Source: an optimization exercise on an open RTL-to-GDS flow (aim: small area). Production flows keep margins and buffers that such runs may drop. Only simulation tests tie the RTL to the original design; equivalence was not proved. Not every run is shown, and edits may drop behaviour that the tests do not exercise. Power figures rest on the tool's default switching activity, not on a simulated workload.

==> run_1/m1.png <==
Scale: 1 px per micron.
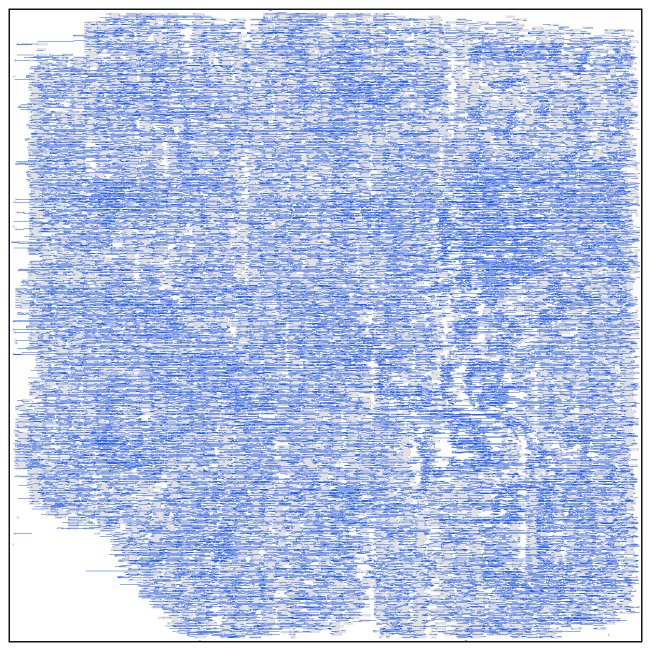
==> run_1/m2.png <==
Scale: 1 px per micron.
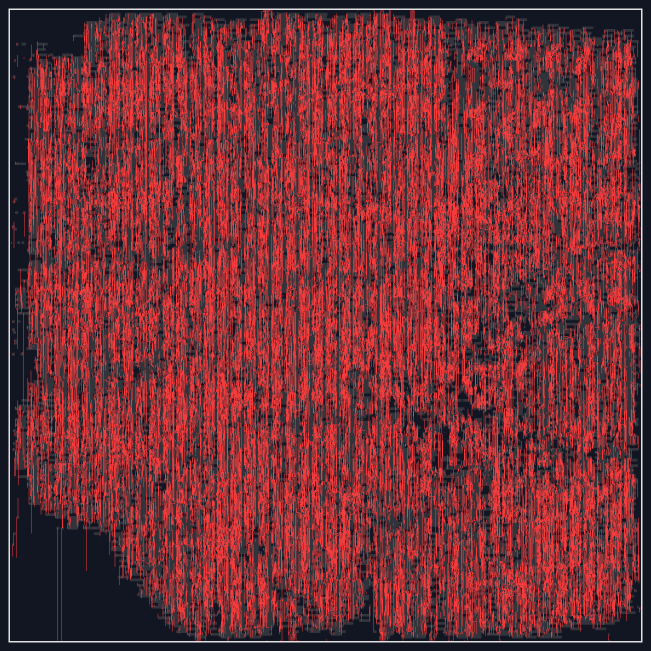
==> run_1/m3.png <==
Scale: 1 px per micron.
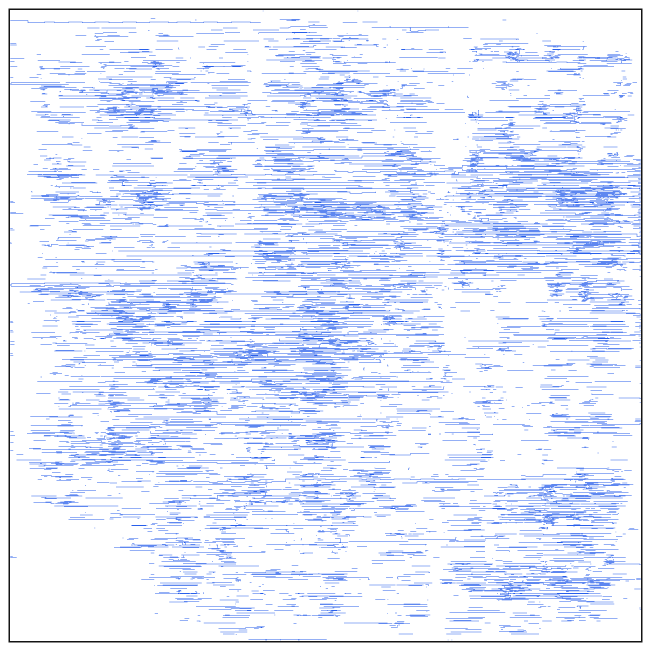
$ cat flow/config.mk
export PLATFORM = sky130hd
export DESIGN_NAME = mem_controller
export DESIGN_NICKNAME = mem_controller
export VERILOG_FILES = /design/flow/design.v
export SDC_FILE = /design/flow/constraint.sdc
export NUM_CORES = 4
export LEC_CHECK = 0
export CAP_MARGIN = 20
export CORE_MARGIN = 2
export CORE_UTILIZATION = 65
export CTS_BUF_LIST = sky130_fd_sc_hd__clkbuf_16
export CTS_CLUSTER_DIAMETER = 60
export CTS_CLUSTER_SIZE = 24
export PLACE_DENSITY = 0.75
export SLEW_MARGIN = 20
export SYNTH_HIERARCHICAL = 1
$ cat flow/constraint.sdc
create_clock -name core_clock -period 10.0 [get_ports {clk}]
set_input_delay 2.0000 -clock core_clock [delete_from_list [all_inputs] [get_ports {clk}]]
set_output_delay 2.0000 -clock core_clock [all_outputs]
set_load 0.01 [all_outputs]
$ cat flow/design.v
module ram  
#(
  parameter DATA_WIDTH    = 10,
  parameter  ADDR_WIDTH    = 12,
  parameter         RAM_TYPE      = "block",
  parameter IF_WIDTH  =   34
)
(
  input  wire                         clk,
  input  wire                         reset,
  input  wire                         s_read_req,
  input  wire [ ADDR_WIDTH  -1 : 0 ]  s_read_addr,
  output reg  [ DATA_WIDTH  -1 : 0 ]  s_read_data,
  input  wire                         s_write_req,
  input  wire [ ADDR_WIDTH  -1 : 0 ]  s_write_addr,
  input  wire [ DATA_WIDTH  -1 : 0 ]  s_write_data
);
  (* RAM_STYLE = RAM_TYPE *)
  reg  [ DATA_WIDTH -1 : 0 ] mem [ 0 : (1<<ADDR_WIDTH) - 1 ];
  reg[ADDR_WIDTH-1:0] rd_addr;
  reg[ADDR_WIDTH-1:0] wr_addr;
  reg[DATA_WIDTH-1:0] wr_data;
  reg[ DATA_WIDTH  -1 : 0 ]  read_data_reg;
  reg rd_addr_v;
  reg wr_addr_v;
  reg [4:0]i;
  always @(posedge clk)
  begin: RAM_WRITE
    if (s_write_req)
      mem[s_write_addr] <= s_write_data;
  end
  always @(posedge clk)
  begin: RAM_READ
    if (reset)
      s_read_data <= 0;
    else if (s_read_req)
      s_read_data <= mem[s_read_addr];
    else 
      s_read_data <= s_read_data;
  end
endmodule
module ram_flag  
#(
  parameter DATA_WIDTH    = 1,
  parameter ADDR_WIDTH    = 4,
  parameter RAM_TYPE      = "block",
  parameter READ_FLAG_LENGTH   = 6
)
(
  input  wire                         clk,
  input                               reset,
  input                               ram_mode,
  input                               s_write_req,
  input  wire [ ADDR_WIDTH  -1 : 0 ]  s_write_addr,
  input  wire [ DATA_WIDTH  -1 : 0 ]  s_write_data,
  input  wire                         s_read_req,
  input  wire [ ADDR_WIDTH  -1 : 0 ]  s_read_addr,
  output reg                          s_read_data_p,
  output reg[READ_FLAG_LENGTH -1 : 0] s_read_data_s
);
  (* RAM_STYLE = RAM_TYPE *)
  reg  [ DATA_WIDTH -1 : 0 ] mem [ 0 : (1<<ADDR_WIDTH) - 1 ];
  wire [ ADDR_WIDTH -1 : 0 ] rd_addr_1 = s_read_addr + 1;
  wire [ ADDR_WIDTH -1 : 0 ] rd_addr_2 = s_read_addr + 2;
  wire [ ADDR_WIDTH -1 : 0 ] rd_addr_3 = s_read_addr + 3;
  wire [ ADDR_WIDTH -1 : 0 ] rd_addr_4 = s_read_addr + 4;
  wire [ ADDR_WIDTH -1 : 0 ] rd_addr_5 = s_read_addr + 5;
  always @(posedge clk)
  begin: RAM_WRITE
    if (s_write_req)
      mem[s_write_addr] <= s_write_data;
  end
  always @(posedge clk) begin: RAM_READ
    if (reset) begin
      s_read_data_s <= 0;
      s_read_data_p <= 0;
    end else if (ram_mode == 1 ) begin
        if ( s_read_req)
          s_read_data_p <= mem[s_read_addr];
        else
          s_read_data_p <= 0;
    end else if (ram_mode == 0) begin
      if ( s_read_req ) begin
        s_read_data_s[0] <= mem[s_read_addr    ];
        s_read_data_s[1] <= mem[rd_addr_1];
        s_read_data_s[2] <= mem[rd_addr_2];
        s_read_data_s[3] <= mem[rd_addr_3];
        s_read_data_s[4] <= mem[rd_addr_4];
        s_read_data_s[5] <= mem[rd_addr_5];
      end else begin
        s_read_data_s[0] <= 0;
        s_read_data_s[1] <= 0;
        s_read_data_s[2] <= 0;
        s_read_data_s[3] <= 0;
        s_read_data_s[4] <= 0;
        s_read_data_s[5] <= 0;
      end
    end       
  end
endmodule
module column_parallel #(	parameter DATA_WIDTH	=	8,
				parameter ADDR_WIDTH  =	6
)(
	input  clk,     
	input  reset,   
  input  mode,
  input  wr_req_p,
  input  [ DATA_WIDTH  - 1 : 0 ] wr_data_p,
  input  rd_en,
	input  rd_req_p,	   
  output	[ DATA_WIDTH	- 1 : 0 ]	rd_data_p
);
  reg   [ ADDR_WIDTH	- 1 : 0 ]	rd_addr;
  reg   [ ADDR_WIDTH  - 1 : 0 ] wr_addr_p;
  wire 	[ DATA_WIDTH	- 1 : 0	]	rd_data;
  reg   [ ADDR_WIDTH  - 1 : 0 ] wr_addr;
  reg								flag_d;
  always @(posedge clk) begin : proc_flag_delay  
  	if(reset) begin
  		flag_d <= 0;
  	end else begin
      flag_d <= rd_req_p; 
  	end
  end
  assign rd_data_p = ( mode == 0 || flag_d ) ? rd_data : 0;  
  always @(posedge clk ) begin : proc_rd_addr
  	if(reset) begin
  		rd_addr <= 0;
  	end 
    else begin
      if(rd_req_p && rd_en )
  			rd_addr <= rd_addr + 1; 
      else
        rd_addr <= rd_addr;
  	end
  end
  always @(posedge clk ) begin : proc_wr_addr_p
    if(reset) begin
      wr_addr_p <= 0;
    end else if(wr_req_p) begin
      wr_addr_p <= wr_addr_p + 1;
    end
  end
  ram #(
    .DATA_WIDTH               ( DATA_WIDTH      ),
    .ADDR_WIDTH               ( ADDR_WIDTH      )
  ) ram_bank (
    .clk                      ( clk             ),   
    .reset                    ( reset           ),   
    .s_write_req              ( wr_req_p       ),   
    .s_write_data             ( wr_data_p      ),   
    .s_write_addr             ( wr_addr_p      ),   
    .s_read_req               ( rd_req_p       	  ),   
    .s_read_data              ( rd_data         ),   
    .s_read_addr              ( rd_addr         )    
  );
endmodule
module mem_controller #(
  parameter DATA_WIDTH  =  8,
  parameter READ_FLAG_LENGTH   = 6,
  parameter READ_REQ_ACT_FLAG = 9'b000_000_111,
  parameter READ_REQ_ACT = 9'b000_000_001,
  parameter ADDR_WIDTH = 4,
  parameter PARALLEL_WIDTH = DATA_WIDTH * 9 , 
  parameter SHIFT_WIDTH = DATA_WIDTH*3,
  parameter NUM_BLOCK = ( 16 / 3 + 1 ) * ( 16 / 3 + 1 ), 
  parameter BLOCK_ADDR_WIDTH = (
(NUM_BLOCK) <= (1<<0) ? 0 : (NUM_BLOCK) <= (1<<1) ? 1 :
(NUM_BLOCK) <= (1<<2) ? 2 : (NUM_BLOCK) <= (1<<3) ? 3 :
(NUM_BLOCK) <= (1<<4) ? 4 : (NUM_BLOCK) <= (1<<5) ? 5 :
(NUM_BLOCK) <= (1<<6) ? 6 : (NUM_BLOCK) <= (1<<7) ? 7 :
(NUM_BLOCK) <= (1<<8) ? 8 : (NUM_BLOCK) <= (1<<9) ? 9 :
(NUM_BLOCK) <= (1<<10) ? 10 : (NUM_BLOCK) <= (1<<11) ? 11 :
(NUM_BLOCK) <= (1<<12) ? 12 : (NUM_BLOCK) <= (1<<13) ? 13 :
(NUM_BLOCK) <= (1<<14) ? 14 : (NUM_BLOCK) <= (1<<15) ? 15 :
(NUM_BLOCK) <= (1<<16) ? 16 : (NUM_BLOCK) <= (1<<17) ? 17 :
(NUM_BLOCK) <= (1<<18) ? 18 : (NUM_BLOCK) <= (1<<19) ? 19 :
(NUM_BLOCK) <= (1<<20) ? 20 : (NUM_BLOCK) <= (1<<21) ? 21 :
(NUM_BLOCK) <= (1<<22) ? 22 : (NUM_BLOCK) <= (1<<23) ? 23 :
(NUM_BLOCK) <= (1<<24) ? 24 : (NUM_BLOCK) <= (1<<25) ? 25 :
(NUM_BLOCK) <= (1<<26) ? 26 : (NUM_BLOCK) <= (1<<27) ? 27 :
(NUM_BLOCK) <= (1<<28) ? 28 : (NUM_BLOCK) <= (1<<29) ? 29 :
(NUM_BLOCK) <= (1<<30) ? 30 : (NUM_BLOCK) <= (1<<31) ? 31 : 32) 
)(
	input	wire	                        clk,     
	input	wire	                        reset,   
  input                               wr_req_pflag,   
  input                               wr_data_pflag0,        
  input                               wr_data_pflag1,
  input                               wr_data_pflag2,
  input                               wr_data_pflag3,
  input                               wr_data_pflag4,
  input                               wr_data_pflag5,
  input                               wr_data_pflag6,
  input                               wr_data_pflag7,
  input                               wr_data_pflag8,
  input                               wr_req_p,
  input [ DATA_WIDTH       - 1 : 0 ]  wr_data_p0,        
  input [ DATA_WIDTH       - 1 : 0 ]  wr_data_p1,
  input [ DATA_WIDTH       - 1 : 0 ]  wr_data_p2,
  input [ DATA_WIDTH       - 1 : 0 ]  wr_data_p3,
  input [ DATA_WIDTH       - 1 : 0 ]  wr_data_p4,
  input [ DATA_WIDTH       - 1 : 0 ]  wr_data_p5,
  input [ DATA_WIDTH       - 1 : 0 ]  wr_data_p6,
  input [ DATA_WIDTH       - 1 : 0 ]  wr_data_p7,
  input [ DATA_WIDTH       - 1 : 0 ]  wr_data_p8,
  input                               wr_req_sflag,
  input [ 16        - 1 : 0 ]  wr_data_sflag,
  input                               wr_req_s,
  input [ DATA_WIDTH       - 1 : 0 ]  wr_data_s,
  input                               mode,   
  input                               start,
  output reg                          en,
  output [ PARALLEL_WIDTH   - 1 : 0 ] parallel_out,
  output [ DATA_WIDTH       - 1 : 0 ] serial_out,
  output [ 4 - 1 : 0 ] act_index,
  output [ 2 - 1 : 0 ] wei_index,  
  output [ 4     : 0 ] row_index,
  output [ 4 - 1 : 0 ] row_val_num,  
  output                              zero_flag,   
  input  [ 4 - 1 : 0 ] cnt,
  input                               row_finish_done_0,  
  input                               row_finish_done_1,   
  input                               row_cal_done
);
  reg [ 1 : 0] state;
  reg  signed [ 4   : 0 ] row_index_signed;
  assign  row_index = row_index_signed[3:0];
  reg                           start_on;
  reg                           start_d;
  reg                           start_dd;
  reg                           start_ddd;
  wire[9      - 1 : 0 ] wr_data_pflag;
  wire[ PARALLEL_WIDTH   - 1 : 0 ] parallel_out_wire;
  wire index_finish;
  assign wr_data_pflag = {wr_data_pflag8 ,   
  wr_data_pflag7,
  wr_data_pflag6,
  wr_data_pflag5,
  wr_data_pflag4,
  wr_data_pflag3,
  wr_data_pflag2,
  wr_data_pflag1,
  wr_data_pflag0} ;
  wire [ DATA_WIDTH       - 1 : 0 ] wr_data_p [ 0 : 9     - 1 ];
  assign wr_data_p[0] = wr_data_p0;
  assign wr_data_p[1] = wr_data_p1;
  assign wr_data_p[2] = wr_data_p2;
  assign wr_data_p[3] = wr_data_p3;
  assign wr_data_p[4] = wr_data_p4;
  assign wr_data_p[5] = wr_data_p5;
  assign wr_data_p[6] = wr_data_p6;
  assign wr_data_p[7] = wr_data_p7;
  assign wr_data_p[8] = wr_data_p8;
  parameter PREP = 2'b00;
  parameter COMP = 2'b01;
  parameter WAIT = 2'b11;
  always @(posedge clk) begin : proc_state
    if(reset) begin
      state <= PREP;
    end else begin
      case (state)
        PREP: if ( en )
                state <= WAIT;
        COMP: if (row_cal_done)
                state <= WAIT;
        WAIT: state <= COMP;
        default: state <= PREP;
      endcase
    end
  end
  parameter PARALLEL_READ = 2'b01;
  parameter PARALLEL_WAIT = 2'b11;
  wire read_wei_finish;
  reg  read_wei_finish_d;
  reg  read_wei_finish_dd;
  reg [1 : 0 ] state_parallel;
  wire parallel_row_read_finish;
  reg parallel_row_read_finish_d;
  always @(posedge clk ) begin : proc_parallel_row_read_finish_d
    if(reset) begin
      parallel_row_read_finish_d <= 0;
    end else begin
      parallel_row_read_finish_d <= parallel_row_read_finish;
    end
  end
  wire row_index_count_3;
  always @(posedge clk ) begin
    if (reset) begin
      state_parallel <= PARALLEL_WAIT;
    end
    else  begin
      case ( state_parallel )
      PARALLEL_WAIT: if( mode == 1 ) begin
                        if( start || en || row_index_count_3 )  
                          state_parallel <= PARALLEL_READ;
                      end else if( read_wei_finish ) 
                          state_parallel <= PARALLEL_READ;
      PARALLEL_READ: if ( parallel_row_read_finish )
                        state_parallel <= PARALLEL_WAIT;
      default: state_parallel <= PARALLEL_WAIT;
      endcase     
    end
  end
  reg flag_state_parallel;
  reg flag_state_parallel_d;
  always @(posedge clk ) begin
    if (reset) begin
      flag_state_parallel <= 0;
      flag_state_parallel_d <= 0;
    end
    else begin
      flag_state_parallel <= state_parallel == PARALLEL_READ;
      flag_state_parallel_d <= flag_state_parallel;      
    end
  end
  parameter SERIAL_READ = 2'b01;
  parameter SERIAL_WAIT = 2'b11;
  reg [1 : 0 ] state_serial;
  reg flag_wei_read;
  always @(posedge clk ) begin
    if (reset) begin
      state_serial <= SERIAL_WAIT;
      flag_wei_read <= 0;
    end
    else  begin
      case ( state_serial )
      SERIAL_WAIT: if( mode == 1 ) begin
                        if( parallel_row_read_finish && !flag_wei_read) begin  
                          state_serial <= SERIAL_READ;
                          flag_wei_read <= 1;
                        end
                    end else if( start )  
                          state_serial <= SERIAL_READ;
      SERIAL_READ: if ( mode == 1 ) 
                        state_serial <= SERIAL_WAIT;
                   else if ( read_wei_finish_d ) 
                        state_serial <= SERIAL_WAIT;
      default: state_serial <= SERIAL_WAIT;
      endcase     
    end
  end
  wire [ 4 - 1 : 0 ] position_1_act;
  wire [ 4 - 1 : 0 ] valid_act_index;
  reg [ 4 - 1 : 0 ] valid_act_index_d;
  reg [ 4 - 1 : 0 ] valid_act_index_dd;
    reg                           s_read_req;
  reg row_cal_done_d;
  wire [ 5 : 0] valid_num_0;
  reg  [ 5 : 0] valid_num_0_d;
  reg  [ 5 : 0] valid_num_0_dd;
  always @(posedge clk ) begin : proc_start_on
       if(reset) begin
         start_on <= 0;
         start_d  <= 0;
         start_dd <= 0;
         start_ddd <= 0;
         read_wei_finish_d <= 0;
         read_wei_finish_dd <= 0;
         valid_act_index_d <= 0;
         valid_act_index_dd <= 0;
         valid_num_0_d <= 0;
         valid_num_0_dd <= 0;
         row_cal_done_d <= 0;
       end else begin
         if(start) begin
           start_on <= 1;
         end
       start_d <= start;  
       start_dd   <= start_d;
       start_ddd <= start_dd;
       read_wei_finish_d <= read_wei_finish;
       read_wei_finish_dd <= read_wei_finish_d;
       valid_act_index_d <= valid_act_index;
       valid_act_index_dd <= valid_act_index_d;
       valid_num_0_d <= valid_num_0;
       valid_num_0_dd <= valid_num_0_d;
       row_cal_done_d <= row_cal_done;
     end
  end
wire [ 16    - 1 : 0 ] flag_serial;
reg signed  [ 16           : 0 ] flag_serial_reg;
  reg   [ ADDR_WIDTH  - 1 : 0 ] rd_addr_s;
wire [ 4 - 1 : 0]rd_addr_serial;
reg  [ 2 * 9    - 1 : 0 ] wei_index_array_full;
reg flag_en;
reg  [ 3:0] m;
  always @(posedge clk ) begin : proc_en
    if(reset) begin
      en <= 0;
      flag_en <= 0;
    end else if ( !flag_en && ( ( (mode == 1 ) && (flag_serial_reg == 0 ) && ( wei_index_array_full != 0) ) || ( mode == 0 && m == 6 ) )  )begin  
      en <= 1;
      flag_en <= 1;
    end else 
      en <= 0;
  end
  reg [ 2       - 1 : 0 ]     wei_index_d;
  wire [ 4  - 1 : 0 ] act_index_0;
  always @(posedge clk ) begin : proc_delay
    if(reset) begin
      wei_index_d <= 0;
    end else begin
      wei_index_d <= wei_index;
    end
  end
  reg [ 4 - 1 : 0 ]   act_index_base;
  assign act_index = ( mode == 1) ? act_index_base + wei_index_d : valid_act_index_d; 
  assign zero_flag = row_val_num == 15;   
  reg [ 2    - 1 : 0 ] row_index_count;
  wire row_index_count_1;
  wire row_index_count_2;
 always @ (posedge clk ) begin
  if(reset) begin
    row_index_count <= 0;  
  end 
  else if ( row_cal_done ) begin
    if(row_index_count < 3)
      row_index_count <= row_index_count + 1;
    else 
      row_index_count <= 1;
  end
 end
  assign row_index_count_1 = state == 3 && row_index_count == 1;
  assign row_index_count_2 = state == 3 && row_index_count == 2;
  assign row_index_count_3 = state == 3 && row_index_count == 3;  
  always @(posedge clk ) begin
  if(reset) begin
    if (mode == 1)
       row_index_signed <= 2;
    else 
      row_index_signed <= -1;
  end else if( ( mode == 1) && row_index_count_3) begin
    row_index_signed <= row_index_signed + 3;
  end else if( (mode == 0) && ( en || row_cal_done == 1 )) 
    row_index_signed <= row_index_signed + 1;
 end
 reg flag_stream_act_1;
always @(posedge clk ) begin
  if (reset) begin
    flag_stream_act_1 <= 0;
  end else if ( mode == 1)  begin
     if ( start || row_index_count_2 ) begin 
        flag_stream_act_1 <= 1;    
     end else if ( row_index_count_2 )
        flag_stream_act_1 <= 0;
  end
end
  reg    [ BLOCK_ADDR_WIDTH  - 1 : 0 ]  wr_addr_pflag;
  wire                                  read_req_pflag;
  wire   [ 9     - 1 : 0 ]   rd_act_flag_p ;
  wire   [ 9     - 1 : 0 ]  rd_req_act_flag;
  wire   [ READ_FLAG_LENGTH  - 1 : 0 ]  rd_act_flag_s   [ 0 : 9     - 1 ];
  reg    [ BLOCK_ADDR_WIDTH  - 1 : 0 ]  rd_addr_pflag;
  reg                                   flag_reused;
  always @(posedge clk) begin
    if (reset) begin
      flag_reused <= 0;
    end else if ( row_cal_done ) begin
      flag_reused <= 1;     
    end else if (row_index_count_3 )
      flag_reused <= 0;  
  end
  always @(posedge clk ) begin : proc_rd_addr_pflag
    if(reset) begin
      rd_addr_pflag <= 0;
    end else if(state_parallel == PARALLEL_READ) begin
      if( mode == 1 ) 
        rd_addr_pflag <= rd_addr_pflag + 1;
      else if( row_index_count_2 ) 
        rd_addr_pflag <= rd_addr_pflag + 6;
    end
  end
  assign parallel_row_read_finish = (mode==1)? ( rd_addr_pflag + 1 ) % 6 == 0 : state_parallel == PARALLEL_READ; 
  always @(posedge clk ) begin : proc_wr_addr_pflag
    if(reset) begin
      wr_addr_pflag <= 0;
    end else if(wr_req_pflag) begin
      wr_addr_pflag <= wr_addr_pflag + 1;
    end
  end
  wire [ 1: 0]block_index;  
  assign block_index = row_index_signed % 3;
  reg  [ 1 : 0 ] shift_pflag;
  always @(posedge clk ) begin : proc_shift_pflag
    if(reset) begin
      shift_pflag <= 0;
    end else if( en || row_cal_done ) begin  
      shift_pflag <= ( row_index_signed + 2 ) % 3;  
    end
  end
  assign rd_req_act_flag = ( mode == 1 ) ? ( state_parallel == PARALLEL_READ ? 9'b111111111 : 9'd0 ) : READ_REQ_ACT_FLAG <<< 3*shift_pflag;
  reg  [ 575 : 0 ] pfmem;
  integer pfw_e;
  always @(posedge clk) begin : proc_pfmem
    for (pfw_e = 0; pfw_e < 64; pfw_e = pfw_e + 1)
      if (wr_req_pflag && wr_addr_pflag == pfw_e)
        pfmem[ 9*pfw_e +: 9 ] <= wr_data_pflag;
  end
  wire [ 2 : 0 ] pf_h1 = rd_addr_pflag[5:3] + 3'd1;
  wire [ 7 : 0 ] pf_s0 = 8'd1 << rd_addr_pflag[5:3];
  wire [ 7 : 0 ] pf_s1 = 8'd1 << pf_h1;
  wire [ 71 : 0 ] pf_r0, pf_r1;
  genvar gv_pb, gv_pe;
  generate
    for (gv_pb = 0; gv_pb < 72; gv_pb = gv_pb + 1) begin : pf_blk
      wire [ 7 : 0 ] d;
      for (gv_pe = 0; gv_pe < 8; gv_pe = gv_pe + 1) begin : pf_d
        assign d[gv_pe] = pfmem[ 72*gv_pe + gv_pb ];
      end
      sel_or #( .N(8) ) u0 ( .d(d), .s(pf_s0), .y(pf_r0[gv_pb]) );
      sel_or #( .N(8) ) u1 ( .d(d), .s(pf_s1), .y(pf_r1[gv_pb]) );
    end
  endgenerate
  wire [ 7 : 0 ] pf_sl = 8'd1 << rd_addr_pflag[2:0];
  wire [ 8 : 0 ] pf_entry;
  genvar gv_pc;
  generate
    for (gv_pc = 0; gv_pc < 9; gv_pc = gv_pc + 1) begin : pf_ent
      wire [ 7 : 0 ] d;
      for (gv_pe = 0; gv_pe < 8; gv_pe = gv_pe + 1) begin : pf_d
        assign d[gv_pe] = pf_r0[ 9*gv_pe + gv_pc ];
      end
      sel_or #( .N(8) ) u ( .d(d), .s(pf_sl), .y(pf_entry[gv_pc]) );
    end
  endgenerate
  reg  [ 8 : 0 ] rd_act_flag_p_r;
  always @(posedge clk) begin : proc_rd_act_flag_p
    if (reset)
      rd_act_flag_p_r <= 0;
    else if (mode == 1 && state_parallel == PARALLEL_READ)
      rd_act_flag_p_r <= pf_entry;
    else
      rd_act_flag_p_r <= 0;
  end
  assign rd_act_flag_p = rd_act_flag_p_r;
  wire [ 2 : 0 ] pf_gs = { shift_pflag == 2, shift_pflag == 1, shift_pflag == 0 };
  wire [ 47 : 0 ] pf_gn;  
  genvar gv_pk;
  generate
    for (gv_pk = 0; gv_pk < 3; gv_pk = gv_pk + 1) begin : pf_grp
      for (gv_pe = 0; gv_pe < 8; gv_pe = gv_pe + 1) begin : pf_e
        sel_aoi3 u0 ( .d({ pf_r0[9*gv_pe + 6 + gv_pk], pf_r0[9*gv_pe + 3 + gv_pk], pf_r0[9*gv_pe + gv_pk] }), .s(pf_gs), .y(pf_gn[16*gv_pk + gv_pe]) );
        sel_aoi3 u1 ( .d({ pf_r1[9*gv_pe + 6 + gv_pk], pf_r1[9*gv_pe + 3 + gv_pk], pf_r1[9*gv_pe + gv_pk] }), .s(pf_gs), .y(pf_gn[16*gv_pk + 8 + gv_pe]) );
      end
    end
  endgenerate
  wire [ 3 : 0 ] pf_ws = 4'd1 << rd_addr_pflag[2:1];
  wire [ 17 : 0 ] pf_wn;  
  genvar gv_pi;
  generate
    for (gv_pk = 0; gv_pk < 3; gv_pk = gv_pk + 1) begin : pf_wk
      for (gv_pi = 0; gv_pi < 6; gv_pi = gv_pi + 1) begin : pf_wi
        sel_or #( .N(4) ) u ( .d({ pf_gn[16*gv_pk + gv_pi + 6], pf_gn[16*gv_pk + gv_pi + 4], pf_gn[16*gv_pk + gv_pi + 2], pf_gn[16*gv_pk + gv_pi] }), .s(pf_ws), .y(pf_wn[6*gv_pk + gv_pi]) );
      end
    end
  endgenerate
  reg  [ 17 : 0 ] pf_win;
  always @(posedge clk) begin : proc_pf_win
    if (reset || mode == 1 || shift_pflag == 3)
      pf_win <= 0;
    else
      pf_win <= ~pf_wn;
  end
  wire [ READ_FLAG_LENGTH  - 1 : 0 ] rd_act_flag_s0;
  wire [ READ_FLAG_LENGTH  - 1 : 0 ] rd_act_flag_s1;
  wire [ READ_FLAG_LENGTH  - 1 : 0 ] rd_act_flag_s2;
  wire [ READ_FLAG_LENGTH * 3 - 1 : 0 ] row_act_flag;
  reg  [ READ_FLAG_LENGTH * 3 - 1 : 0 ] row_act_flag_reg;
  reg  [ 1 : 0 ] shift_pflag_d;
  always @(posedge clk ) begin : proc_shift_pflag_d
    if(reset) begin
      shift_pflag_d <= 0;
    end else begin
      shift_pflag_d <= shift_pflag;
    end
  end
  assign rd_act_flag_s0 = pf_win[5:0];
  assign rd_act_flag_s1 = pf_win[11:6];
  assign rd_act_flag_s2 = pf_win[17:12];
  assign row_act_flag = { rd_act_flag_s2[5], rd_act_flag_s1[5], rd_act_flag_s0[5],
                          rd_act_flag_s2[4], rd_act_flag_s1[4], rd_act_flag_s0[4],
                          rd_act_flag_s2[3], rd_act_flag_s1[3], rd_act_flag_s0[3],
                          rd_act_flag_s2[2], rd_act_flag_s1[2], rd_act_flag_s0[2],
                          rd_act_flag_s2[1], rd_act_flag_s1[1], rd_act_flag_s0[1],
                          rd_act_flag_s2[0], rd_act_flag_s1[0], rd_act_flag_s0[0]};
  assign valid_num_0 =  rd_act_flag_s0[0]+ rd_act_flag_s1[0]+ rd_act_flag_s2[0]+
                        rd_act_flag_s0[1]+ rd_act_flag_s1[1]+ rd_act_flag_s2[1]+
                        rd_act_flag_s0[2]+ rd_act_flag_s1[2]+ rd_act_flag_s2[2]+
                        rd_act_flag_s0[3]+ rd_act_flag_s1[3]+ rd_act_flag_s2[3]+
                        rd_act_flag_s0[4]+ rd_act_flag_s1[4]+ rd_act_flag_s2[4]+
                        rd_act_flag_s0[5]+ rd_act_flag_s1[5]+ rd_act_flag_s2[5];
  assign position_1_act = (
((~row_act_flag_reg + 1 ) & row_act_flag_reg) <= (1<<0) ? 0 : ((~row_act_flag_reg + 1 ) & row_act_flag_reg) <= (1<<1) ? 1 :
((~row_act_flag_reg + 1 ) & row_act_flag_reg) <= (1<<2) ? 2 : ((~row_act_flag_reg + 1 ) & row_act_flag_reg) <= (1<<3) ? 3 :
((~row_act_flag_reg + 1 ) & row_act_flag_reg) <= (1<<4) ? 4 : ((~row_act_flag_reg + 1 ) & row_act_flag_reg) <= (1<<5) ? 5 :
((~row_act_flag_reg + 1 ) & row_act_flag_reg) <= (1<<6) ? 6 : ((~row_act_flag_reg + 1 ) & row_act_flag_reg) <= (1<<7) ? 7 :
((~row_act_flag_reg + 1 ) & row_act_flag_reg) <= (1<<8) ? 8 : ((~row_act_flag_reg + 1 ) & row_act_flag_reg) <= (1<<9) ? 9 :
((~row_act_flag_reg + 1 ) & row_act_flag_reg) <= (1<<10) ? 10 : ((~row_act_flag_reg + 1 ) & row_act_flag_reg) <= (1<<11) ? 11 :
((~row_act_flag_reg + 1 ) & row_act_flag_reg) <= (1<<12) ? 12 : ((~row_act_flag_reg + 1 ) & row_act_flag_reg) <= (1<<13) ? 13 :
((~row_act_flag_reg + 1 ) & row_act_flag_reg) <= (1<<14) ? 14 : ((~row_act_flag_reg + 1 ) & row_act_flag_reg) <= (1<<15) ? 15 :
((~row_act_flag_reg + 1 ) & row_act_flag_reg) <= (1<<16) ? 16 : ((~row_act_flag_reg + 1 ) & row_act_flag_reg) <= (1<<17) ? 17 :
((~row_act_flag_reg + 1 ) & row_act_flag_reg) <= (1<<18) ? 18 : ((~row_act_flag_reg + 1 ) & row_act_flag_reg) <= (1<<19) ? 19 :
((~row_act_flag_reg + 1 ) & row_act_flag_reg) <= (1<<20) ? 20 : ((~row_act_flag_reg + 1 ) & row_act_flag_reg) <= (1<<21) ? 21 :
((~row_act_flag_reg + 1 ) & row_act_flag_reg) <= (1<<22) ? 22 : ((~row_act_flag_reg + 1 ) & row_act_flag_reg) <= (1<<23) ? 23 :
((~row_act_flag_reg + 1 ) & row_act_flag_reg) <= (1<<24) ? 24 : ((~row_act_flag_reg + 1 ) & row_act_flag_reg) <= (1<<25) ? 25 :
((~row_act_flag_reg + 1 ) & row_act_flag_reg) <= (1<<26) ? 26 : ((~row_act_flag_reg + 1 ) & row_act_flag_reg) <= (1<<27) ? 27 :
((~row_act_flag_reg + 1 ) & row_act_flag_reg) <= (1<<28) ? 28 : ((~row_act_flag_reg + 1 ) & row_act_flag_reg) <= (1<<29) ? 29 :
((~row_act_flag_reg + 1 ) & row_act_flag_reg) <= (1<<30) ? 30 : ((~row_act_flag_reg + 1 ) & row_act_flag_reg) <= (1<<31) ? 31 : 32); 
  reg [ 4  - 1 : 0 ] valid_act_index_reg;
  always @(posedge clk) begin : proc_valid_act_index_reg
    if(reset) begin
      valid_act_index_reg <= 0;
    end else if( row_act_flag_reg != 0 ) begin
      valid_act_index_reg <= valid_act_index + 1;
    end
  end
  assign valid_act_index = position_1_act + valid_act_index_reg;
  always @(posedge clk ) begin : proc_row_act_flag_reg
    if(reset) begin
      row_act_flag_reg <= 0;
    end else if ( en || row_cal_done )  begin  
      row_act_flag_reg <= row_act_flag;
    end else
      row_act_flag_reg <= row_act_flag_reg >> ( position_1_act + 1);
  end
  wire  [ DATA_WIDTH  - 1 : 0 ] rd_data_p [ 0 : 9 -1 ];
  wire [ 9     - 1 : 0 ] rd_req_act;
  assign rd_req_act = ( mode == 1 )? rd_act_flag_p : READ_REQ_ACT <<< ( 3*block_index + valid_act_index % 3 ); 
  reg  [ 5 : 0 ] wr_addr_p;
  always @(posedge clk) begin : proc_wr_addr_p_col
    if (reset)
      wr_addr_p <= 0;
    else if (wr_req_p)
      wr_addr_p <= wr_addr_p + 1;
  end
  wire [ 63 : 0 ] col_wsel = {64{wr_req_p}} & ( 64'd1 << wr_addr_p );
  wire col_rd_en = ( mode == 1 || row_act_flag_reg != 0 );
  genvar gv_i, gv_e, gv_b;
  generate
    for (gv_i = 0; gv_i < 9 ; gv_i = gv_i + 1)
    begin : parallel_data
      reg  [ 511 : 0 ] m;
      reg  [ 5 : 0 ] ra;
      reg  [ 7 : 0 ] q;
      integer we;
      always @(posedge clk) begin : proc_m
        for (we = 0; we < 64; we = we + 1)
          if (col_wsel[we])
            m[ 8*we +: 8 ] <= wr_data_p[gv_i];
      end
      wire rq = rd_req_act[gv_i];
      wire [ 7 : 0 ] hi = {8{rq}} & ( 8'd1 << ra[5:3] );
      wire [ 7 : 0 ] lo = 8'd1 << ra[2:0];
      wire [ 63 : 0 ] sel;
      for (gv_e = 0; gv_e < 64; gv_e = gv_e + 1) begin : g_sel
        assign sel[gv_e] = hi[gv_e/8] & lo[gv_e%8];
      end
      wire [ 7 : 0 ] r;
      for (gv_b = 0; gv_b < 8; gv_b = gv_b + 1) begin : g_bit
        wire [ 63 : 0 ] d;
        for (gv_e = 0; gv_e < 64; gv_e = gv_e + 1) begin : g_d
          assign d[gv_e] = m[ 8*gv_e + gv_b ];
        end
        sel_or #( .N(64) ) u ( .d(d), .s(sel), .y(r[gv_b]) );
      end
      always @(posedge clk) begin : proc_rd
        if (reset)
          ra <= 0;
        else if (rq && col_rd_en)
          ra <= ra + 1;
        if (reset)
          q <= 0;
        else if (rq || mode == 1)
          q <= r;
      end
      assign rd_data_p[gv_i] = q;
    end
  endgenerate
  wire [ DATA_WIDTH -1 : 0 ] serial_in;
  reg   [ 4  - 1 : 0 ] column_parallel_index;
  always @(posedge clk) begin : proc_column_parallel_index
    if(reset) begin
      column_parallel_index <= 0;
    end else begin
      column_parallel_index <= 3*block_index + valid_act_index % 3;
    end
  end
  assign serial_in = ( mode == 1 || column_parallel_index > 8 ) ? 8'b0 : rd_data_p [ column_parallel_index ];
  reg  [ DATA_WIDTH * 3        - 1 : 0 ]     serial_array;
  reg  [ DATA_WIDTH * 9 - 1 : 0 ] serial_array_full;
  wire [ PARALLEL_WIDTH   - 1 : 0 ] parallel_in;
  assign parallel_in = (mode == 1) ? {  rd_data_p [ 2 ], rd_data_p [ 5 ], rd_data_p [ 8 ],
                                        rd_data_p [ 1 ], rd_data_p [ 4 ], rd_data_p [ 7 ],
                                        rd_data_p [ 0 ], rd_data_p [ 3 ], rd_data_p [ 6 ] } : serial_array_full;   
  reg [ PARALLEL_WIDTH * 6  - 1 : 0 ] parallel_array_reg;
  always @(posedge clk ) begin
    if( ( mode == 1 ) && (flag_state_parallel_d == 1 ) )
      parallel_array_reg <= {parallel_in, parallel_array_reg [ PARALLEL_WIDTH * 6 - 1 : PARALLEL_WIDTH ]};
  end
 always @(posedge clk) begin : proc_act_index_reg 
   if(reset) begin
    act_index_base  <= 0;
   end else if ( mode  == 1 )begin
      if( row_cal_done )
        act_index_base <= 0;
      else if( row_finish_done_0 ) 
          if ( act_index_base >= 12 ) 
            act_index_base <= 0;
          else
            act_index_base <= act_index_base + 3;
   end else begin
        act_index_base <= 0000000000000;
   end
 end
 reg [ 407 : 0 ] parallel_array;
 reg             parallel_loaded;
 always @(posedge clk ) begin : proc_parallel_array
   if ( (mode == 1 ) && ( en || row_index_count_3) )
     parallel_array <= parallel_array_reg[ 407 : 0 ];
 end
 always @(posedge clk ) begin : proc_parallel_loaded
   if(reset)
     parallel_loaded <= 0;
   else if ( (mode == 1 ) && ( en || row_index_count_3) )
     parallel_loaded <= 1;
 end
  wire [ 4 : 0 ] par_off = act_index_base + wei_index_d;
  wire [ 14 : 0 ] par_sel = {15{parallel_loaded}} & ( 15'd1 << par_off );
  genvar gv_w, gv_x;
  generate
    for (gv_w = 0; gv_w < 72; gv_w = gv_w + 1) begin : par_w
      wire [ 14 : 0 ] d;
      for (gv_x = 0; gv_x < 15; gv_x = gv_x + 1) begin : par_d
        assign d[gv_x] = parallel_array[ 24*gv_x + gv_w ];
      end
      sel_or #( .N(15) ) u ( .d(d), .s(par_sel), .y(parallel_out_wire[gv_w]) );
    end
  endgenerate
  assign parallel_out = (mode == 1)? { parallel_out_wire [23:16], parallel_out_wire [47:40], parallel_out_wire [71:64],
                                       parallel_out_wire [15:8 ], parallel_out_wire [39:32], parallel_out_wire [63:56],
                                       parallel_out_wire [7 :0 ], parallel_out_wire [31:24], parallel_out_wire [55:48] } 
                                    : serial_array_full;
wire [ 2 * 3    - 1 : 0 ] valid_row;
  reg [ 4       - 1 : 0 ] rd_addr_sflag;
  reg [4 -1 : 0 ]rd_addr_d;
  reg [4 -1 : 0 ]wr_addr;
  wire [16 - 1 : 0 ]flag_array;
  reg                        start_on_d;  
  wire [ 2 - 1 : 0 ] valid_row0;
  wire [ 2 - 1 : 0 ] valid_row1;
  wire [ 2 - 1 : 0 ] valid_row2;
  reg rd_req_wei;
  always @(posedge clk ) begin : proc_rd_req_wei
    if(reset) begin
      rd_req_wei <= 0;
    end else if ( mode == 1 ) begin
      rd_req_wei <= parallel_row_read_finish && !flag_wei_read;  
    end else if ( mode == 0 ) begin
      rd_req_wei <= start;
    end
  end
  always @(posedge clk) begin : proc_rd_addr
     if(reset) begin
       rd_addr_sflag <= 0;
    end else if( rd_req_wei && mode == 1 ) begin 
      rd_addr_sflag <= rd_addr_sflag + 1; 
    end else if( mode == 0 && state_serial == SERIAL_READ )
      rd_addr_sflag <= rd_addr_sflag + 1; 
  end
  assign read_wei_finish = rd_addr_sflag == 9 || row_cal_done;  
  wire [ 4     - 1 : 0 ] valid_index; 
  reg  [ 4     - 1 : 0 ] valid_wei_index_d;
  assign valid_index = (
(( ~flag_serial_reg + 1 ) & flag_serial_reg) <= (1<<0) ? 0 : (( ~flag_serial_reg + 1 ) & flag_serial_reg) <= (1<<1) ? 1 :
(( ~flag_serial_reg + 1 ) & flag_serial_reg) <= (1<<2) ? 2 : (( ~flag_serial_reg + 1 ) & flag_serial_reg) <= (1<<3) ? 3 :
(( ~flag_serial_reg + 1 ) & flag_serial_reg) <= (1<<4) ? 4 : (( ~flag_serial_reg + 1 ) & flag_serial_reg) <= (1<<5) ? 5 :
(( ~flag_serial_reg + 1 ) & flag_serial_reg) <= (1<<6) ? 6 : (( ~flag_serial_reg + 1 ) & flag_serial_reg) <= (1<<7) ? 7 :
(( ~flag_serial_reg + 1 ) & flag_serial_reg) <= (1<<8) ? 8 : (( ~flag_serial_reg + 1 ) & flag_serial_reg) <= (1<<9) ? 9 :
(( ~flag_serial_reg + 1 ) & flag_serial_reg) <= (1<<10) ? 10 : (( ~flag_serial_reg + 1 ) & flag_serial_reg) <= (1<<11) ? 11 :
(( ~flag_serial_reg + 1 ) & flag_serial_reg) <= (1<<12) ? 12 : (( ~flag_serial_reg + 1 ) & flag_serial_reg) <= (1<<13) ? 13 :
(( ~flag_serial_reg + 1 ) & flag_serial_reg) <= (1<<14) ? 14 : (( ~flag_serial_reg + 1 ) & flag_serial_reg) <= (1<<15) ? 15 :
(( ~flag_serial_reg + 1 ) & flag_serial_reg) <= (1<<16) ? 16 : (( ~flag_serial_reg + 1 ) & flag_serial_reg) <= (1<<17) ? 17 :
(( ~flag_serial_reg + 1 ) & flag_serial_reg) <= (1<<18) ? 18 : (( ~flag_serial_reg + 1 ) & flag_serial_reg) <= (1<<19) ? 19 :
(( ~flag_serial_reg + 1 ) & flag_serial_reg) <= (1<<20) ? 20 : (( ~flag_serial_reg + 1 ) & flag_serial_reg) <= (1<<21) ? 21 :
(( ~flag_serial_reg + 1 ) & flag_serial_reg) <= (1<<22) ? 22 : (( ~flag_serial_reg + 1 ) & flag_serial_reg) <= (1<<23) ? 23 :
(( ~flag_serial_reg + 1 ) & flag_serial_reg) <= (1<<24) ? 24 : (( ~flag_serial_reg + 1 ) & flag_serial_reg) <= (1<<25) ? 25 :
(( ~flag_serial_reg + 1 ) & flag_serial_reg) <= (1<<26) ? 26 : (( ~flag_serial_reg + 1 ) & flag_serial_reg) <= (1<<27) ? 27 :
(( ~flag_serial_reg + 1 ) & flag_serial_reg) <= (1<<28) ? 28 : (( ~flag_serial_reg + 1 ) & flag_serial_reg) <= (1<<29) ? 29 :
(( ~flag_serial_reg + 1 ) & flag_serial_reg) <= (1<<30) ? 30 : (( ~flag_serial_reg + 1 ) & flag_serial_reg) <= (1<<31) ? 31 : 32); 
  wire [ 2   - 1 : 0 ] valid_wei_index;
   wire [ 2   - 1 : 0 ] valid_wei_index_back;
  always @(posedge clk ) begin : proc_valid_index_reg_d
    if(reset) begin
      valid_wei_index_d <= 0;
    end else if ( flag_serial_reg != 0) begin
      valid_wei_index_d <= valid_wei_index + 1;
    end
  end
  assign valid_wei_index = ( valid_index + valid_wei_index_d ) % 3; 
  assign valid_wei_index_back = 2 - valid_wei_index;
  reg flag_refresh_flag_serial;
  always @(posedge clk ) begin : proc_flag_refresh_flag_serial
    if(reset) begin
      flag_refresh_flag_serial <= 0;
    end else begin
      flag_refresh_flag_serial <= state_serial == SERIAL_READ;
    end
  end
  reg  [ 3:0] n;
  always @(posedge clk ) begin : proc_flag_serial_reg
    if(reset) begin
      flag_serial_reg <= 0;
    end else if ( flag_refresh_flag_serial )begin  
      flag_serial_reg <= flag_serial; 
    end else 
      flag_serial_reg <= flag_serial_reg >> ( valid_index + 1 ) ; 
  end
  assign index_finish = flag_serial_reg == 0;  
  always @(posedge clk ) begin : proc_wei_index_array_full
    if(reset) begin
      wei_index_array_full <= 0;
      n <= 0;
    end else if( mode == 1 && flag_serial_reg != 0 ) begin  
       wei_index_array_full <= {wei_index_array_full[ 2 * ( 9 - 1)  - 1 : 0 ], valid_wei_index_back }; 
         n <= n + 1;
    end
  end
  assign flag_array = flag_serial;
  assign valid_row0 = ( flag_array[8] + flag_array[7] + flag_array[6] );
  assign valid_row1 = ( flag_array[5] + flag_array[4] + flag_array[3] );
  assign valid_row2 = ( flag_array[2] + flag_array[1] + flag_array[0] );
  assign valid_row  = (mode == 1) ? {valid_row2, valid_row1, valid_row0} : valid_num_0; 
  always @(posedge clk ) begin
    if(reset) begin
      wr_addr <= 0;
    end else if(wr_req_sflag) begin
      wr_addr <= wr_addr + 1;
    end
  end
  reg  [ 255 : 0 ] sfmem;
  reg  [ 15 : 0 ] flag_serial_r;
  integer sfw_e;
  always @(posedge clk) begin : proc_sfmem
    for (sfw_e = 0; sfw_e < 16; sfw_e = sfw_e + 1)
      if (wr_req_sflag && wr_addr == sfw_e)
        sfmem[ 16*sfw_e +: 16 ] <= wr_data_sflag;
  end
  wire [ 15 : 0 ] sf_sel = 16'd1 << rd_addr_sflag;
  wire [ 15 : 0 ] sf_rd;
  genvar gv_sb, gv_se;
  generate
    for (gv_sb = 0; gv_sb < 16; gv_sb = gv_sb + 1) begin : sf_b
      wire [ 15 : 0 ] d;
      for (gv_se = 0; gv_se < 16; gv_se = gv_se + 1) begin : sf_d
        assign d[gv_se] = sfmem[ 16*gv_se + gv_sb ];
      end
      sel_or #( .N(16) ) u ( .d(d), .s(sf_sel), .y(sf_rd[gv_sb]) );
    end
  endgenerate
  always @(posedge clk) begin : proc_flag_serial
    if (reset)
      flag_serial_r <= 0;
    else if (rd_req_wei)
      flag_serial_r <= sf_rd;
  end
  assign flag_serial = flag_serial_r;
  wire [ DATA_WIDTH - 1 : 0 ] rd_data_wei;
  wire [ DATA_WIDTH - 1 : 0 ] s_read_data;
  wire rd_req_s;
  assign rd_req_s = flag_serial_reg != 0;
  reg   [ ADDR_WIDTH  - 1 : 0 ] wr_addr_s;
  reg  [ ADDR_WIDTH   - 1 : 0 ] k;
  reg                           s_read_req_d;
  reg                           flag_stream_wei;
  reg                           flag_stream_wei_d;
  always @(posedge clk ) begin : proc_s_read_req
    if(reset) begin
      s_read_req <= 0;
      s_read_req_d <= 0;
    end else if(mode == 1 && flag_serial_reg != 0) begin
        s_read_req <= 1;
    end else if( mode == 0 && flag_serial[k] == 1 ) begin
        s_read_req <= 1;
    end else begin
        s_read_req <= 0;
    end
    s_read_req_d <= s_read_req;
  end
  always @(posedge clk) begin : proc_rd_addr_s
    if(reset) begin
      rd_addr_s <= 0;
    end else if( s_read_req ) begin
      rd_addr_s <= rd_addr_s + 1;
    end
  end
  always @(posedge clk ) begin : proc_k
    if(reset) begin
      k <= 0;
    end else if ( mode == 0 && flag_serial != 0 ) begin
      if( k < 9 - 1 )
        k <= k + 1;
    end
  end
  always @(posedge clk ) begin : proc_flag_stream_wei
    if(reset) begin
      flag_stream_wei <= 0;
      flag_stream_wei_d <= 0;
    end else if ( mode == 0 && flag_serial != 0 )begin
      flag_stream_wei <= 1;
    end
    flag_stream_wei_d <= flag_stream_wei;
  end
  always @(posedge clk ) begin : proc_wr_addr_p
    if(reset) begin
      wr_addr_s <= 0;
    end else if(wr_req_s) begin
      wr_addr_s <= wr_addr_s + 1;
    end
  end
  reg  [ 127 : 0 ] wmem;
  reg  [ 7 : 0 ] s_read_data_r;
  integer ww_e;
  always @(posedge clk) begin : proc_wmem
    for (ww_e = 0; ww_e < 16; ww_e = ww_e + 1)
      if (wr_req_s && wr_addr_s == ww_e)
        wmem[ 8*ww_e +: 8 ] <= wr_data_s;
  end
  wire [ 15 : 0 ] w_sel = 16'd1 << rd_addr_s;
  wire [ 7 : 0 ] w_rd;
  genvar gv_wb, gv_we;
  generate
    for (gv_wb = 0; gv_wb < 8; gv_wb = gv_wb + 1) begin : w_b
      wire [ 15 : 0 ] d;
      for (gv_we = 0; gv_we < 16; gv_we = gv_we + 1) begin : w_d
        assign d[gv_we] = wmem[ 8*gv_we + gv_wb ];
      end
      sel_or #( .N(16) ) u ( .d(d), .s(w_sel), .y(w_rd[gv_wb]) );
    end
  endgenerate
  always @(posedge clk) begin : proc_s_read_data
    if (reset)
      s_read_data_r <= 0;
    else if (s_read_req)
      s_read_data_r <= w_rd;
  end
  assign s_read_data = s_read_data_r;
   assign rd_data_wei = (mode ==1 )? s_read_data : s_read_req_d ? s_read_data : 0; 
   reg  [ 5       - 1 : 0 ]     row_val_num_a;
   reg  [ 3 : 0 ] j;  
   reg  [ 4       - 1 : 0 ]     count_array;
   reg  [ 5 : 0 ]     wei_index_array;  
   reg                                        flag_serial_d;
   reg finish_wei_d, finish_wei_dd;
   reg [ DATA_WIDTH            - 1 : 0 ] column_out_serial_d;
   reg  [ 3 : 0 ] i;  
  wire [ 35 : 0 ] wei_index_array_full_pad = { 18'b0, wei_index_array_full };
  wire [ 143 : 0 ] serial_array_full_pad = { 72'b0, serial_array_full };
  wire finish_wei;
  always @(posedge clk ) begin : proc_serial_array
    if(reset) begin
      serial_array_full <= 0;
      m <= 0;
    end else if(mode == 1) begin 
        if(s_read_req_d) begin
            if ( m < 9 )
              serial_array_full [ DATA_WIDTH*m +: DATA_WIDTH ] <= rd_data_wei;
            m <= m + 1;
      end       
    end else if ( mode == 0) begin
      if ( flag_stream_wei_d && ( m < 9 ) )  begin
            serial_array_full [ DATA_WIDTH*m +: DATA_WIDTH ] <= rd_data_wei;
            m <= m + 1;
      end
    end
    flag_serial_d <= flag_serial;
    finish_wei_d <= finish_wei;
    finish_wei_dd <= finish_wei_d;
  end
  reg [ DATA_WIDTH - 1: 0 ] serial_out_reg;
  assign serial_out = ( mode == 1)? serial_out_reg : serial_in;
  always @(posedge clk) begin : proc_serial_out
    if(reset) begin
      serial_out_reg   <= 0;
    end else if(mode ==1 ) begin
        begin
          serial_out_reg <= ( i < 3 ) ? serial_array[ DATA_WIDTH* i +:DATA_WIDTH ] : 0;  
        end
    end else if ( mode == 0 ) begin
    end
  end
  always @(posedge clk) begin : proc_wei_index_array  
    if(reset) begin
      j <= 0;
      row_val_num_a<= 0;
      wei_index_array<= 0;
      serial_array <= 0;
    end else if ( mode == 1 && (en || row_cal_done)  ) begin 
      row_val_num_a <= ( j <= 4 ) ? valid_row[ j  +: 2 ] : 2'b00;  
      wei_index_array <= wei_index_array_full_pad[ 2 *count_array +: 2 * 3 ];  
      serial_array <= serial_array_full_pad[ DATA_WIDTH * count_array +: DATA_WIDTH * 3 ]; 
      if( en || ( {2'b00, j} < {row_val_num_a, 1'b0} ) )
        j <= j + 2;
      else
        j <= 0;
    end else if ( mode == 0 && state == WAIT) begin  
      row_val_num_a <= valid_row;
    end
  end
  always @(posedge clk ) begin : proc_count_array   
    if(reset) begin
      count_array <= 0;
    end else if( mode ==1 && ( state == WAIT)) begin
        count_array <= ( count_array + row_val_num_a <= ( valid_row[1:0] + valid_row[3:2] )) ? ( count_array + row_val_num_a ) : 0;
    end
  end
  always @(posedge clk ) begin : proc_i  
      if(en || reset) begin
        i <= 0;
      end else if (row_cal_done) begin 
        i <= 0 ;
      end else if( i < row_val_num  ) begin
        i <= i + 1;
      end else
        i <= 0;
    end
  assign row_val_num = row_val_num_a - 1;
  reg [ 4     - 1 : 0 ] valid_index_d;
  reg [ 4     - 1 : 0 ] valid_index_dd;  
  always @(posedge clk ) begin : proc_valid_index_d
    if(reset) begin
      valid_index_d <= 0;
    end else begin
      valid_index_d <= valid_index;
      valid_index_dd <= valid_index_d;  
    end
  end
  assign wei_index = (mode == 1)? ( i < 3 ? wei_index_array[2*i +: 2] : 2'b00 ) : valid_index_dd;  
endmodule
module sel_aoi3 ( input [ 2 : 0 ] d, input [ 2 : 0 ] s, output y );
  assign y = ~|( d & s );
endmodule
module sel_aoi2 ( input [ 1 : 0 ] d, input [ 1 : 0 ] s, output y );
  assign y = ~|( d & s );
endmodule
module sel_or #( parameter N = 3 ) ( input [ N - 1 : 0 ] d, input [ N - 1 : 0 ] s, output y );
  localparam N3 = ( N % 3 == 1 && N > 1 ) ? ( N - 4 ) / 3 : N / 3;
  localparam N2 = ( N - 3*N3 == 4 ) ? 2 : ( N - 3*N3 == 2 ) ? 1 : 0;
  localparam N1 = N - 3*N3 - 2*N2;
  wire [ N3 + N2 + N1 - 1 : 0 ] t;
  genvar g;
  generate
    for (g = 0; g < N3; g = g + 1) begin : g3
      sel_aoi3 u ( .d(d[3*g +: 3]), .s(s[3*g +: 3]), .y(t[g]) );
    end
    for (g = 0; g < N2; g = g + 1) begin : g2
      sel_aoi2 u ( .d(d[3*N3 + 2*g +: 2]), .s(s[3*N3 + 2*g +: 2]), .y(t[N3 + g]) );
    end
    if (N1 == 1) begin : g1
      assign t[N3 + N2] = ~( d[N-1] & s[N-1] );
    end
  endgenerate
  assign y = ~&t;
endmodule
$ cat flow/run.sh
#!/bin/bash
# synth_recipe.tcl (not shown) runs the flow's synth.tcl, then flattens the netlist and writes it again
# the make line also repeats each setting of config.mk as NAME=value (left out here)
make -C /OpenROAD-flow-scripts/flow DESIGN_CONFIG=/design/flow/config.mk WORK_HOME=/design/flow/orfs CLKGATE_MAP_FILE= SYNTH_SCRIPT=/design/flow/synth_recipe.tcl finish
==> PnR_summary.wiki, run 1 <==
{| class="wikitable"
! Metric !! Value
|-
| Run status || timing/DRC/antenna clean
|-
| Die Ht || ~630 microns
|-
| NumNets Final || 15392
|-
| Final critical-path required period || 9700 ps
|-
| Fraction of power consumed by sequential logic || 50.1%
|-
| Placed Instances || roughly 20000
|-
| Non-filler cells in the finished layout || 20699
|-
| Post-Route Utilization || between 70 and 80%
|-
| Leakage power || approximately 90 nW
|-
| Synth cell count leaders || 6415 x sky130_fd_sc_hd__edfxtp_1, 2176 x sky130_fd_sc_hd__a222oi_1, 1103 x sky130_fd_sc_hd__nor2_1, 719 x sky130_fd_sc_hd__nand2_1, 442 x sky130_fd_sc_hd__dfxtp_1
|-
| Gate count after technology mapping || about 14000
|-
| Tot Pwr || ~0.065 W
|-
| Internal power || 0.0453 W
|-
| CP top delay family || simple AND/OR/NAND/NOR gates
|-
| Clock transition at the registers of the reported paths || 90 ps
|-
| Net count after synthesis || 14451
|-
| Area share of xor/xnor cells in the synthesized design || 0.302%
|-
| Bufs on Longest Clock Path || 4
|-
| Clock insertion delay at the later pin of the skew report || 1030 ps
|-
| Cell with the most instances after synthesis || sky130_fd_sc_hd__edfxtp_1
|-
| CP Data Arrival Time || 10590 ps
|-
| Number of filler cells placed in the layout || between 20000 and 25000
|-
| First-pass GRT wire length || 1010 mm
|-
| H-tree depth || 5
|-
| Number of global-route vias before repair || 149381
|-
| DPL Wire Length || 450 mm
|-
| Seq/Total Area, Yosys || around four fifths
|-
| Count of final hold-check violations || 0
|-
| Detailed router's first-iteration violation count || 35468
|-
| Slew Viols, Final || 0
|-
| Std cell rows || 230
|-
| Final worst slack || approximately 300 ps
|-
| Number of buffers added to fix hold violations after cts || 0
|-
| Slowest cell on crit path || sky130_fd_sc_hd__or4_1
|-
| Synthesized cell area || 256000 sq um
|-
| Sink Count || 6857
|-
| Class of the most critical setup path || flop to flop
|-
| Combinational fraction of design power || 19.6%
|-
| Initial DRT Pass Iterations || 17
|-
| Hold slack final || 361 ps
|-
| Placed Instance Area || 268000 sq um
|-
| Worst slew margin || a little under a fifth
|-
| Proportion of synthesized flip-flops having asynchronous set or reset || 0%
|-
| Pwr per Cell Area || about 230 nW/um^2
|-
| Residual antenna-violating net count after detailed routing || 0
|-
| Fin area || 284000 sq um
|-
| Largest clock skew in the final design || roughly 53 ps
|-
| Critical path startpoint category || flop
|-
| Required time worst endpoint || roughly 11000 ps
|-
| Worst vdd rail ir drop || between 0.0007 and 0.0008 V
|-
| Final-report setup violation count || 0
|-
| Gr ovfl total || 0
|-
| Share of the synthesized area in compound gates (AO/OA/AOI/OAI) || 11.5%
|-
| Floorplan die area || 398000 sq um
|-
| Most common library cell in the layout ignoring fill and taps || sky130_fd_sc_hd__edfxtp_1
|-
| Fin crit share || roughly 97%
|-
| Worst Max-Slew Pin Slew || 1220 ps
|-
| Netlist cell types || 100
|-
| Initial antenna violation count || 37
|-
| Power spent charging and discharging nets || between 0.015 and 0.02 W
|-
| Peak fanout along the critical path || 8
|-
| Post-Syn Area per Cell || ~18 sq um
|-
| I/O Buffers || between 200 and 250
|-
| Power share of the clock group || 30.2%
|-
| Pin count of the biggest net entering global routing || 167
|-
| Seq. cell area || 201000 sq um
|-
| Number of CTS-inserted buffers || between 400 and 500
|-
| Detailed-route wire length per cell || 34.1 microns
|-
| Root buffer selected by CTS || sky130_fd_sc_hd__clkbuf_16
|-
| Num ports || 217
|-
| Total DRC errors in the routed layout || 0
|-
| Buf/Inv on CP || 5
|-
| Synth Area in Simple Gates || 6.08%
|-
| Flip-flop count of the largest register, all copies and words added || 4608
|-
| Total global-route track usage || 34.6%
|-
| Share of cells above drive strength 1 || 13.1%
|-
| Delay of the slowest cell on the worst path || around 570 ps
|-
| Largest family of logic cells by synthesized area || compound AO/OA/AOI/OAI gates
|-
| Yosys reg bits || 6857
|-
| Class of the most critical hold timing path || flop to flop
|-
| Pre-CTS setup slack || -300 ps
|-
| Multiplexer share of the synthesized area || under 10%
|-
| Global placement routability congestion || 0.956
|-
| Dominant cells by area after synthesis || sky130_fd_sc_hd__edfxtp_1 75%, sky130_fd_sc_hd__a222oi_1 8.5%, sky130_fd_sc_hd__dfxtp_1 3.5%, sky130_fd_sc_hd__a22oi_2 1.7%, sky130_fd_sc_hd__nor2_1 1.6%
|-
| Count of maximum capacitance violations || 0
|-
| Fraction of post-synthesis cell area in the top cell type by area || 75.4%
|-
| Overall die width || 631 microns
|-
| Critical path endpoint category || flop
|-
| Final sum of negative setup slack || 0 ps
|-
| Total of warnings raised by yosys || 7
|-
| Most area-hungry cell type in the Yosys netlist || sky130_fd_sc_hd__edfxtp_1
|-
| Most frequent cells in the layout || 6415 x sky130_fd_sc_hd__edfxtp_1, 2176 x sky130_fd_sc_hd__a222oi_1, 1005 x sky130_fd_sc_hd__nor2_1
|-
| Most instantiated flip-flop cell in the synthesis netlist || sky130_fd_sc_hd__edfxtp_1
|-
| Area delta synth->final || 11.0%
|-
| Switching Fraction || 29.9%
|-
| Effective utilization at floorplan || 65.2%
|-
| Fmax || 0.103 GHz
|-
| Detail-routed via count per cell || 7.53
|-
| Area taken by multi-input logic gates || 53700 sq um
|-
| Synthesized-area fraction occupied by adder cells || 0.982%
|-
| Number of flops mapped to enable cells by yosys || around 6400
|-
| CTS tree || done
|-
| Total core area || 392000 sq um
|}
## Picture notes: m1.png
longest straight run: 114 microns
main direction: horizontal
via count of the routed design: 155803
post-detailed-routing wire length: 706 mm
met1 demand-to-capacity share in global routing: 46.2%

## Picture notes: m2.png
main direction: vertical
nets with wire on the layer: 13974
longest straight run: 180 microns
share of all routed wire: 47%
met2 usage: 54.6%

## Picture notes: m3.png
main direction: horizontal
share of all routed wire: 13%
nets with wire on the layer: 3407
longest straight run: 245 microns
wire length on this layer: 94.6 mm
GRT met3 Usage: 7.74%

==> run 1: power groups by stage <==
stage	sequential, W	clock [W]	combinational [W]
4_1_cts	0.0323	0.0196	0.0120
3_3_place_gp	0.0329	0	0.0116
2_1_floorplan	0.0326	0	0.00704
5_1_grt	0.0324	0.0206	0.0133
6_report	0.0323	0.0195	0.0127
3_5_place_dp	0.0330	0	0.0119
==> run 1: per-module statistics from Yosys, one instance, submodules excluded, a selection <==
module / cells inside / times used / area (sq um) / flops+latches
mem_controller: 10803 / 1 / 224000 / 6857
sel_aoi2: 1 / 345 / 12.5 / 0
sel_aoi3: 1 / 2166 / 10.0 / 0
==> run 1: path summary, 6_finish.rpt <==
path	cells past startpoint	to	start	slack, ps
hold reg to reg	0	flag_stream_wei_d$_DFF_P_	flag_stream_wei$_SDFFE_PP0P_	360
setup reg to reg	38	parallel_data[6].q[5]$_SDFFE_PP0P_	row_act_flag_reg[14]$_SDFF_PP0_	300
setup / recovery	38	parallel_data[6].q[5]$_SDFFE_PP0P_	row_act_flag_reg[14]$_SDFF_PP0_	300
hold / removal	0	flag_stream_wei_d$_DFF_P_	flag_stream_wei$_SDFFE_PP0P_	360
==> run 1: routing by layer <==
| metal | wire, microns | track usage (%) | up-vias |
|---|---|---|---|
| li1 | - | - | 63762 |
| met1 | 242000 | 46.2 | 77753 |
| met2 | 330000 | 54.6 | 12573 |
| met3 | 94600 | 7.74 | 1713 |
| met4 | 38900 | 17.0 | 2 |
| met5 | 13 | 0 | - |
==> run 1: area by class of cell <==
type,instances,area share (%)
repair buffers,758,2.19
well taps,5220,2.30
multi-input cells,6902,18.9
clock buffers,438,3.86
flip-flops and latches,6857,71.0
inverters,135,0.179
diodes,33,0.0291
clock inverters,356,1.50
==> run 1: cells by family (layout without fill, tap and decap cells) <==
logic type / Yosys count / in the layout
adders and majority gates: 187 / 187
xor gates and xnor gates: 85 / 85
DFF: 6857 / 6857
other: 1 / 34
and+or+nand+nor: 3228 / 3228
muxes: 384 / 384
AOI/OAI and AO/OA: 3017 / 3017
buffers and inverters: 386 / 1687
==> run 1: repair_timing <==
action | in CTS | in global routing
pin swaps | 0 | 14
setup buffers | 0 | 7
setup endpoints to repair | 7 | 72
gates cloned | 0 | 0
resized for setup | 9 | 50
==> run_1/m4.png <==
Scale: 1 px per micron.
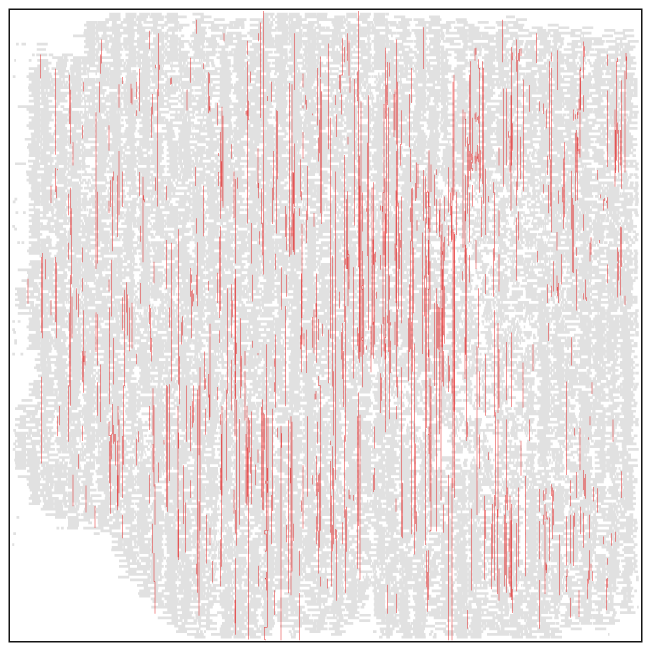

--- run 2 (diff from run 1) ---
--- a/flow/config.mk
+++ b/flow/config.mk
@@ -9,7 +9,7 @@
 export CORE_MARGIN = 2
 export CORE_UTILIZATION = 65
-export CTS_BUF_LIST = sky130_fd_sc_hd__clkbuf_16
-export CTS_CLUSTER_DIAMETER = 60
-export CTS_CLUSTER_SIZE = 24
+export CTS_BUF_LIST = sky130_fd_sc_hd__clkbuf_8
+export CTS_CLUSTER_DIAMETER = 40
+export CTS_CLUSTER_SIZE = 18
 export PLACE_DENSITY = 0.75
 export SLEW_MARGIN = 20
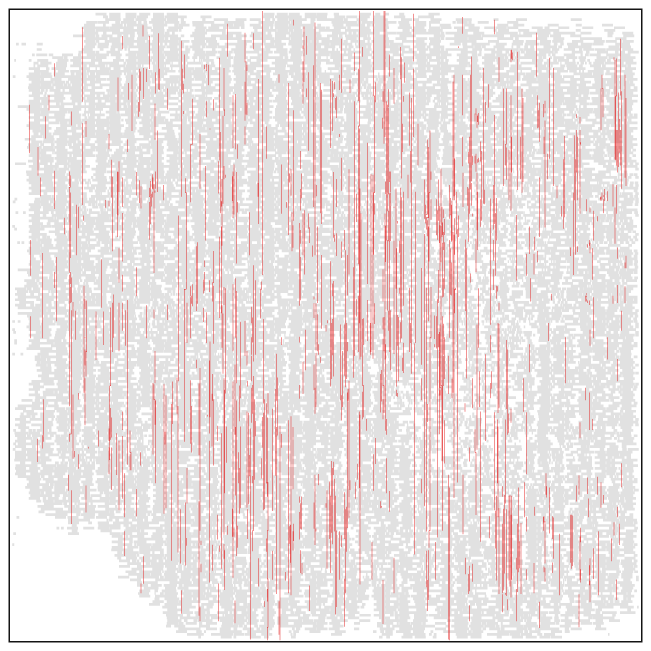
(run_2/m4.png)
Scale: 1 px per micron.
longest straight run: 275 microns
share of all routed wire: 5.7%
main direction: vertical
post-detailed-routing wire length: 705 mm
via count of the routed design: 156577

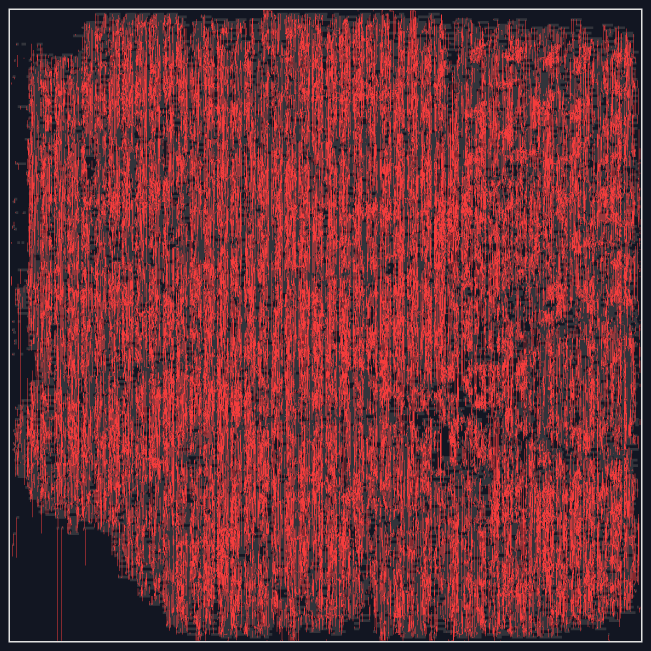
(run_2/m2.png)
Scale: 1 px per micron.
met2 usage: 54.5%

==> PnR_summary.wiki, run 2 <==
{| class="wikitable"
! Metric !! Value
|-
| Run status || timing/DRC/antenna clean (unchanged)
|-
| Peak fanout along the critical path || 8 (unchanged)
|-
| Critical path startpoint category || flop (unchanged)
|-
| Required time worst endpoint || 11170 ps (was 10890 ps)
|-
| Worst Max-Slew Pin Slew || 1320 ps (was 1220 ps)
|-
| Die Ht || 631 microns (unchanged)
|-
| Synth Area in Simple Gates || 6.08% (unchanged)
|-
| Fraction of power consumed by sequential logic || 50.9% (was 50.1%)
|-
| Area share of xor/xnor cells in the synthesized design || 0.302% (unchanged)
|-
| Most instantiated flip-flop cell in the synthesis netlist || sky130_fd_sc_hd__edfxtp_1 (unchanged)
|-
| Count of maximum capacitance violations || 0 (unchanged)
|-
| Clock transition at the registers of the reported paths || 100 ps (was 90 ps)
|-
| Delay of the slowest cell on the worst path || 570 ps (about the same)
|-
| Post-Syn Area per Cell || 18.1 sq um (unchanged)
|-
| NumNets Final || 15614 (was 15392)
|-
| Class of the most critical setup path || flop to flop (unchanged)
|-
| Net count after synthesis || 14451 (unchanged)
|-
| Root buffer selected by CTS || sky130_fd_sc_hd__clkbuf_8 (was sky130_fd_sc_hd__clkbuf_16)
|-
| Total global-route track usage || 34.5% (was 34.6%)
|-
| Total DRC errors in the routed layout || 0 (unchanged)
|-
| Residual antenna-violating net count after detailed routing || 0 (unchanged)
|-
| Netlist cell types || 100 (unchanged)
|-
| Floorplan die area || 398000 sq um (unchanged)
|-
| Register-to-register path setup slack || 370 ps (was 300 ps)
|-
| Power in combinational cells || 0.0126 W (was 0.0127 W)
|-
| Share of cells above drive strength 1 || 15.2% (was 13.1%)
|-
| Detailed router's first-iteration violation count || 35259 (was 35468)
|-
| Pwr per Cell Area || 224 nW/um^2 (was 227 nW/um^2)
|-
| RSZ-0062 raised after global routing || true
|-
| Fin crit share || 96.3% (was 97.0%)
|-
| Std cell rows || 230 (unchanged)
|-
| Most common library cell in the layout ignoring fill and taps || sky130_fd_sc_hd__edfxtp_1 (unchanged)
|-
| Internal power || 0.0444 W (was 0.0453 W)
|-
| Flip-flop count of the largest register, all copies and words added || 4608 (unchanged)
|-
| Heaviest power group || sequential cells (unchanged)
|-
| Fraction of post-synthesis cell area in the top cell type by area || 75.4% (unchanged)
|-
| Fmax || 0.104 GHz (was 0.103 GHz)
|-
| Sink Count || 6857 (unchanged)
|-
| CP top delay family || simple AND/OR/NAND/NOR gates (unchanged)
|-
| Power spent charging and discharging nets || 0.0192 W (was 0.0193 W)
|-
| Placed Instances || 19861 (unchanged)
|-
| Power share of the clock group || 29.3% (was 30.2%)
|-
| Synthesized cell area || 256000 sq um (unchanged)
|-
| Worst vdd rail ir drop || 0.000734 V (was 0.000730 V)
|-
| First-pass GRT wire length || 1010 mm (about the same)
|-
| Area delta synth->final || 10.9% (was 11.0%)
|-
| H-tree depth || 6 (was 5)
|-
| Final-report setup violation count || 0 (unchanged)
|-
| Dominant cells by area after synthesis || sky130_fd_sc_hd__edfxtp_1 75%, sky130_fd_sc_hd__a222oi_1 8.5%, sky130_fd_sc_hd__dfxtp_1 3.5%, sky130_fd_sc_hd__a22oi_2 1.7%, sky130_fd_sc_hd__nor2_1 1.6% (unchanged)
|-
| Pin count of the biggest net entering global routing || 167 (unchanged)
|-
| Switching Fraction || 30.3% (was 29.9%)
|-
| DPL Wire Length || 450 mm (unchanged)
|-
| Buf/Inv on CP || 5 (unchanged)
|-
| Count of final hold-check violations || 0 (unchanged)
|-
| Most area-hungry cell type in the Yosys netlist || sky130_fd_sc_hd__edfxtp_1 (unchanged)
|-
| Global placement routability congestion || 0.956 (unchanged)
|-
| Final critical-path required period || 9630 ps (was 9700 ps)
|-
| Gate count after technology mapping || 14145 (unchanged)
|-
| Num ports || 217 (unchanged)
|-
| Critical path endpoint category || flop (unchanged)
|-
| Non-filler cells in the finished layout || 21096 (was 20699)
|-
| Bufs on Longest Clock Path || 4 (unchanged)
|-
| Clock insertion delay at the later pin of the skew report || 1320 ps (was 1030 ps)
|-
| Sequential power || 0.0323 W (about the same)
|-
| Largest clock skew in the final design || 125 ps (was 53.1 ps)
|-
| Gr ovfl total || 0 (unchanged)
|-
| Slowest cell on crit path || sky130_fd_sc_hd__or4_1 (unchanged)
|-
| Overall die width || 631 microns (unchanged)
|-
| Effective utilization at floorplan || 65.2% (unchanged)
|-
| CP Data Arrival Time || 10800 ps (was 10590 ps)
|-
| CTS tree || done (unchanged)
|-
| Most frequent cells in the layout || 6415 x sky130_fd_sc_hd__edfxtp_1, 2176 x sky130_fd_sc_hd__a222oi_1, 981 x sky130_fd_sc_hd__nor2_1 (was 6415 x sky130_fd_sc_hd__edfxtp_1, 2176 x sky130_fd_sc_hd__a222oi_1, 1005 x sky130_fd_sc_hd__nor2_1)
|-
| Combinational fraction of design power || 19.9% (was 19.6%)
|-
| Number of flops mapped to enable cells by yosys || 6415 (unchanged)
|-
| Total core area || 392000 sq um (unchanged)
|-
| Total of warnings raised by yosys || 7 (unchanged)
|-
| Synth cell count leaders || 6415 x sky130_fd_sc_hd__edfxtp_1, 2176 x sky130_fd_sc_hd__a222oi_1, 1103 x sky130_fd_sc_hd__nor2_1, 719 x sky130_fd_sc_hd__nand2_1, 442 x sky130_fd_sc_hd__dfxtp_1 (unchanged)
|-
| Initial DRT Pass Iterations || 22 (was 17)
|-
| Class of the most critical hold timing path || flop to flop (unchanged)
|-
| Leakage power || 89.1 nW (was 89.0 nW)
|-
| Initial antenna violation count || 40 (was 37)
|-
| Number of global-route vias before repair || 150490 (was 149381)
|-
| Multiplexer share of the synthesized area || 1.69% (unchanged)
|-
| Slew Viols, Final || 0 (unchanged)
|-
| Detail-routed via count per cell || 7.42 (was 7.53)
|-
| I/O Buffers || 210 (unchanged)
|-
| Share of the synthesized area in compound gates (AO/OA/AOI/OAI) || 11.5% (unchanged)
|-
| Proportion of synthesized flip-flops having asynchronous set or reset || 0% (unchanged)
|-
| Yosys reg bits || 6857 (unchanged)
|-
| Seq/Total Area, Yosys || 78.8% (unchanged)
|-
| Largest family of logic cells by synthesized area || compound AO/OA/AOI/OAI gates (unchanged)
|-
| Power dissipated in the clock network || 0.0186 W (was 0.0195 W)
|-
| Tot Pwr || 0.0636 W (was 0.0645 W)
|-
| Synthesized-area fraction occupied by adder cells || 0.982% (unchanged)
|-
| Detailed-route wire length per cell || 33.4 microns (was 34.1 microns)
|-
| Worst slew margin || 11.6% (was 18.5%)
|-
| Number of CTS-inserted buffers || 649 (was 432)
|-
| Cell with the most instances after synthesis || sky130_fd_sc_hd__edfxtp_1 (unchanged)
|}
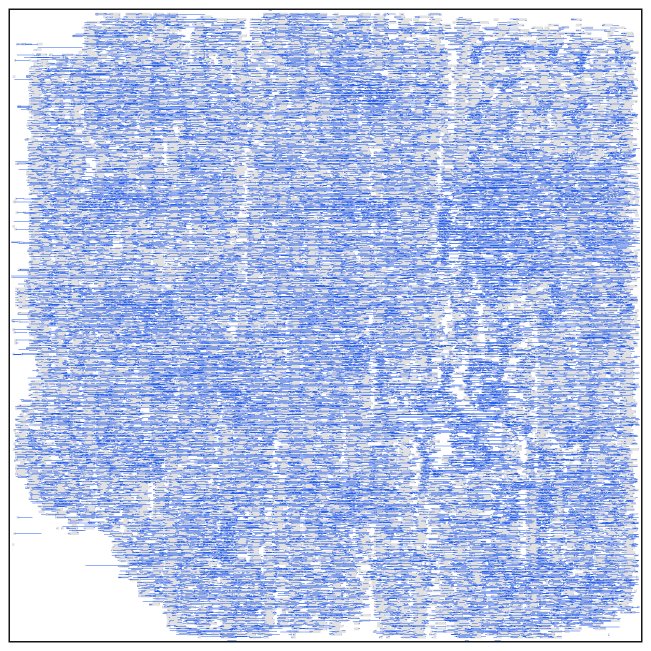
(run_2/m1.png)
Scale: 1 px per micron.
wire length on this layer: 243 mm
nets with wire on the layer: 15101
main direction: horizontal
met1 demand-to-capacity share in global routing: 45.8%

-- run 2: cell types whose count changed in the layout (fill, tap and decap cells not counted), sizes merged --
cell | previous run | this run
buf | 631 | 636
bufinv | 24 | 56
clkbuf | 438 | 677
clkinv | 116 | 180
clkinvlp | 25 | 66
diode | 33 | 34
inv | 326 | 341
-- run 2: path summary, 6_finish.rpt --
check                                                      from                                 end  cells after the start
worst max-delay path            row_act_flag_reg[14]$_SDFF_PP0_  parallel_data[1].q[0]$_SDFFE_PP0P_                     38
worst min-delay path               flag_stream_wei$_SDFFE_PP0P_           flag_stream_wei_d$_DFF_P_                      0
worst max register to register  row_act_flag_reg[14]$_SDFF_PP0_  parallel_data[1].q[0]$_SDFFE_PP0P_                     38
worst min register to register     flag_stream_wei$_SDFFE_PP0P_           flag_stream_wei_d$_DFF_P_                      0
-- run 2: layer usage --
layer | vias to the layer above | GRT usage [%] | routed length (microns)
met5 | - | 0 | 91
met4 | 12 | 17.4 | 39900
met3 | 1858 | 7.87 | 94500
met2 | 12592 | 54.5 | 328000
met1 | 77810 | 45.8 | 243000
li1 | 64305 | - | -
-- run 2: timing repair --
item,in CTS,in global routing
buffers inserted,0,8
resized for setup,14,85
gates cloned,0,0
hold buffers,0,0
pin swaps,1,23
setup endpoints to repair,12,72
-- run 2: stage by stage --
| step | util, % | hold WS [ps] | setup slack [ps] | cell area, sq um | TNS [ps] |
|---|---|---|---|---|---|
| 2_1_floorplan | - | 329 | 905 | 256000 | 0 |
| 3_3_place_gp | 68.3 | 347 | -363 | 268000 | -808 |
| 3_5_place_dp | 68.3 | 347 | -300 | 268000 | -719 |
| 4_1_cts | 72.1 | 359 | 6.97 | 283000 | 0 |
| 5_1_grt | 72.3 | 368 | -49.5 | 283000 | -126 |
| 6_report | 72.3 | 356 | 373 | 283000 | 0 |
-- run 2: cell type report --
type / count / area [sq um]
clock inverter: 508 / 5350
fill: 23231 / 109000
tap: 5220 / 6530
clock buffer: 677 / 9320
timing repair buffer: 763 / 6270
inverter: 135 / 509
sequential: 6857 / 201000
antenna: 34 / 85.1
multi-input combinational: 6902 / 53800
-- run 2: modules after synthesis (local to each module, per instance), excerpt --
module | times used | flops+latches | cells inside
sel_aoi3 | 2166 | 0 | 1
sel_aoi2 | 345 | 0 | 1
mem_controller | 1 | 6857 | 10803
==> run_2/m3.png <==
Scale: 1 px per micron.
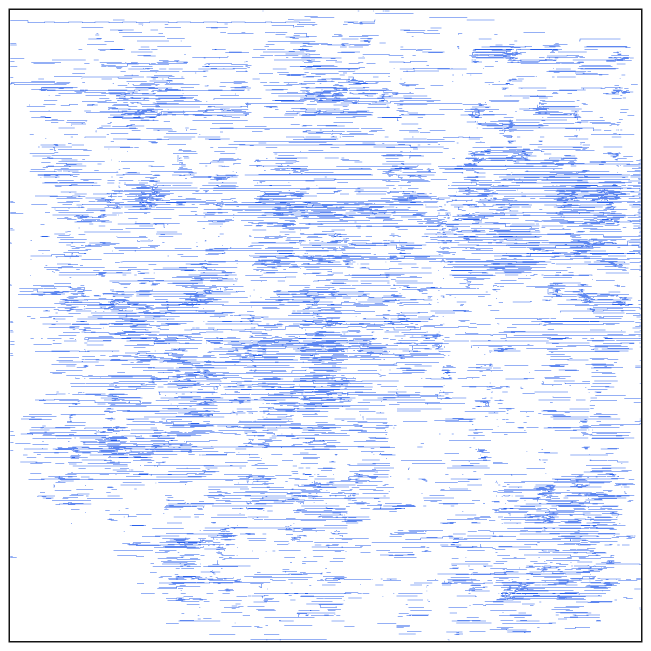

--- run 3 (diff from run 2) ---
--- a/flow/design.v
+++ b/flow/design.v
@@ -727,19 +727,23 @@
  end
   wire [ 4 : 0 ] par_off = act_index_base + wei_index_d;
-  wire [ 14 : 0 ] par_sel = {15{parallel_loaded}} & ( 15'd1 << par_off );
+  wire [ 14 : 0 ] par_sel = {15{parallel_loaded & mode}} & ( 15'd1 << par_off );
+  function integer par_map ( input integer k );
+    case (k)
+      0: par_map = 6; 1: par_map = 3; 2: par_map = 0;
+      3: par_map = 7; 4: par_map = 4; 5: par_map = 1;
+      6: par_map = 8; 7: par_map = 5; default: par_map = 2;
+    endcase
+  endfunction
   genvar gv_w, gv_x;
   generate
     for (gv_w = 0; gv_w < 72; gv_w = gv_w + 1) begin : par_w
-      wire [ 14 : 0 ] d;
+      wire [ 15 : 0 ] d;
       for (gv_x = 0; gv_x < 15; gv_x = gv_x + 1) begin : par_d
-        assign d[gv_x] = parallel_array[ 24*gv_x + gv_w ];
+        assign d[gv_x] = parallel_array[ 24*gv_x + 8*par_map(gv_w/8) + gv_w%8 ];
       end
-      sel_or #( .N(15) ) u ( .d(d), .s(par_sel), .y(parallel_out_wire[gv_w]) );
+      assign d[15] = serial_array_full[gv_w];
+      sel_or #( .N(16) ) u ( .d(d), .s({ ~mode, par_sel }), .y(parallel_out[gv_w]) );
     end
   endgenerate
-  assign parallel_out = (mode == 1)? { parallel_out_wire [23:16], parallel_out_wire [47:40], parallel_out_wire [71:64],
-                                       parallel_out_wire [15:8 ], parallel_out_wire [39:32], parallel_out_wire [63:56],
-                                       parallel_out_wire [7 :0 ], parallel_out_wire [31:24], parallel_out_wire [55:48] } 
-                                    : serial_array_full;
 wire [ 2 * 3    - 1 : 0 ] valid_row;
   reg [ 4       - 1 : 0 ] rd_addr_sflag;
@@ -979,5 +983,16 @@
   end
   reg [ DATA_WIDTH - 1: 0 ] serial_out_reg;
-  assign serial_out = ( mode == 1)? serial_out_reg : serial_in;
+  wire [ 15 : 0 ] cpi_sel = {16{~mode}} & ( 16'd1 << column_parallel_index );
+  genvar gv_so, gv_sc;
+  generate
+    for (gv_so = 0; gv_so < 8; gv_so = gv_so + 1) begin : so_b
+      wire [ 9 : 0 ] d;
+      for (gv_sc = 0; gv_sc < 9; gv_sc = gv_sc + 1) begin : so_d
+        assign d[gv_sc] = rd_data_p[gv_sc][gv_so];
+      end
+      assign d[9] = serial_out_reg[gv_so];
+      sel_or #( .N(10) ) u ( .d(d), .s({ mode, cpi_sel[8:0] }), .y(serial_out[gv_so]) );
+    end
+  endgenerate
   always @(posedge clk) begin : proc_serial_out
     if(reset) begin
@@ -990,4 +1005,24 @@
     end
   end
+  wire [ 15 : 0 ] ca_sel = 16'd1 << count_array;
+  wire [ 23 : 0 ] serial_array_sl;
+  wire [ 5 : 0 ] wei_index_array_sl;
+  genvar gv_sa, gv_sk;
+  generate
+    for (gv_sa = 0; gv_sa < 24; gv_sa = gv_sa + 1) begin : sa_b
+      wire [ (71 - gv_sa)/8 : 0 ] d;
+      for (gv_sk = 0; gv_sk <= (71 - gv_sa)/8; gv_sk = gv_sk + 1) begin : sa_d
+        assign d[gv_sk] = serial_array_full[ 8*gv_sk + gv_sa ];
+      end
+      sel_or #( .N((71 - gv_sa)/8 + 1) ) u ( .d(d), .s(ca_sel[ (71 - gv_sa)/8 : 0 ]), .y(serial_array_sl[gv_sa]) );
+    end
+    for (gv_sa = 0; gv_sa < 6; gv_sa = gv_sa + 1) begin : wa_b
+      wire [ (17 - gv_sa)/2 : 0 ] d;
+      for (gv_sk = 0; gv_sk <= (17 - gv_sa)/2; gv_sk = gv_sk + 1) begin : wa_d
+        assign d[gv_sk] = wei_index_array_full[ 2*gv_sk + gv_sa ];
+      end
+      sel_or #( .N((17 - gv_sa)/2 + 1) ) u ( .d(d), .s(ca_sel[ (17 - gv_sa)/2 : 0 ]), .y(wei_index_array_sl[gv_sa]) );
+    end
+  endgenerate
   always @(posedge clk) begin : proc_wei_index_array  
     if(reset) begin
@@ -998,6 +1033,6 @@
     end else if ( mode == 1 && (en || row_cal_done)  ) begin 
       row_val_num_a <= ( j <= 4 ) ? valid_row[ j  +: 2 ] : 2'b00;  
-      wei_index_array <= wei_index_array_full_pad[ 2 *count_array +: 2 * 3 ];  
-      serial_array <= serial_array_full_pad[ DATA_WIDTH * count_array +: DATA_WIDTH * 3 ]; 
+      wei_index_array <= wei_index_array_sl;
+      serial_array <= serial_array_sl;
       if( en || ( {2'b00, j} < {row_val_num_a, 1'b0} ) )
         j <= j + 2;
@@ -1041,12 +1076,8 @@
   assign y = ~|( d & s );
 endmodule
-module sel_aoi2 ( input [ 1 : 0 ] d, input [ 1 : 0 ] s, output y );
-  assign y = ~|( d & s );
-endmodule
 module sel_or #( parameter N = 3 ) ( input [ N - 1 : 0 ] d, input [ N - 1 : 0 ] s, output y );
-  localparam N3 = ( N % 3 == 1 && N > 1 ) ? ( N - 4 ) / 3 : N / 3;
-  localparam N2 = ( N - 3*N3 == 4 ) ? 2 : ( N - 3*N3 == 2 ) ? 1 : 0;
-  localparam N1 = N - 3*N3 - 2*N2;
-  wire [ N3 + N2 + N1 - 1 : 0 ] t;
+  localparam N3 = N / 3;
+  localparam NR = N - 3*N3;
+  wire [ N3 + NR - 1 : 0 ] t;
   genvar g;
   generate
@@ -1054,9 +1085,6 @@
       sel_aoi3 u ( .d(d[3*g +: 3]), .s(s[3*g +: 3]), .y(t[g]) );
     end
-    for (g = 0; g < N2; g = g + 1) begin : g2
-      sel_aoi2 u ( .d(d[3*N3 + 2*g +: 2]), .s(s[3*N3 + 2*g +: 2]), .y(t[N3 + g]) );
-    end
-    if (N1 == 1) begin : g1
-      assign t[N3 + N2] = ~( d[N-1] & s[N-1] );
+    for (g = 0; g < NR; g = g + 1) begin : g1
+      assign t[N3 + g] = ~( d[3*N3 + g] & s[3*N3 + g] );
     end
   endgenerate
==> flow/flow/run.sh (new file) <==
#!/bin/bash
# The standard layout (standard.sh, unchanged synthesis, floorplan,
# placement and routing), except that clock tree synthesis inserts no dummy
# loads. CTS_ARGS replaces the CTS options built from CTS_BUF_LIST,
# CTS_CLUSTER_SIZE and CTS_CLUSTER_DIAMETER, so it repeats them.
set -euo pipefail
CTS="-sink_clustering_enable -repair_clock_nets"
CTS="$CTS -sink_clustering_size ${CLUSTER_SIZE:-18} -sink_clustering_max_diameter ${CLUSTER_DIAMETER:-40}"
CTS="$CTS -buf_list sky130_fd_sc_hd__clkbuf_8 -dont_use_dummy_load"
bash standard.sh "CTS_ARGS=$CTS" finish > standard.log 2>&1
==> flow/standard.sh (new file) <==
#!/bin/bash
# synth_recipe.tcl (not shown) runs the flow's synth.tcl, then flattens the netlist and writes it again
# the make line also repeats each setting of config.mk as NAME=value (left out here)
make -C /OpenROAD-flow-scripts/flow DESIGN_CONFIG=/design/flow/config.mk WORK_HOME=/design/flow/orfs CLKGATE_MAP_FILE= SYNTH_SCRIPT=/design/flow/synth_recipe.tcl "${@:-finish}"
--- a/flow/config.mk
+++ b/flow/config.mk
@@ -6,11 +6,11 @@
 export NUM_CORES = 4
 export LEC_CHECK = 0
-export CAP_MARGIN = 20
+export CAP_MARGIN = 10
 export CORE_MARGIN = 2
-export CORE_UTILIZATION = 65
+export CORE_UTILIZATION = 55
 export CTS_BUF_LIST = sky130_fd_sc_hd__clkbuf_8
 export CTS_CLUSTER_DIAMETER = 40
 export CTS_CLUSTER_SIZE = 18
-export PLACE_DENSITY = 0.75
-export SLEW_MARGIN = 20
+export PLACE_DENSITY = 0.65
+export SLEW_MARGIN = 10
 export SYNTH_HIERARCHICAL = 1
removed: flow/run.sh
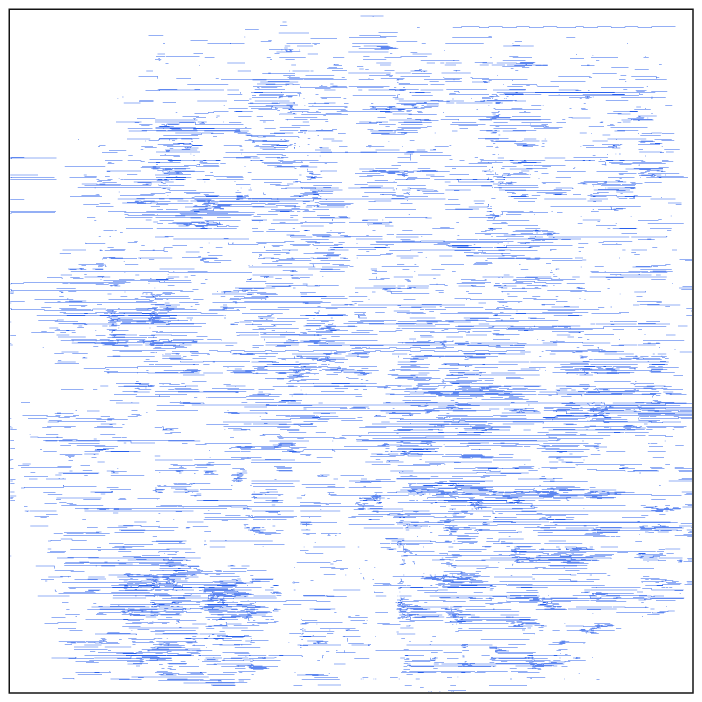
(run_3/m3.png)
Scale: 1 px per micron.
longest straight run: 318 microns
wire length on this layer: 87.9 mm
nets with wire on the layer: 2891
share of all routed wire: 12%
GRT met3 Usage: 6.23%
post-detailed-routing wire length: 720 mm
via count of the routed design: 152558

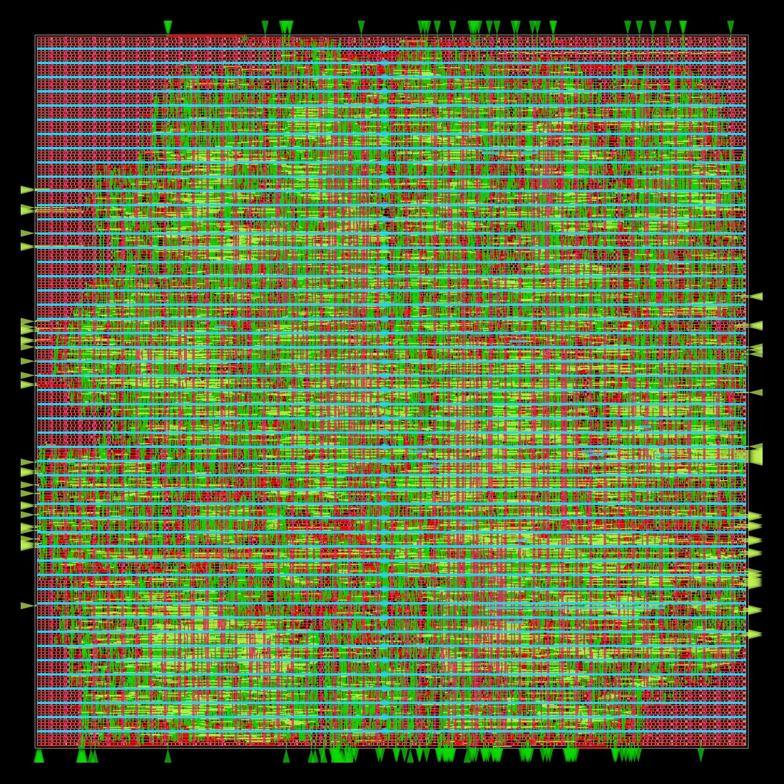
(run_3/top_view.png)
num ports: 217
floorplan die area: 465000 sq um
Post-Route Utilization: 60.2%
overall die width: 682 microns

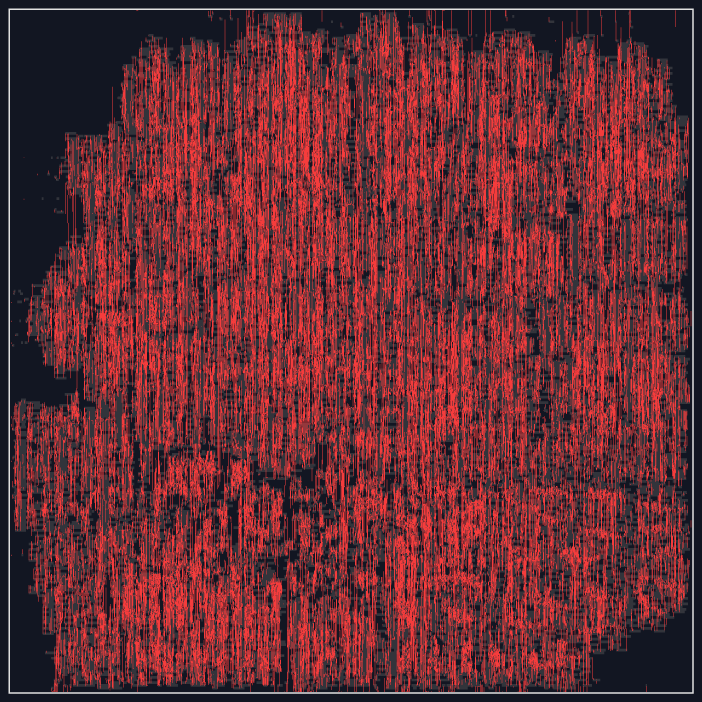
(run_3/m2.png)
Scale: 1 px per micron.
nets with wire on the layer: 13680
main direction: vertical
wire length on this layer: 330 mm
share of all routed wire: 46%
met2 usage: 46.7%

==> PnR_summary.wiki, run 3 <==
{| class="wikitable"
! Metric !! Value
|-
| Netlist cell types || 100 (unchanged)
|-
| Most common library cell in the layout ignoring fill and taps || sky130_fd_sc_hd__edfxtp_1 (unchanged)
|-
| Most instantiated flip-flop cell in the synthesis netlist || sky130_fd_sc_hd__edfxtp_1 (unchanged)
|-
| Heaviest power group || sequential cells (unchanged)
|-
| Number of global-route vias before repair || 147198 (was 150490)
|-
| Most frequent cells in the layout || 6415 x sky130_fd_sc_hd__edfxtp_1, 2374 x sky130_fd_sc_hd__a222oi_1, 867 x sky130_fd_sc_hd__nor2_1 (was 6415 x sky130_fd_sc_hd__edfxtp_1, 2176 x sky130_fd_sc_hd__a222oi_1, 981 x sky130_fd_sc_hd__nor2_1)
|-
| Pin count of the biggest net entering global routing || 187 (was 167)
|-
| Proportion of synthesized flip-flops having asynchronous set or reset || 0% (unchanged)
|-
| Internal power || 0.0427 W (was 0.0444 W)
|-
| Power dissipated in the clock network || 0.0148 W (was 0.0186 W)
|-
| Sequential power || 0.0326 W (was 0.0323 W)
|-
| Critical path endpoint category || flop (unchanged)
|-
| I/O Buffers || 210 (unchanged)
|-
| Power spent charging and discharging nets || 0.0194 W (was 0.0192 W)
|-
| Fraction of post-synthesis cell area in the top cell type by area || 76.1% (was 75.4%)
|-
| Slew Viols, Final || 0 (unchanged)
|-
| Slowest cell on crit path || sky130_fd_sc_hd__a2111oi_1 (was sky130_fd_sc_hd__or4_1)
|-
| Path length in cells of the critical path || 38 (unchanged)
|-
| Count of maximum capacitance violations || 0 (unchanged)
|-
| Combinational fraction of design power || 23.7% (was 19.9%)
|-
| Detailed-route wire length per cell || 33.9 microns (was 33.4 microns)
|-
| Worst slew margin || 10.4% (was 11.6%)
|-
| Leakage power || 86.1 nW (was 89.1 nW)
|-
| Synthesized cell area || 253000 sq um (was 256000 sq um)
|-
| Detail-routed via count per cell || 7.19 (was 7.42)
|-
| Buf/Inv on CP || 8 (was 5)
|-
| Bufs on Longest Clock Path || 4 (unchanged)
|-
| Critical path startpoint category || flop (unchanged)
|-
| Class of the most critical setup path || flop to flop (unchanged)
|-
| Class of the most critical hold timing path || flop to flop (unchanged)
|-
| Area delta synth->final || 9.27% (was 10.9%)
|-
| Area taken by multi-input logic gates || 51700 sq um (was 53800 sq um)
|-
| Count of final hold-check violations || 0 (unchanged)
|-
| Fraction of power consumed by sequential logic || 52.5% (was 50.9%)
|-
| DPL Wire Length || 461 mm (was 450 mm)
|-
| CP top delay family || simple AND/OR/NAND/NOR gates (unchanged)
|-
| Global placement routability congestion || 0.932 (was 0.956)
|-
| Pwr per Cell Area || 225 nW/um^2 (was 224 nW/um^2)
|-
| Placed Instance Area || 266000 sq um (was 268000 sq um)
|-
| CP Data Arrival Time || 10870 ps (was 10800 ps)
|-
| Initial DRT Pass Iterations || 17 (was 22)
|-
| Std cell rows || 249 (was 230)
|-
| Fin crit share || 96.6% (was 96.3%)
|-
| Seq. cell area || 201000 sq um (about the same)
|-
| Final critical-path required period || 9660 ps (was 9630 ps)
|-
| Total of warnings raised by yosys || 7 (unchanged)
|-
| Pre-CTS setup slack || -218 ps (was -300 ps)
|-
| Run status || timing/DRC/antenna clean (unchanged)
|-
| Detailed router's first-iteration violation count || 33562 (was 35259)
|-
| Clock transition at the registers of the reported paths || 100 ps (about the same)
|-
| Peak fanout along the critical path || 10 (was 8)
|-
| Largest clock skew in the final design || 119 ps (was 125 ps)
|-
| Switching Fraction || 31.2% (was 30.3%)
|-
| Root buffer selected by CTS || sky130_fd_sc_hd__clkbuf_8 (unchanged)
|-
| Gate count after technology mapping || 13897 (was 14145)
|-
| Effective utilization at floorplan || 55.1% (was 65.2%)
|-
| Most area-hungry cell type in the Yosys netlist || sky130_fd_sc_hd__edfxtp_1 (unchanged)
|-
| NumNets Final || 15352 (was 15614)
|-
| Final-report setup violation count || 0 (unchanged)
|-
| Number of filler cells placed in the layout || 32778 (was 23231)
|-
| Number of buffers added to fix hold violations after cts || 0 (unchanged)
|-
| Share of cells above drive strength 1 || 11.3% (was 15.2%)
|-
| Net count after synthesis || 14203 (was 14451)
|-
| Final worst slack || 342 ps (was 373 ps)
|-
| Tot Pwr || 0.0621 W (was 0.0636 W)
|-
| Fin area || 276000 sq um (was 283000 sq um)
|-
| Depth of the worst hold-timing path || 0 (unchanged)
|-
| Worst r2r path cells || 38 (unchanged)
|-
| RSZ-0062 raised after global routing || true (unchanged)
|-
| Worst Max-Slew Pin Slew || 1330 ps (was 1320 ps)
|-
| Dominant cells by area after synthesis || sky130_fd_sc_hd__edfxtp_1 76%, sky130_fd_sc_hd__a222oi_1 9.4%, sky130_fd_sc_hd__dfxtp_1 3.5%, sky130_fd_sc_hd__nor2_1 1.6%, sky130_fd_sc_hd__nand4_1 1.1% (was sky130_fd_sc_hd__edfxtp_1 75%, sky130_fd_sc_hd__a222oi_1 8.5%, sky130_fd_sc_hd__dfxtp_1 3.5%, sky130_fd_sc_hd__a22oi_2 1.7%, sky130_fd_sc_hd__nor2_1 1.6%)
|-
| Total core area || 459000 sq um (was 392000 sq um)
|-
| Seq/Total Area, Yosys || 79.6% (was 78.8%)
|-
| H-tree depth || 6 (unchanged)
|-
| Power share of the clock group || 23.8% (was 29.3%)
|-
| First-pass GRT wire length || 1010 mm (about the same)
|-
| Flip-flop count of the largest register, all copies and words added || 4608 (unchanged)
|-
| CTS tree || done (unchanged)
|-
| Required time worst endpoint || 11210 ps (was 11170 ps)
|-
| Delay of the slowest cell on the worst path || 590 ps (was 570 ps)
|-
| Cell with the most instances after synthesis || sky130_fd_sc_hd__edfxtp_1 (unchanged)
|-
| Yosys reg bits || 6857 (unchanged)
|-
| Worst vdd rail ir drop || 0.00166 V (was 0.000734 V)
|-
| Power in combinational cells || 0.0147 W (was 0.0126 W)
|-
| Count of cells resized by post-cts repair || 0 (was 14)
|-
| Gr ovfl total || 0 (unchanged)
|-
| Clock insertion delay at the later pin of the skew report || 1290 ps (was 1320 ps)
|-
| Residual antenna-violating net count after detailed routing || 0 (unchanged)
|-
| Synth cell count leaders || 6415 x sky130_fd_sc_hd__edfxtp_1, 2374 x sky130_fd_sc_hd__a222oi_1, 1088 x sky130_fd_sc_hd__nor2_1, 563 x sky130_fd_sc_hd__nand2_1, 442 x sky130_fd_sc_hd__dfxtp_1 (was 6415 x sky130_fd_sc_hd__edfxtp_1, 2176 x sky130_fd_sc_hd__a222oi_1, 1103 x sky130_fd_sc_hd__nor2_1, 719 x sky130_fd_sc_hd__nand2_1, 442 x sky130_fd_sc_hd__dfxtp_1)
|-
| Number of CTS-inserted buffers || 698 (was 649)
|-
| Initial antenna violation count || 42 (was 40)
|-
| Post-Syn Area per Cell || 18.2 sq um (was 18.1 sq um)
|-
| Fmax || 0.104 GHz (about the same)
|-
| Total DRC errors in the routed layout || 0 (unchanged)
|-
| Number of flops mapped to enable cells by yosys || 6415 (unchanged)
|-
| Sink Count || 6857 (unchanged)
|-
| Total global-route track usage || 29.9% (was 34.5%)
|-
| Buffers inserted during post-CTS setup optimization || 3 (was 0)
|}
==> run 3: cell count changes after synthesis, sizes merged, moves of 73 or more <==
cell and change:
nand2 -157, and4 -95, mux2 +73, a211oi +73, a22oi -228, a222oi +198
==> run 3: per-module statistics from Yosys (local to each module, per instance), a selection <==
module	area (sq um)	times used	flip-flops and latches
mem_controller	222000	1	6857
sel_aoi3	10.0	2374	0
==> run 3: cells by family (layout without fill, tap and decap cells) <==
group                      Yosys count  count (layout)  share of synthesized area [%]
AOI/OAI and AO/OA                 3018            3018                           11.3
xor gates and xnor gates            71              71                          0.246
adders and majority gates          187             187                          0.992
buffers and inverters              359            1506                          0.564
DFF                               6857            6857                           79.6
muxes                              362             362                           1.52
other                                1              28                        0.00148
and+or+nand+nor                   3042            3042                           5.76
==> run 3: per-layer routing <==
metal  part of all wire [%]  wire [microns]  GRT usage (%)
met4                    4.4           31700           12.0
met2                     46          330000           46.7
met5                  0.047             337          0.260
met1                     38          270000           41.6
met3                     12           87900           6.23
==> run 3: path summary, 6_finish.rpt <==
kind,startpoint,slack [ps],endpoint
worst max-delay path,row_act_flag_reg[4]$_SDFF_PP0_,340,parallel_data[7].q[3]$_SDFFE_PP0P_
worst min register to register,parallel_array_reg[71]$_DFFE_PP_,390,parallel_array[71]$_DFFE_PP_
worst min-delay path,parallel_array_reg[71]$_DFFE_PP_,390,parallel_array[71]$_DFFE_PP_
worst max register to register,row_act_flag_reg[4]$_SDFF_PP0_,340,parallel_data[7].q[3]$_SDFFE_PP0P_
==> run 3: area by class of cell <==
type / count / area share [%]
Multi-Input combinational cell: 6681 / 18.7
Antenna cell: 27 / 0.0244
Inverter: 144 / 0.196
Timing Repair Buffer: 664 / 1.94
Sequential cell: 6857 / 72.9
Clock buffer: 698 / 3.47
Tap cell: 6149 / 2.78
==> run 3: metrics by stage <==
| stage | util, % | setup TNS (ps) | hold WS, ps | cells |
|---|---|---|---|---|
| floorplan | - | 0 | 329 | 13897 |
| global placement | 57.9 | -5920 | 401 | 20480 |
| detailed placement | 57.9 | -1030 | 405 | 20480 |
| CTS | 60.0 | -8.67 | 379 | 21181 |
| global route | 60.2 | -4550 | 380 | 21199 |
| finish | 60.2 | 0 | 386 | 21220 |
==> run_3/m1.png <==
Scale: 1 px per micron.
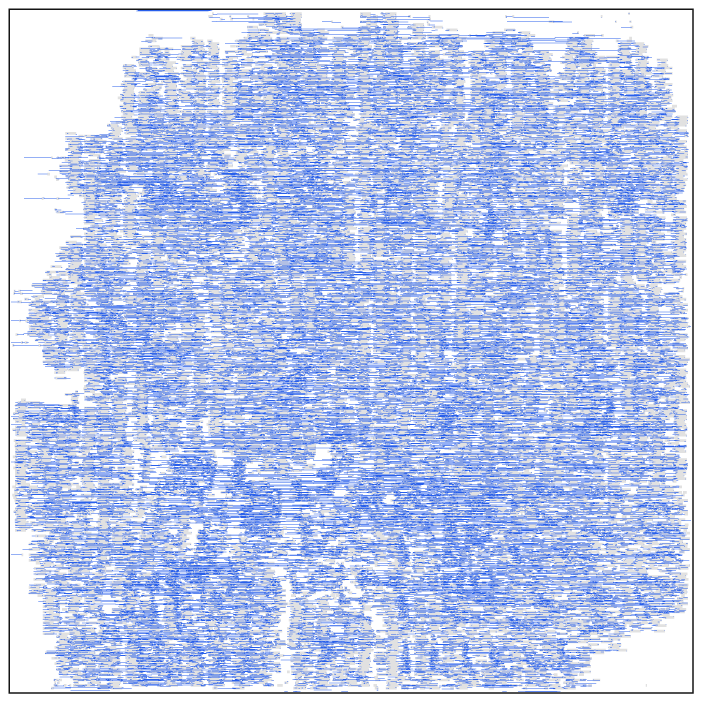

--- run 4 (diff from run 3) ---
--- a/flow/design.v
+++ b/flow/design.v
@@ -651,5 +651,5 @@
       end
       wire rq = rd_req_act[gv_i];
-      wire [ 7 : 0 ] hi = {8{rq}} & ( 8'd1 << ra[5:3] );
+      wire [ 7 : 0 ] hi = 8'd1 << ra[5:3];
       wire [ 7 : 0 ] lo = 8'd1 << ra[2:0];
       wire [ 63 : 0 ] sel;
@@ -672,6 +672,8 @@
         if (reset)
           q <= 0;
-        else if (rq || mode == 1)
+        else if (rq)
           q <= r;
+        else if (mode == 1)
+          q <= 0;
       end
       assign rd_data_p[gv_i] = q;
--- a/flow/config.mk
+++ b/flow/config.mk
@@ -8,5 +8,5 @@
 export CAP_MARGIN = 10
 export CORE_MARGIN = 2
-export CORE_UTILIZATION = 55
+export CORE_UTILIZATION = 50
 export CTS_BUF_LIST = sky130_fd_sc_hd__clkbuf_8
 export CTS_CLUSTER_DIAMETER = 40
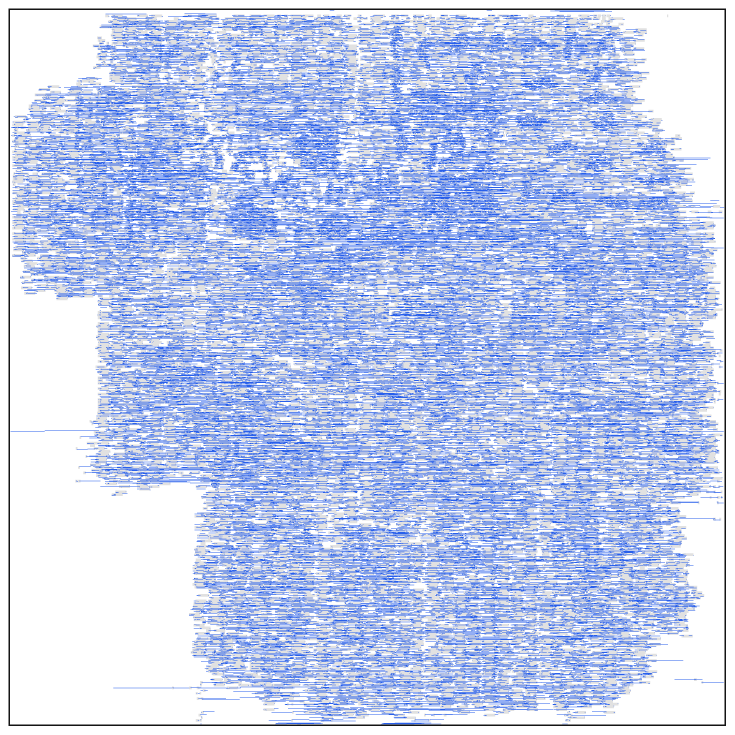
(run_4/m1.png)
Scale: 1 px per micron.
nets with wire on the layer: 14812
share of all routed wire: 39%
wire length on this layer: 275 mm
longest straight run: 153 microns
met1 demand-to-capacity share in global routing: 37.7%
post-detailed-routing wire length: 705 mm

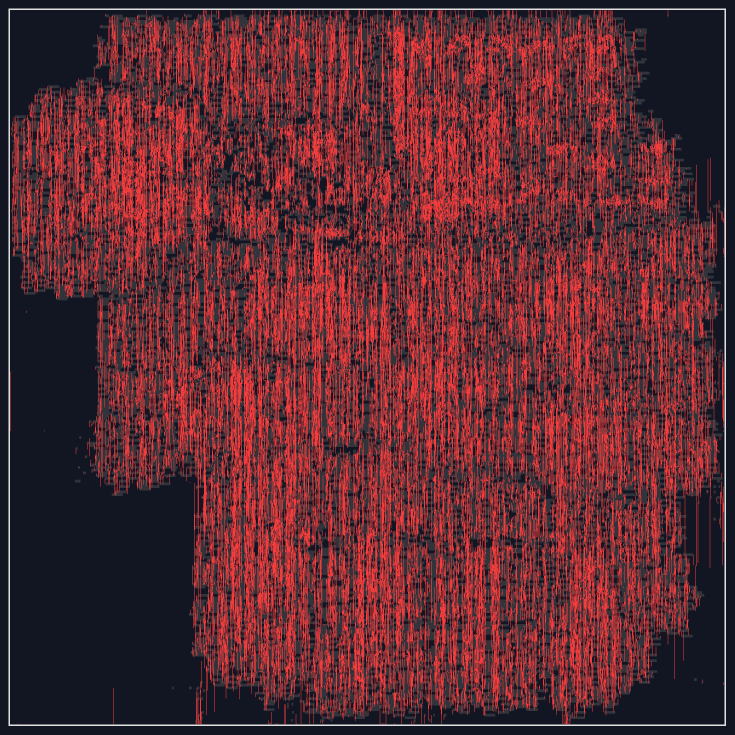
(run_4/m2.png)
Scale: 1 px per micron.
nets with wire on the layer: 13268
main direction: vertical
met2 usage: 40.6%
via count of the routed design: 149537

==> PnR_summary.wiki, run 4 <==
{| class="wikitable"
! Metric !! Value
|-
| Run status || complete, but fails checks (was timing/DRC/antenna clean)
|-
| Checks failing in the layout checks || capacitance limit, slew limit
|-
| RSZ-0062 raised after global routing || false (was true)
|-
| Post-Syn Area per Cell || 18.1 sq um (was 18.2 sq um)
|-
| Floorplan die area || 511000 sq um (was 465000 sq um)
|-
| Count of final hold-check violations || 0 (unchanged)
|-
| Pwr per Cell Area || 203 nW/um^2 (was 225 nW/um^2)
|-
| Residual antenna-violating net count after detailed routing || 0 (unchanged)
|-
| DPL Wire Length || 444 mm (was 461 mm)
|-
| Effective utilization at floorplan || 50.3% (was 55.1%)
|-
| Detailed router's first-iteration violation count || 30511 (was 33562)
|-
| Sink Count || 6857 (unchanged)
|-
| Std cell rows || 260 (was 249)
|-
| Number of global-route vias before repair || 142008 (was 147198)
|-
| CP Data Arrival Time || 10210 ps (was 10870 ps)
|-
| Most frequent cells in the layout || 6415 x sky130_fd_sc_hd__edfxtp_1, 2375 x sky130_fd_sc_hd__a222oi_1, 1020 x sky130_fd_sc_hd__nor2_1 (was 6415 x sky130_fd_sc_hd__edfxtp_1, 2374 x sky130_fd_sc_hd__a222oi_1, 867 x sky130_fd_sc_hd__nor2_1)
|-
| Seq. cell area || 201000 sq um (unchanged)
|-
| Worst vdd rail ir drop || 0.000724 V (was 0.00166 V)
|-
| Clock insertion delay at the later pin of the skew report || 1390 ps (was 1290 ps)
|-
| Tot Pwr || 0.0557 W (was 0.0621 W)
|-
| Cell with the most instances after synthesis || sky130_fd_sc_hd__edfxtp_1 (unchanged)
|-
| Pin count of the biggest net entering global routing || 171 (was 187)
|-
| Number of buffers added to fix hold violations after cts || 0 (unchanged)
|-
| Dominant cells by area after synthesis || sky130_fd_sc_hd__edfxtp_1 76%, sky130_fd_sc_hd__a222oi_1 9.4%, sky130_fd_sc_hd__dfxtp_1 3.5%, sky130_fd_sc_hd__nor2_1 1.7%, sky130_fd_sc_hd__nand4_1 1.1% (was sky130_fd_sc_hd__edfxtp_1 76%, sky130_fd_sc_hd__a222oi_1 9.4%, sky130_fd_sc_hd__dfxtp_1 3.5%, sky130_fd_sc_hd__nor2_1 1.6%, sky130_fd_sc_hd__nand4_1 1.1%)
|-
| Count of maximum capacitance violations || 1 (was 0)
|-
| Number of CTS-inserted buffers || 737 (was 698)
|-
| Delay of the slowest cell on the worst path || 740 ps (was 590 ps)
|-
| Slowest cell on crit path || sky130_fd_sc_hd__fa_1 (was sky130_fd_sc_hd__a2111oi_1)
|-
| NumNets Final || 15224 (was 15352)
|-
| Num ports || 217 (unchanged)
|-
| Total DRC errors in the routed layout || 0 (unchanged)
|-
| Yosys reg bits || 6857 (unchanged)
|-
| Root buffer selected by CTS || sky130_fd_sc_hd__clkbuf_8 (unchanged)
|-
| Most instantiated flip-flop cell in the synthesis netlist || sky130_fd_sc_hd__edfxtp_1 (unchanged)
|-
| First-pass GRT wire length || 993 mm (was 1010 mm)
|-
| Required time worst endpoint || 11190 ps (was 11210 ps)
|-
| Die Ht || 715 microns (was 682 microns)
|-
| Fin crit share || 90.3% (was 96.6%)
|-
| Peak fanout along the critical path || 18 (was 10)
|-
| Final-report setup violation count || 0 (unchanged)
|-
| Final critical-path required period || 9030 ps (was 9660 ps)
|-
| I/O Buffers || 210 (unchanged)
|-
| Uppermost metal layer occupied by signal nets || met5 (unchanged)
|-
| Placed Instance Area || 264000 sq um (was 266000 sq um)
|-
| Gr ovfl total || 0 (unchanged)
|-
| Largest clock skew in the final design || 188 ps (was 119 ps)
|-
| Net count after synthesis || 14238 (was 14203)
|-
| Area taken by multi-input logic gates || 50300 sq um (was 51700 sq um)
|-
| Area delta synth->final || 8.82% (was 9.27%)
|-
| Buf/Inv on CP || 6 (was 8)
|-
| Hold slack final || 361 ps (was 386 ps)
|-
| H-tree depth || 6 (unchanged)
|-
| Final sum of negative setup slack || 0 ps (unchanged)
|-
| Bufs on Longest Clock Path || 4 (unchanged)
|-
| Seq/Total Area, Yosys || 79.8% (was 79.6%)
|-
| Global placement routability congestion || 0.899 (was 0.932)
|-
| Fin area || 275000 sq um (was 276000 sq um)
|-
| Gate count after technology mapping || 13932 (was 13897)
|-
| Class of the most critical hold timing path || flop to flop (unchanged)
|-
| Worst Max-Slew Pin Slew || 1490 ps (was 1330 ps)
|-
| Total global-route track usage || 26.6% (was 29.9%)
|-
| Wire length on met3 || 82.8 mm (was 87.9 mm)
|-
| Slew Viols, Final || 1 (was 0)
|-
| Fraction of post-synthesis cell area in the top cell type by area || 76.3% (was 76.1%)
|-
| Most common library cell in the layout ignoring fill and taps || sky130_fd_sc_hd__edfxtp_1 (unchanged)
|-
| Most area-hungry cell type in the Yosys netlist || sky130_fd_sc_hd__edfxtp_1 (unchanged)
|-
| Detail-routed via count per cell || 6.92 (was 7.19)
|-
| Fmax || 0.111 GHz (was 0.104 GHz)
|-
| Flip-flop count of the largest register, all copies and words added || 4608 (unchanged)
|-
| Synthesized cell area || 252000 sq um (was 253000 sq um)
|-
| Initial antenna violation count || 50 (was 42)
|-
| Most used routing layer || met2 (unchanged)
|-
| Leakage power || 84.9 nW (was 86.1 nW)
|-
| Critical path endpoint category || flop (unchanged)
|}
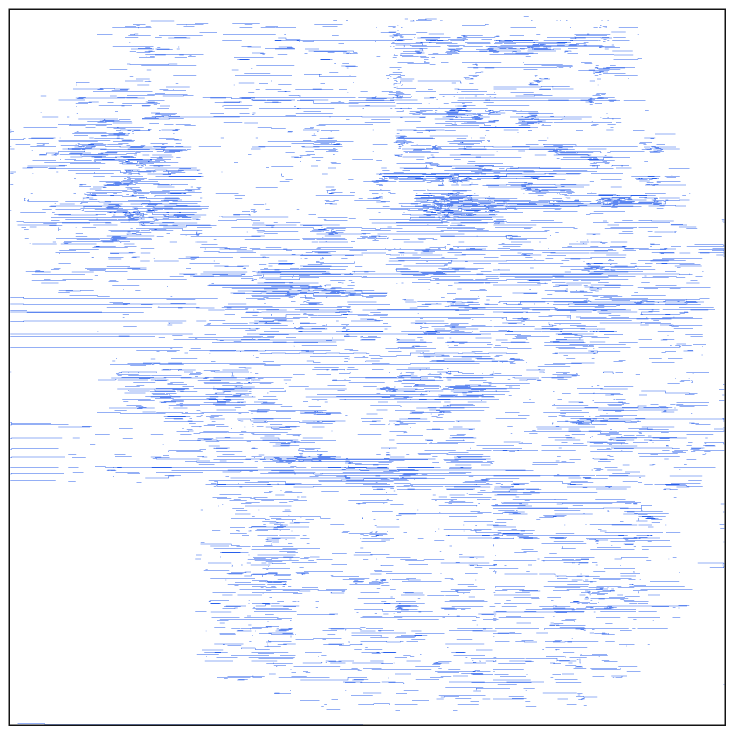
(run_4/m3.png)
Scale: 1 px per micron.
nets with wire on the layer: 2467
main direction: horizontal
share of all routed wire: 12%
GRT met3 Usage: 5.83%

## run 4: path summary, 6_finish.rpt
check        cells past startpoint                               from  slack (ps)                             endpoint
max                             30     row_act_flag_reg[1]$_SDFF_PP0_         970  parallel_data[8].ra[5]$_SDFFE_PP0P_
min reg2reg                      0  parallel_array_reg[426]$_DFFE_PP_         360    parallel_array_reg[354]$_DFFE_PP_
max reg2reg                     30     row_act_flag_reg[1]$_SDFF_PP0_         970  parallel_data[8].ra[5]$_SDFFE_PP0P_
min                              0  parallel_array_reg[426]$_DFFE_PP_         360    parallel_array_reg[354]$_DFFE_PP_
## run 4: worst register-to-register path: cells and delay by family (launching register included)
| family | cells | cell delay (ps) |
|---|---|---|
| mux | 1 | 240 |
| fa+ha+maj | 7 | 2590 |
| buf+inv | 6 | 880 |
| flops | 1 | 340 |
| compound gates | 7 | 1860 |
| simple gates | 7 | 2340 |
| xor+xnor | 2 | 750 |
## run 4: through the flow
step	utilization (%)	setup WS, ps	cells
after floorplan	-	174	13932
after global placement	52.6	1010	20857
after detailed placement	52.6	963	20857
after CTS	54.7	897	21594
after global routing	54.7	301	21598
final	54.7	972	21616
## run 4: power breakdown
| part | leakage, nW | internal [W] | switching [W] |
|---|---|---|---|
| Clock | 5.30 | 0.00650 | 0.00879 |
| Combinational | 18.2 | 0.00258 | 0.00540 |
| Sequential | 61.3 | 0.0318 | 0.000637 |
| Total | 84.9 | 0.0409 | 0.0148 |
## run 4: cells by family after synthesis
group	Yosys count	synth area share (%)
and+or+nand+nor	3059	5.71
xor gates and xnor gates	71	0.258
buffers and inverters	379	0.575
other	1	0.00149
AOI/OAI and AO/OA	3058	11.3
DFF	6857	79.8
muxes	320	1.35
adders and majority gates	187	0.994
## run 4: modules after synthesis, one instance, submodules excluded, a selection
module          times used  cells inside  cell area, sq um
mem_controller           1         10304            221000
sel_aoi3              2374             1              10.0
## run 4: layout make-up
| class | instances | share of cell area (%) |
|---|---|---|
| multi-input cells | 6696 | 18.3 |
| repair buffers | 473 | 1.38 |
| flip-flops and latches | 6857 | 73.3 |
| clock buffers | 737 | 3.69 |
| well taps | 6681 | 3.04 |
| diodes | 19 | 0.0173 |
| inverters | 153 | 0.212 |
## run 4: repair_timing
action | in CTS | in global routing
gates resized for setup | 0 | 2
hold endpoints to repair | 0 | 0
endpoints found under the setup margin | 0 | 1
buffers inserted | 0 | 0
==> run_4/top_view.png <==
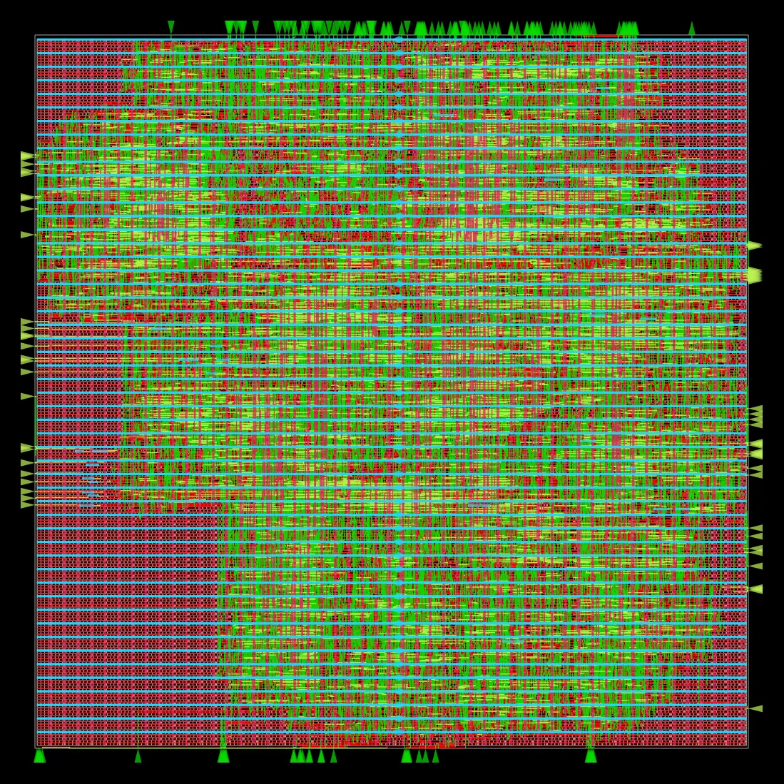

--- run 5 (diff from run 4) ---
--- a/flow/config.mk
+++ b/flow/config.mk
@@ -6,5 +6,5 @@
 export NUM_CORES = 4
 export LEC_CHECK = 0
-export CAP_MARGIN = 10
+export CAP_MARGIN = 20
 export CORE_MARGIN = 2
 export CORE_UTILIZATION = 50
@@ -13,4 +13,4 @@
 export CTS_CLUSTER_SIZE = 18
 export PLACE_DENSITY = 0.65
-export SLEW_MARGIN = 10
+export SLEW_MARGIN = 20
 export SYNTH_HIERARCHICAL = 1
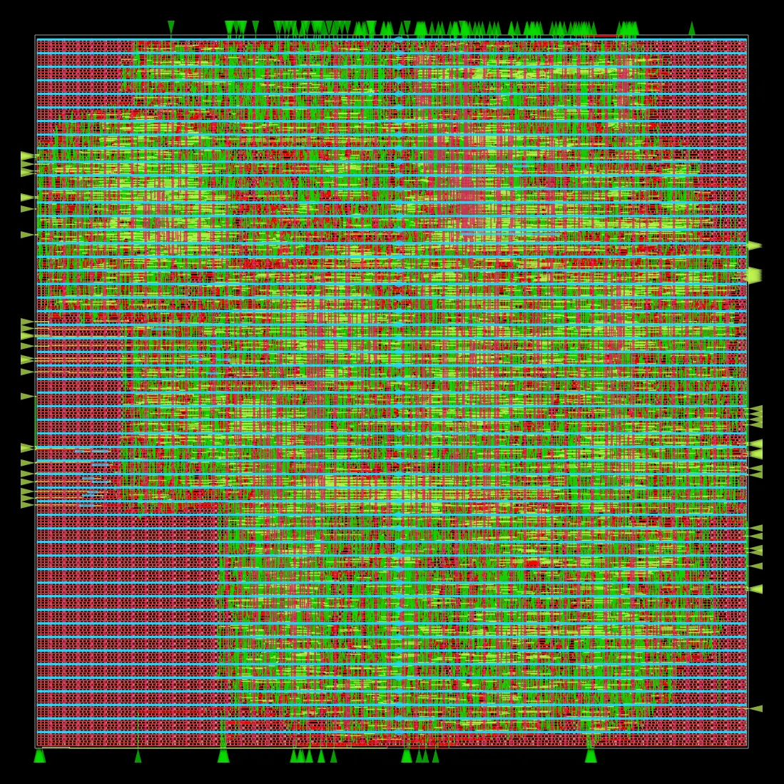
(run_5/top_view.png)
fin area: 275000 sq um
overall die width: 715 microns
Post-Route Utilization: 54.7%

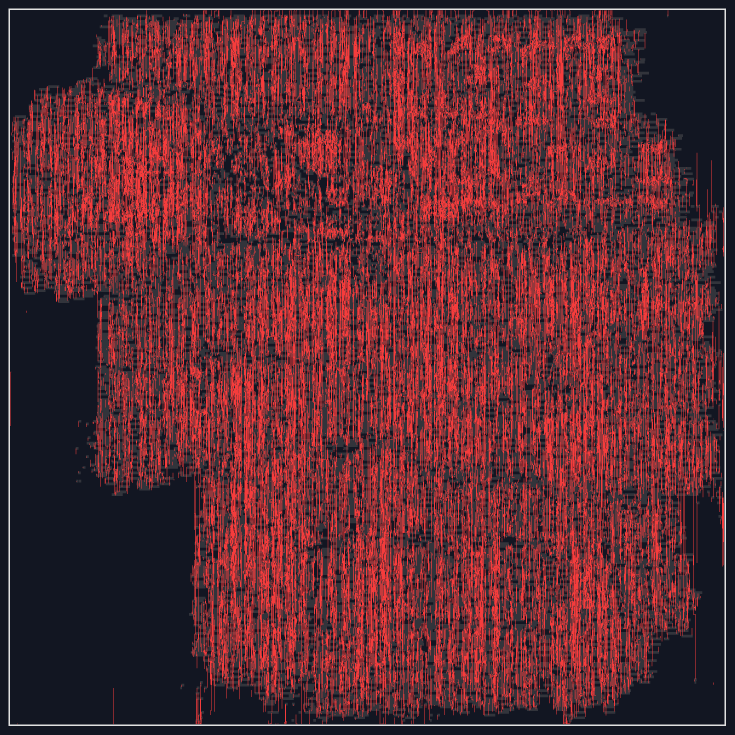
(run_5/m2.png)
Scale: 1 px per micron.
longest straight run: 160 microns
share of all routed wire: 45%
main direction: vertical
met2 usage: 40.7%
via count of the routed design: 150000
post-detailed-routing wire length: 705 mm

==> PnR_summary.wiki, run 5 <==
{| class="wikitable"
! Metric !! Value
|-
| Run status || timing/DRC/antenna clean (was complete, but fails checks)
|-
| Number of filler cells placed in the layout || 38927 (was 38912)
|-
| Largest clock skew in the final design || 179 ps (was 188 ps)
|-
| Clock insertion delay at the later pin of the skew report || 1360 ps (was 1390 ps)
|-
| Area taken by multi-input logic gates || 50300 sq um (about the same)
|-
| Worst Max-Slew Pin Slew || 1240 ps (was 1490 ps)
|-
| Yosys reg bits || 6857 (unchanged)
|-
| Pwr per Cell Area || 203 nW/um^2 (about the same)
|-
| Worst slew margin || 16.8% (was -0.0472%)
|-
| Residual antenna-violating net count after detailed routing || 0 (unchanged)
|-
| GRT met3 Usage || 5.36% (was 5.83%)
|-
| Std cell rows || 260 (unchanged)
|-
| Endpoint of the most critical register-to-register path || parallel_data[8].ra[5]$_SDFFE_PP0P_ (unchanged)
|-
| Well tap count || 6681 (unchanged)
|-
| Initial DRT Pass Iterations || 17 (unchanged)
|-
| Detailed-route wire length per cell || 32.6 microns (about the same)
|-
| Synthesized cell area || 252000 sq um (unchanged)
|-
| Flip-flop count of the largest register, all copies and words added || 4608 (unchanged)
|-
| Netlist cell types || 88 (unchanged)
|-
| Register-to-register path setup slack || 820 ps (was 970 ps)
|-
| Buf/Inv on CP || 6 (unchanged)
|-
| Class of the most critical setup path || flop to flop (unchanged)
|-
| Count of cells resized by post-cts repair || 0 (unchanged)
|-
| Final-report setup violation count || 0 (unchanged)
|-
| Switching Fraction || 26.7% (was 26.6%)
|}
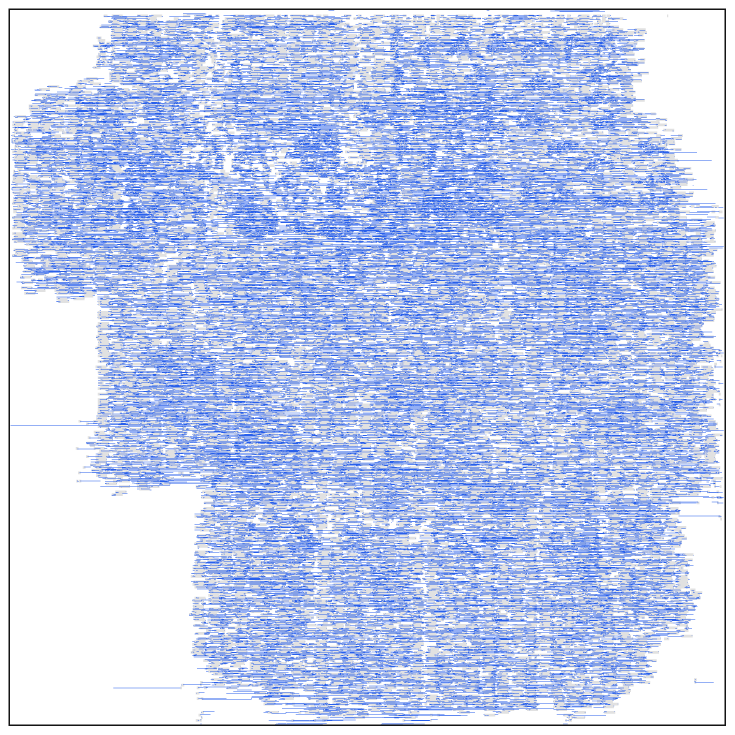
(run_5/m1.png)
Scale: 1 px per micron.
main direction: horizontal
share of all routed wire: 39%
nets with wire on the layer: 14797
wire length on this layer: 276 mm
met1 demand-to-capacity share in global routing: 38.0%

run 5: through the flow:
step | area [sq um] | total power (W)
6_report | 275000 | 0.0558
3_3_place_gp | 264000 | 0.0407
4_1_cts | 275000 | 0.0558
5_1_grt | 275000 | 0.0577
2_1_floorplan | 252000 | 0.0379
3_5_place_dp | 264000 | 0.0408
run 5: routing by layer:
metal  part of all wire [%]  vias to the layer above
li1                       -                    62831
met2                     45                     9613
met5                  0.037                        -
met3                     12                     1326
met1                     39                    76200
met4                    4.1                       30
run 5: per-module statistics from Yosys (local to each module, per instance), excerpt:
| module | cell area [sq um] | copies in the design |
|---|---|---|
| mem_controller | 221000 | 1 |
| sel_aoi3 | 10.0 | 2374 |
run 5: worst max-delay path by stage:
stage	start	to	slack (ps)	cells past startpoint
6_report	row_act_flag_reg[14]$_SDFF_PP0_	parallel_data[8].ra[5]$_SDFFE_PP0P_	820	30
3_5_place_dp	row_act_flag_reg[10]$_SDFF_PP0_	parallel_data[8].ra[5]$_SDFFE_PP0P_	970	30
4_1_cts	row_act_flag_reg[13]$_SDFF_PP0_	parallel_data[8].ra[5]$_SDFFE_PP0P_	840	30
3_3_place_gp	row_act_flag_reg[10]$_SDFF_PP0_	parallel_data[8].ra[5]$_SDFFE_PP0P_	1010	30
5_1_grt	row_act_flag_reg[14]$_SDFF_PP0_	parallel_data[8].ra[5]$_SDFFE_PP0P_	30	30
2_1_floorplan	mode	parallel_array[0]$_DFFE_PP_	170	4

==> screenshots <==
Signal wires on met4.
Scale: 1 px per micron.
Plate I
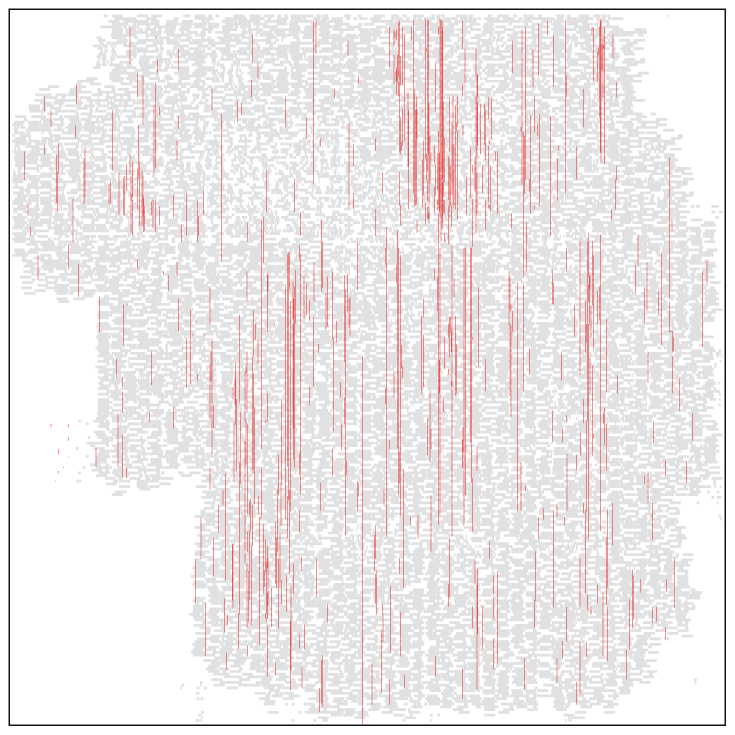
Plate II
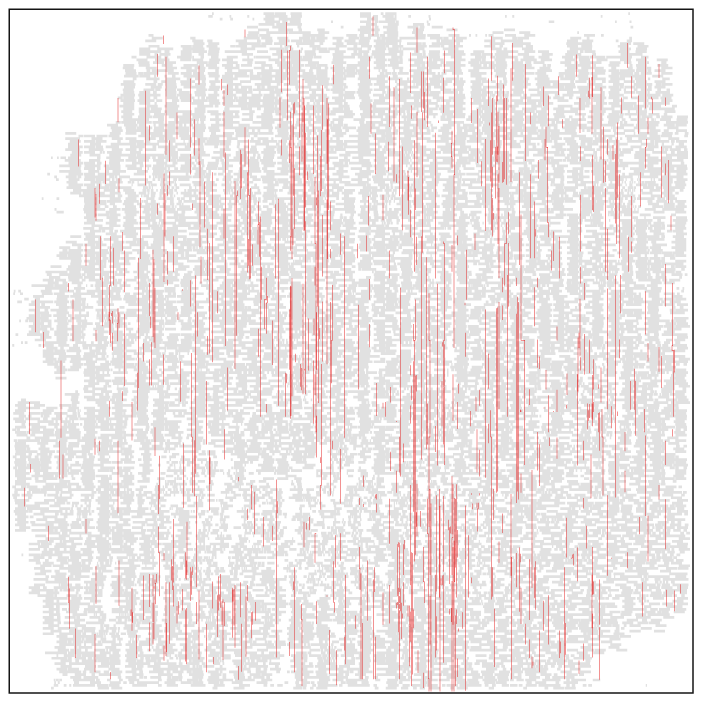
Plate II -> run 3
Plate I -> run 5

## static timing again, ports no longer ideal
No port has a modelled driver above. Below, the same layouts with a new extraction and two added sets of constraints.
Step 1 (the two cells are an assumption about what drives the block):
set clk [get_ports {clk}]
set_driving_cell -lib_cell sky130_fd_sc_hd__clkbuf_16 $clk
set_driving_cell -lib_cell sky130_fd_sc_hd__buf_2 [delete_from_list [all_inputs] $clk]
Step 2 times the ports against the registers' clock, not the clock port: input delays grow and output delays shrink by t, the midpoint of the rising clock arrivals with the driver on.
Three values: ideal, step 1, step 2; two values: the first two.
| run | shift t [ns] | setup slack, ns | hold slack, ns |
|---|---|---|---|
| run 1 | 1.139 | 0.298 / 0.298 / 0.298 | 0.361 / 0.361 / 0.361 |
| run 2 | 1.385 | 0.373 / 0.373 / 0.373 | 0.356 / 0.356 / 0.356 |
| run 3 | 1.381 | 0.342 / 0.342 / 0.342 | 0.386 / 0.386 / 0.386 |
| run 4 | 1.400 | 0.972 / 0.972 / 0.972 | 0.361 / 0.361 / 0.361 |
| run 5 | 1.363 | 0.823 / 0.823 / 0.823 | 0.330 / 0.330 / 0.330 |
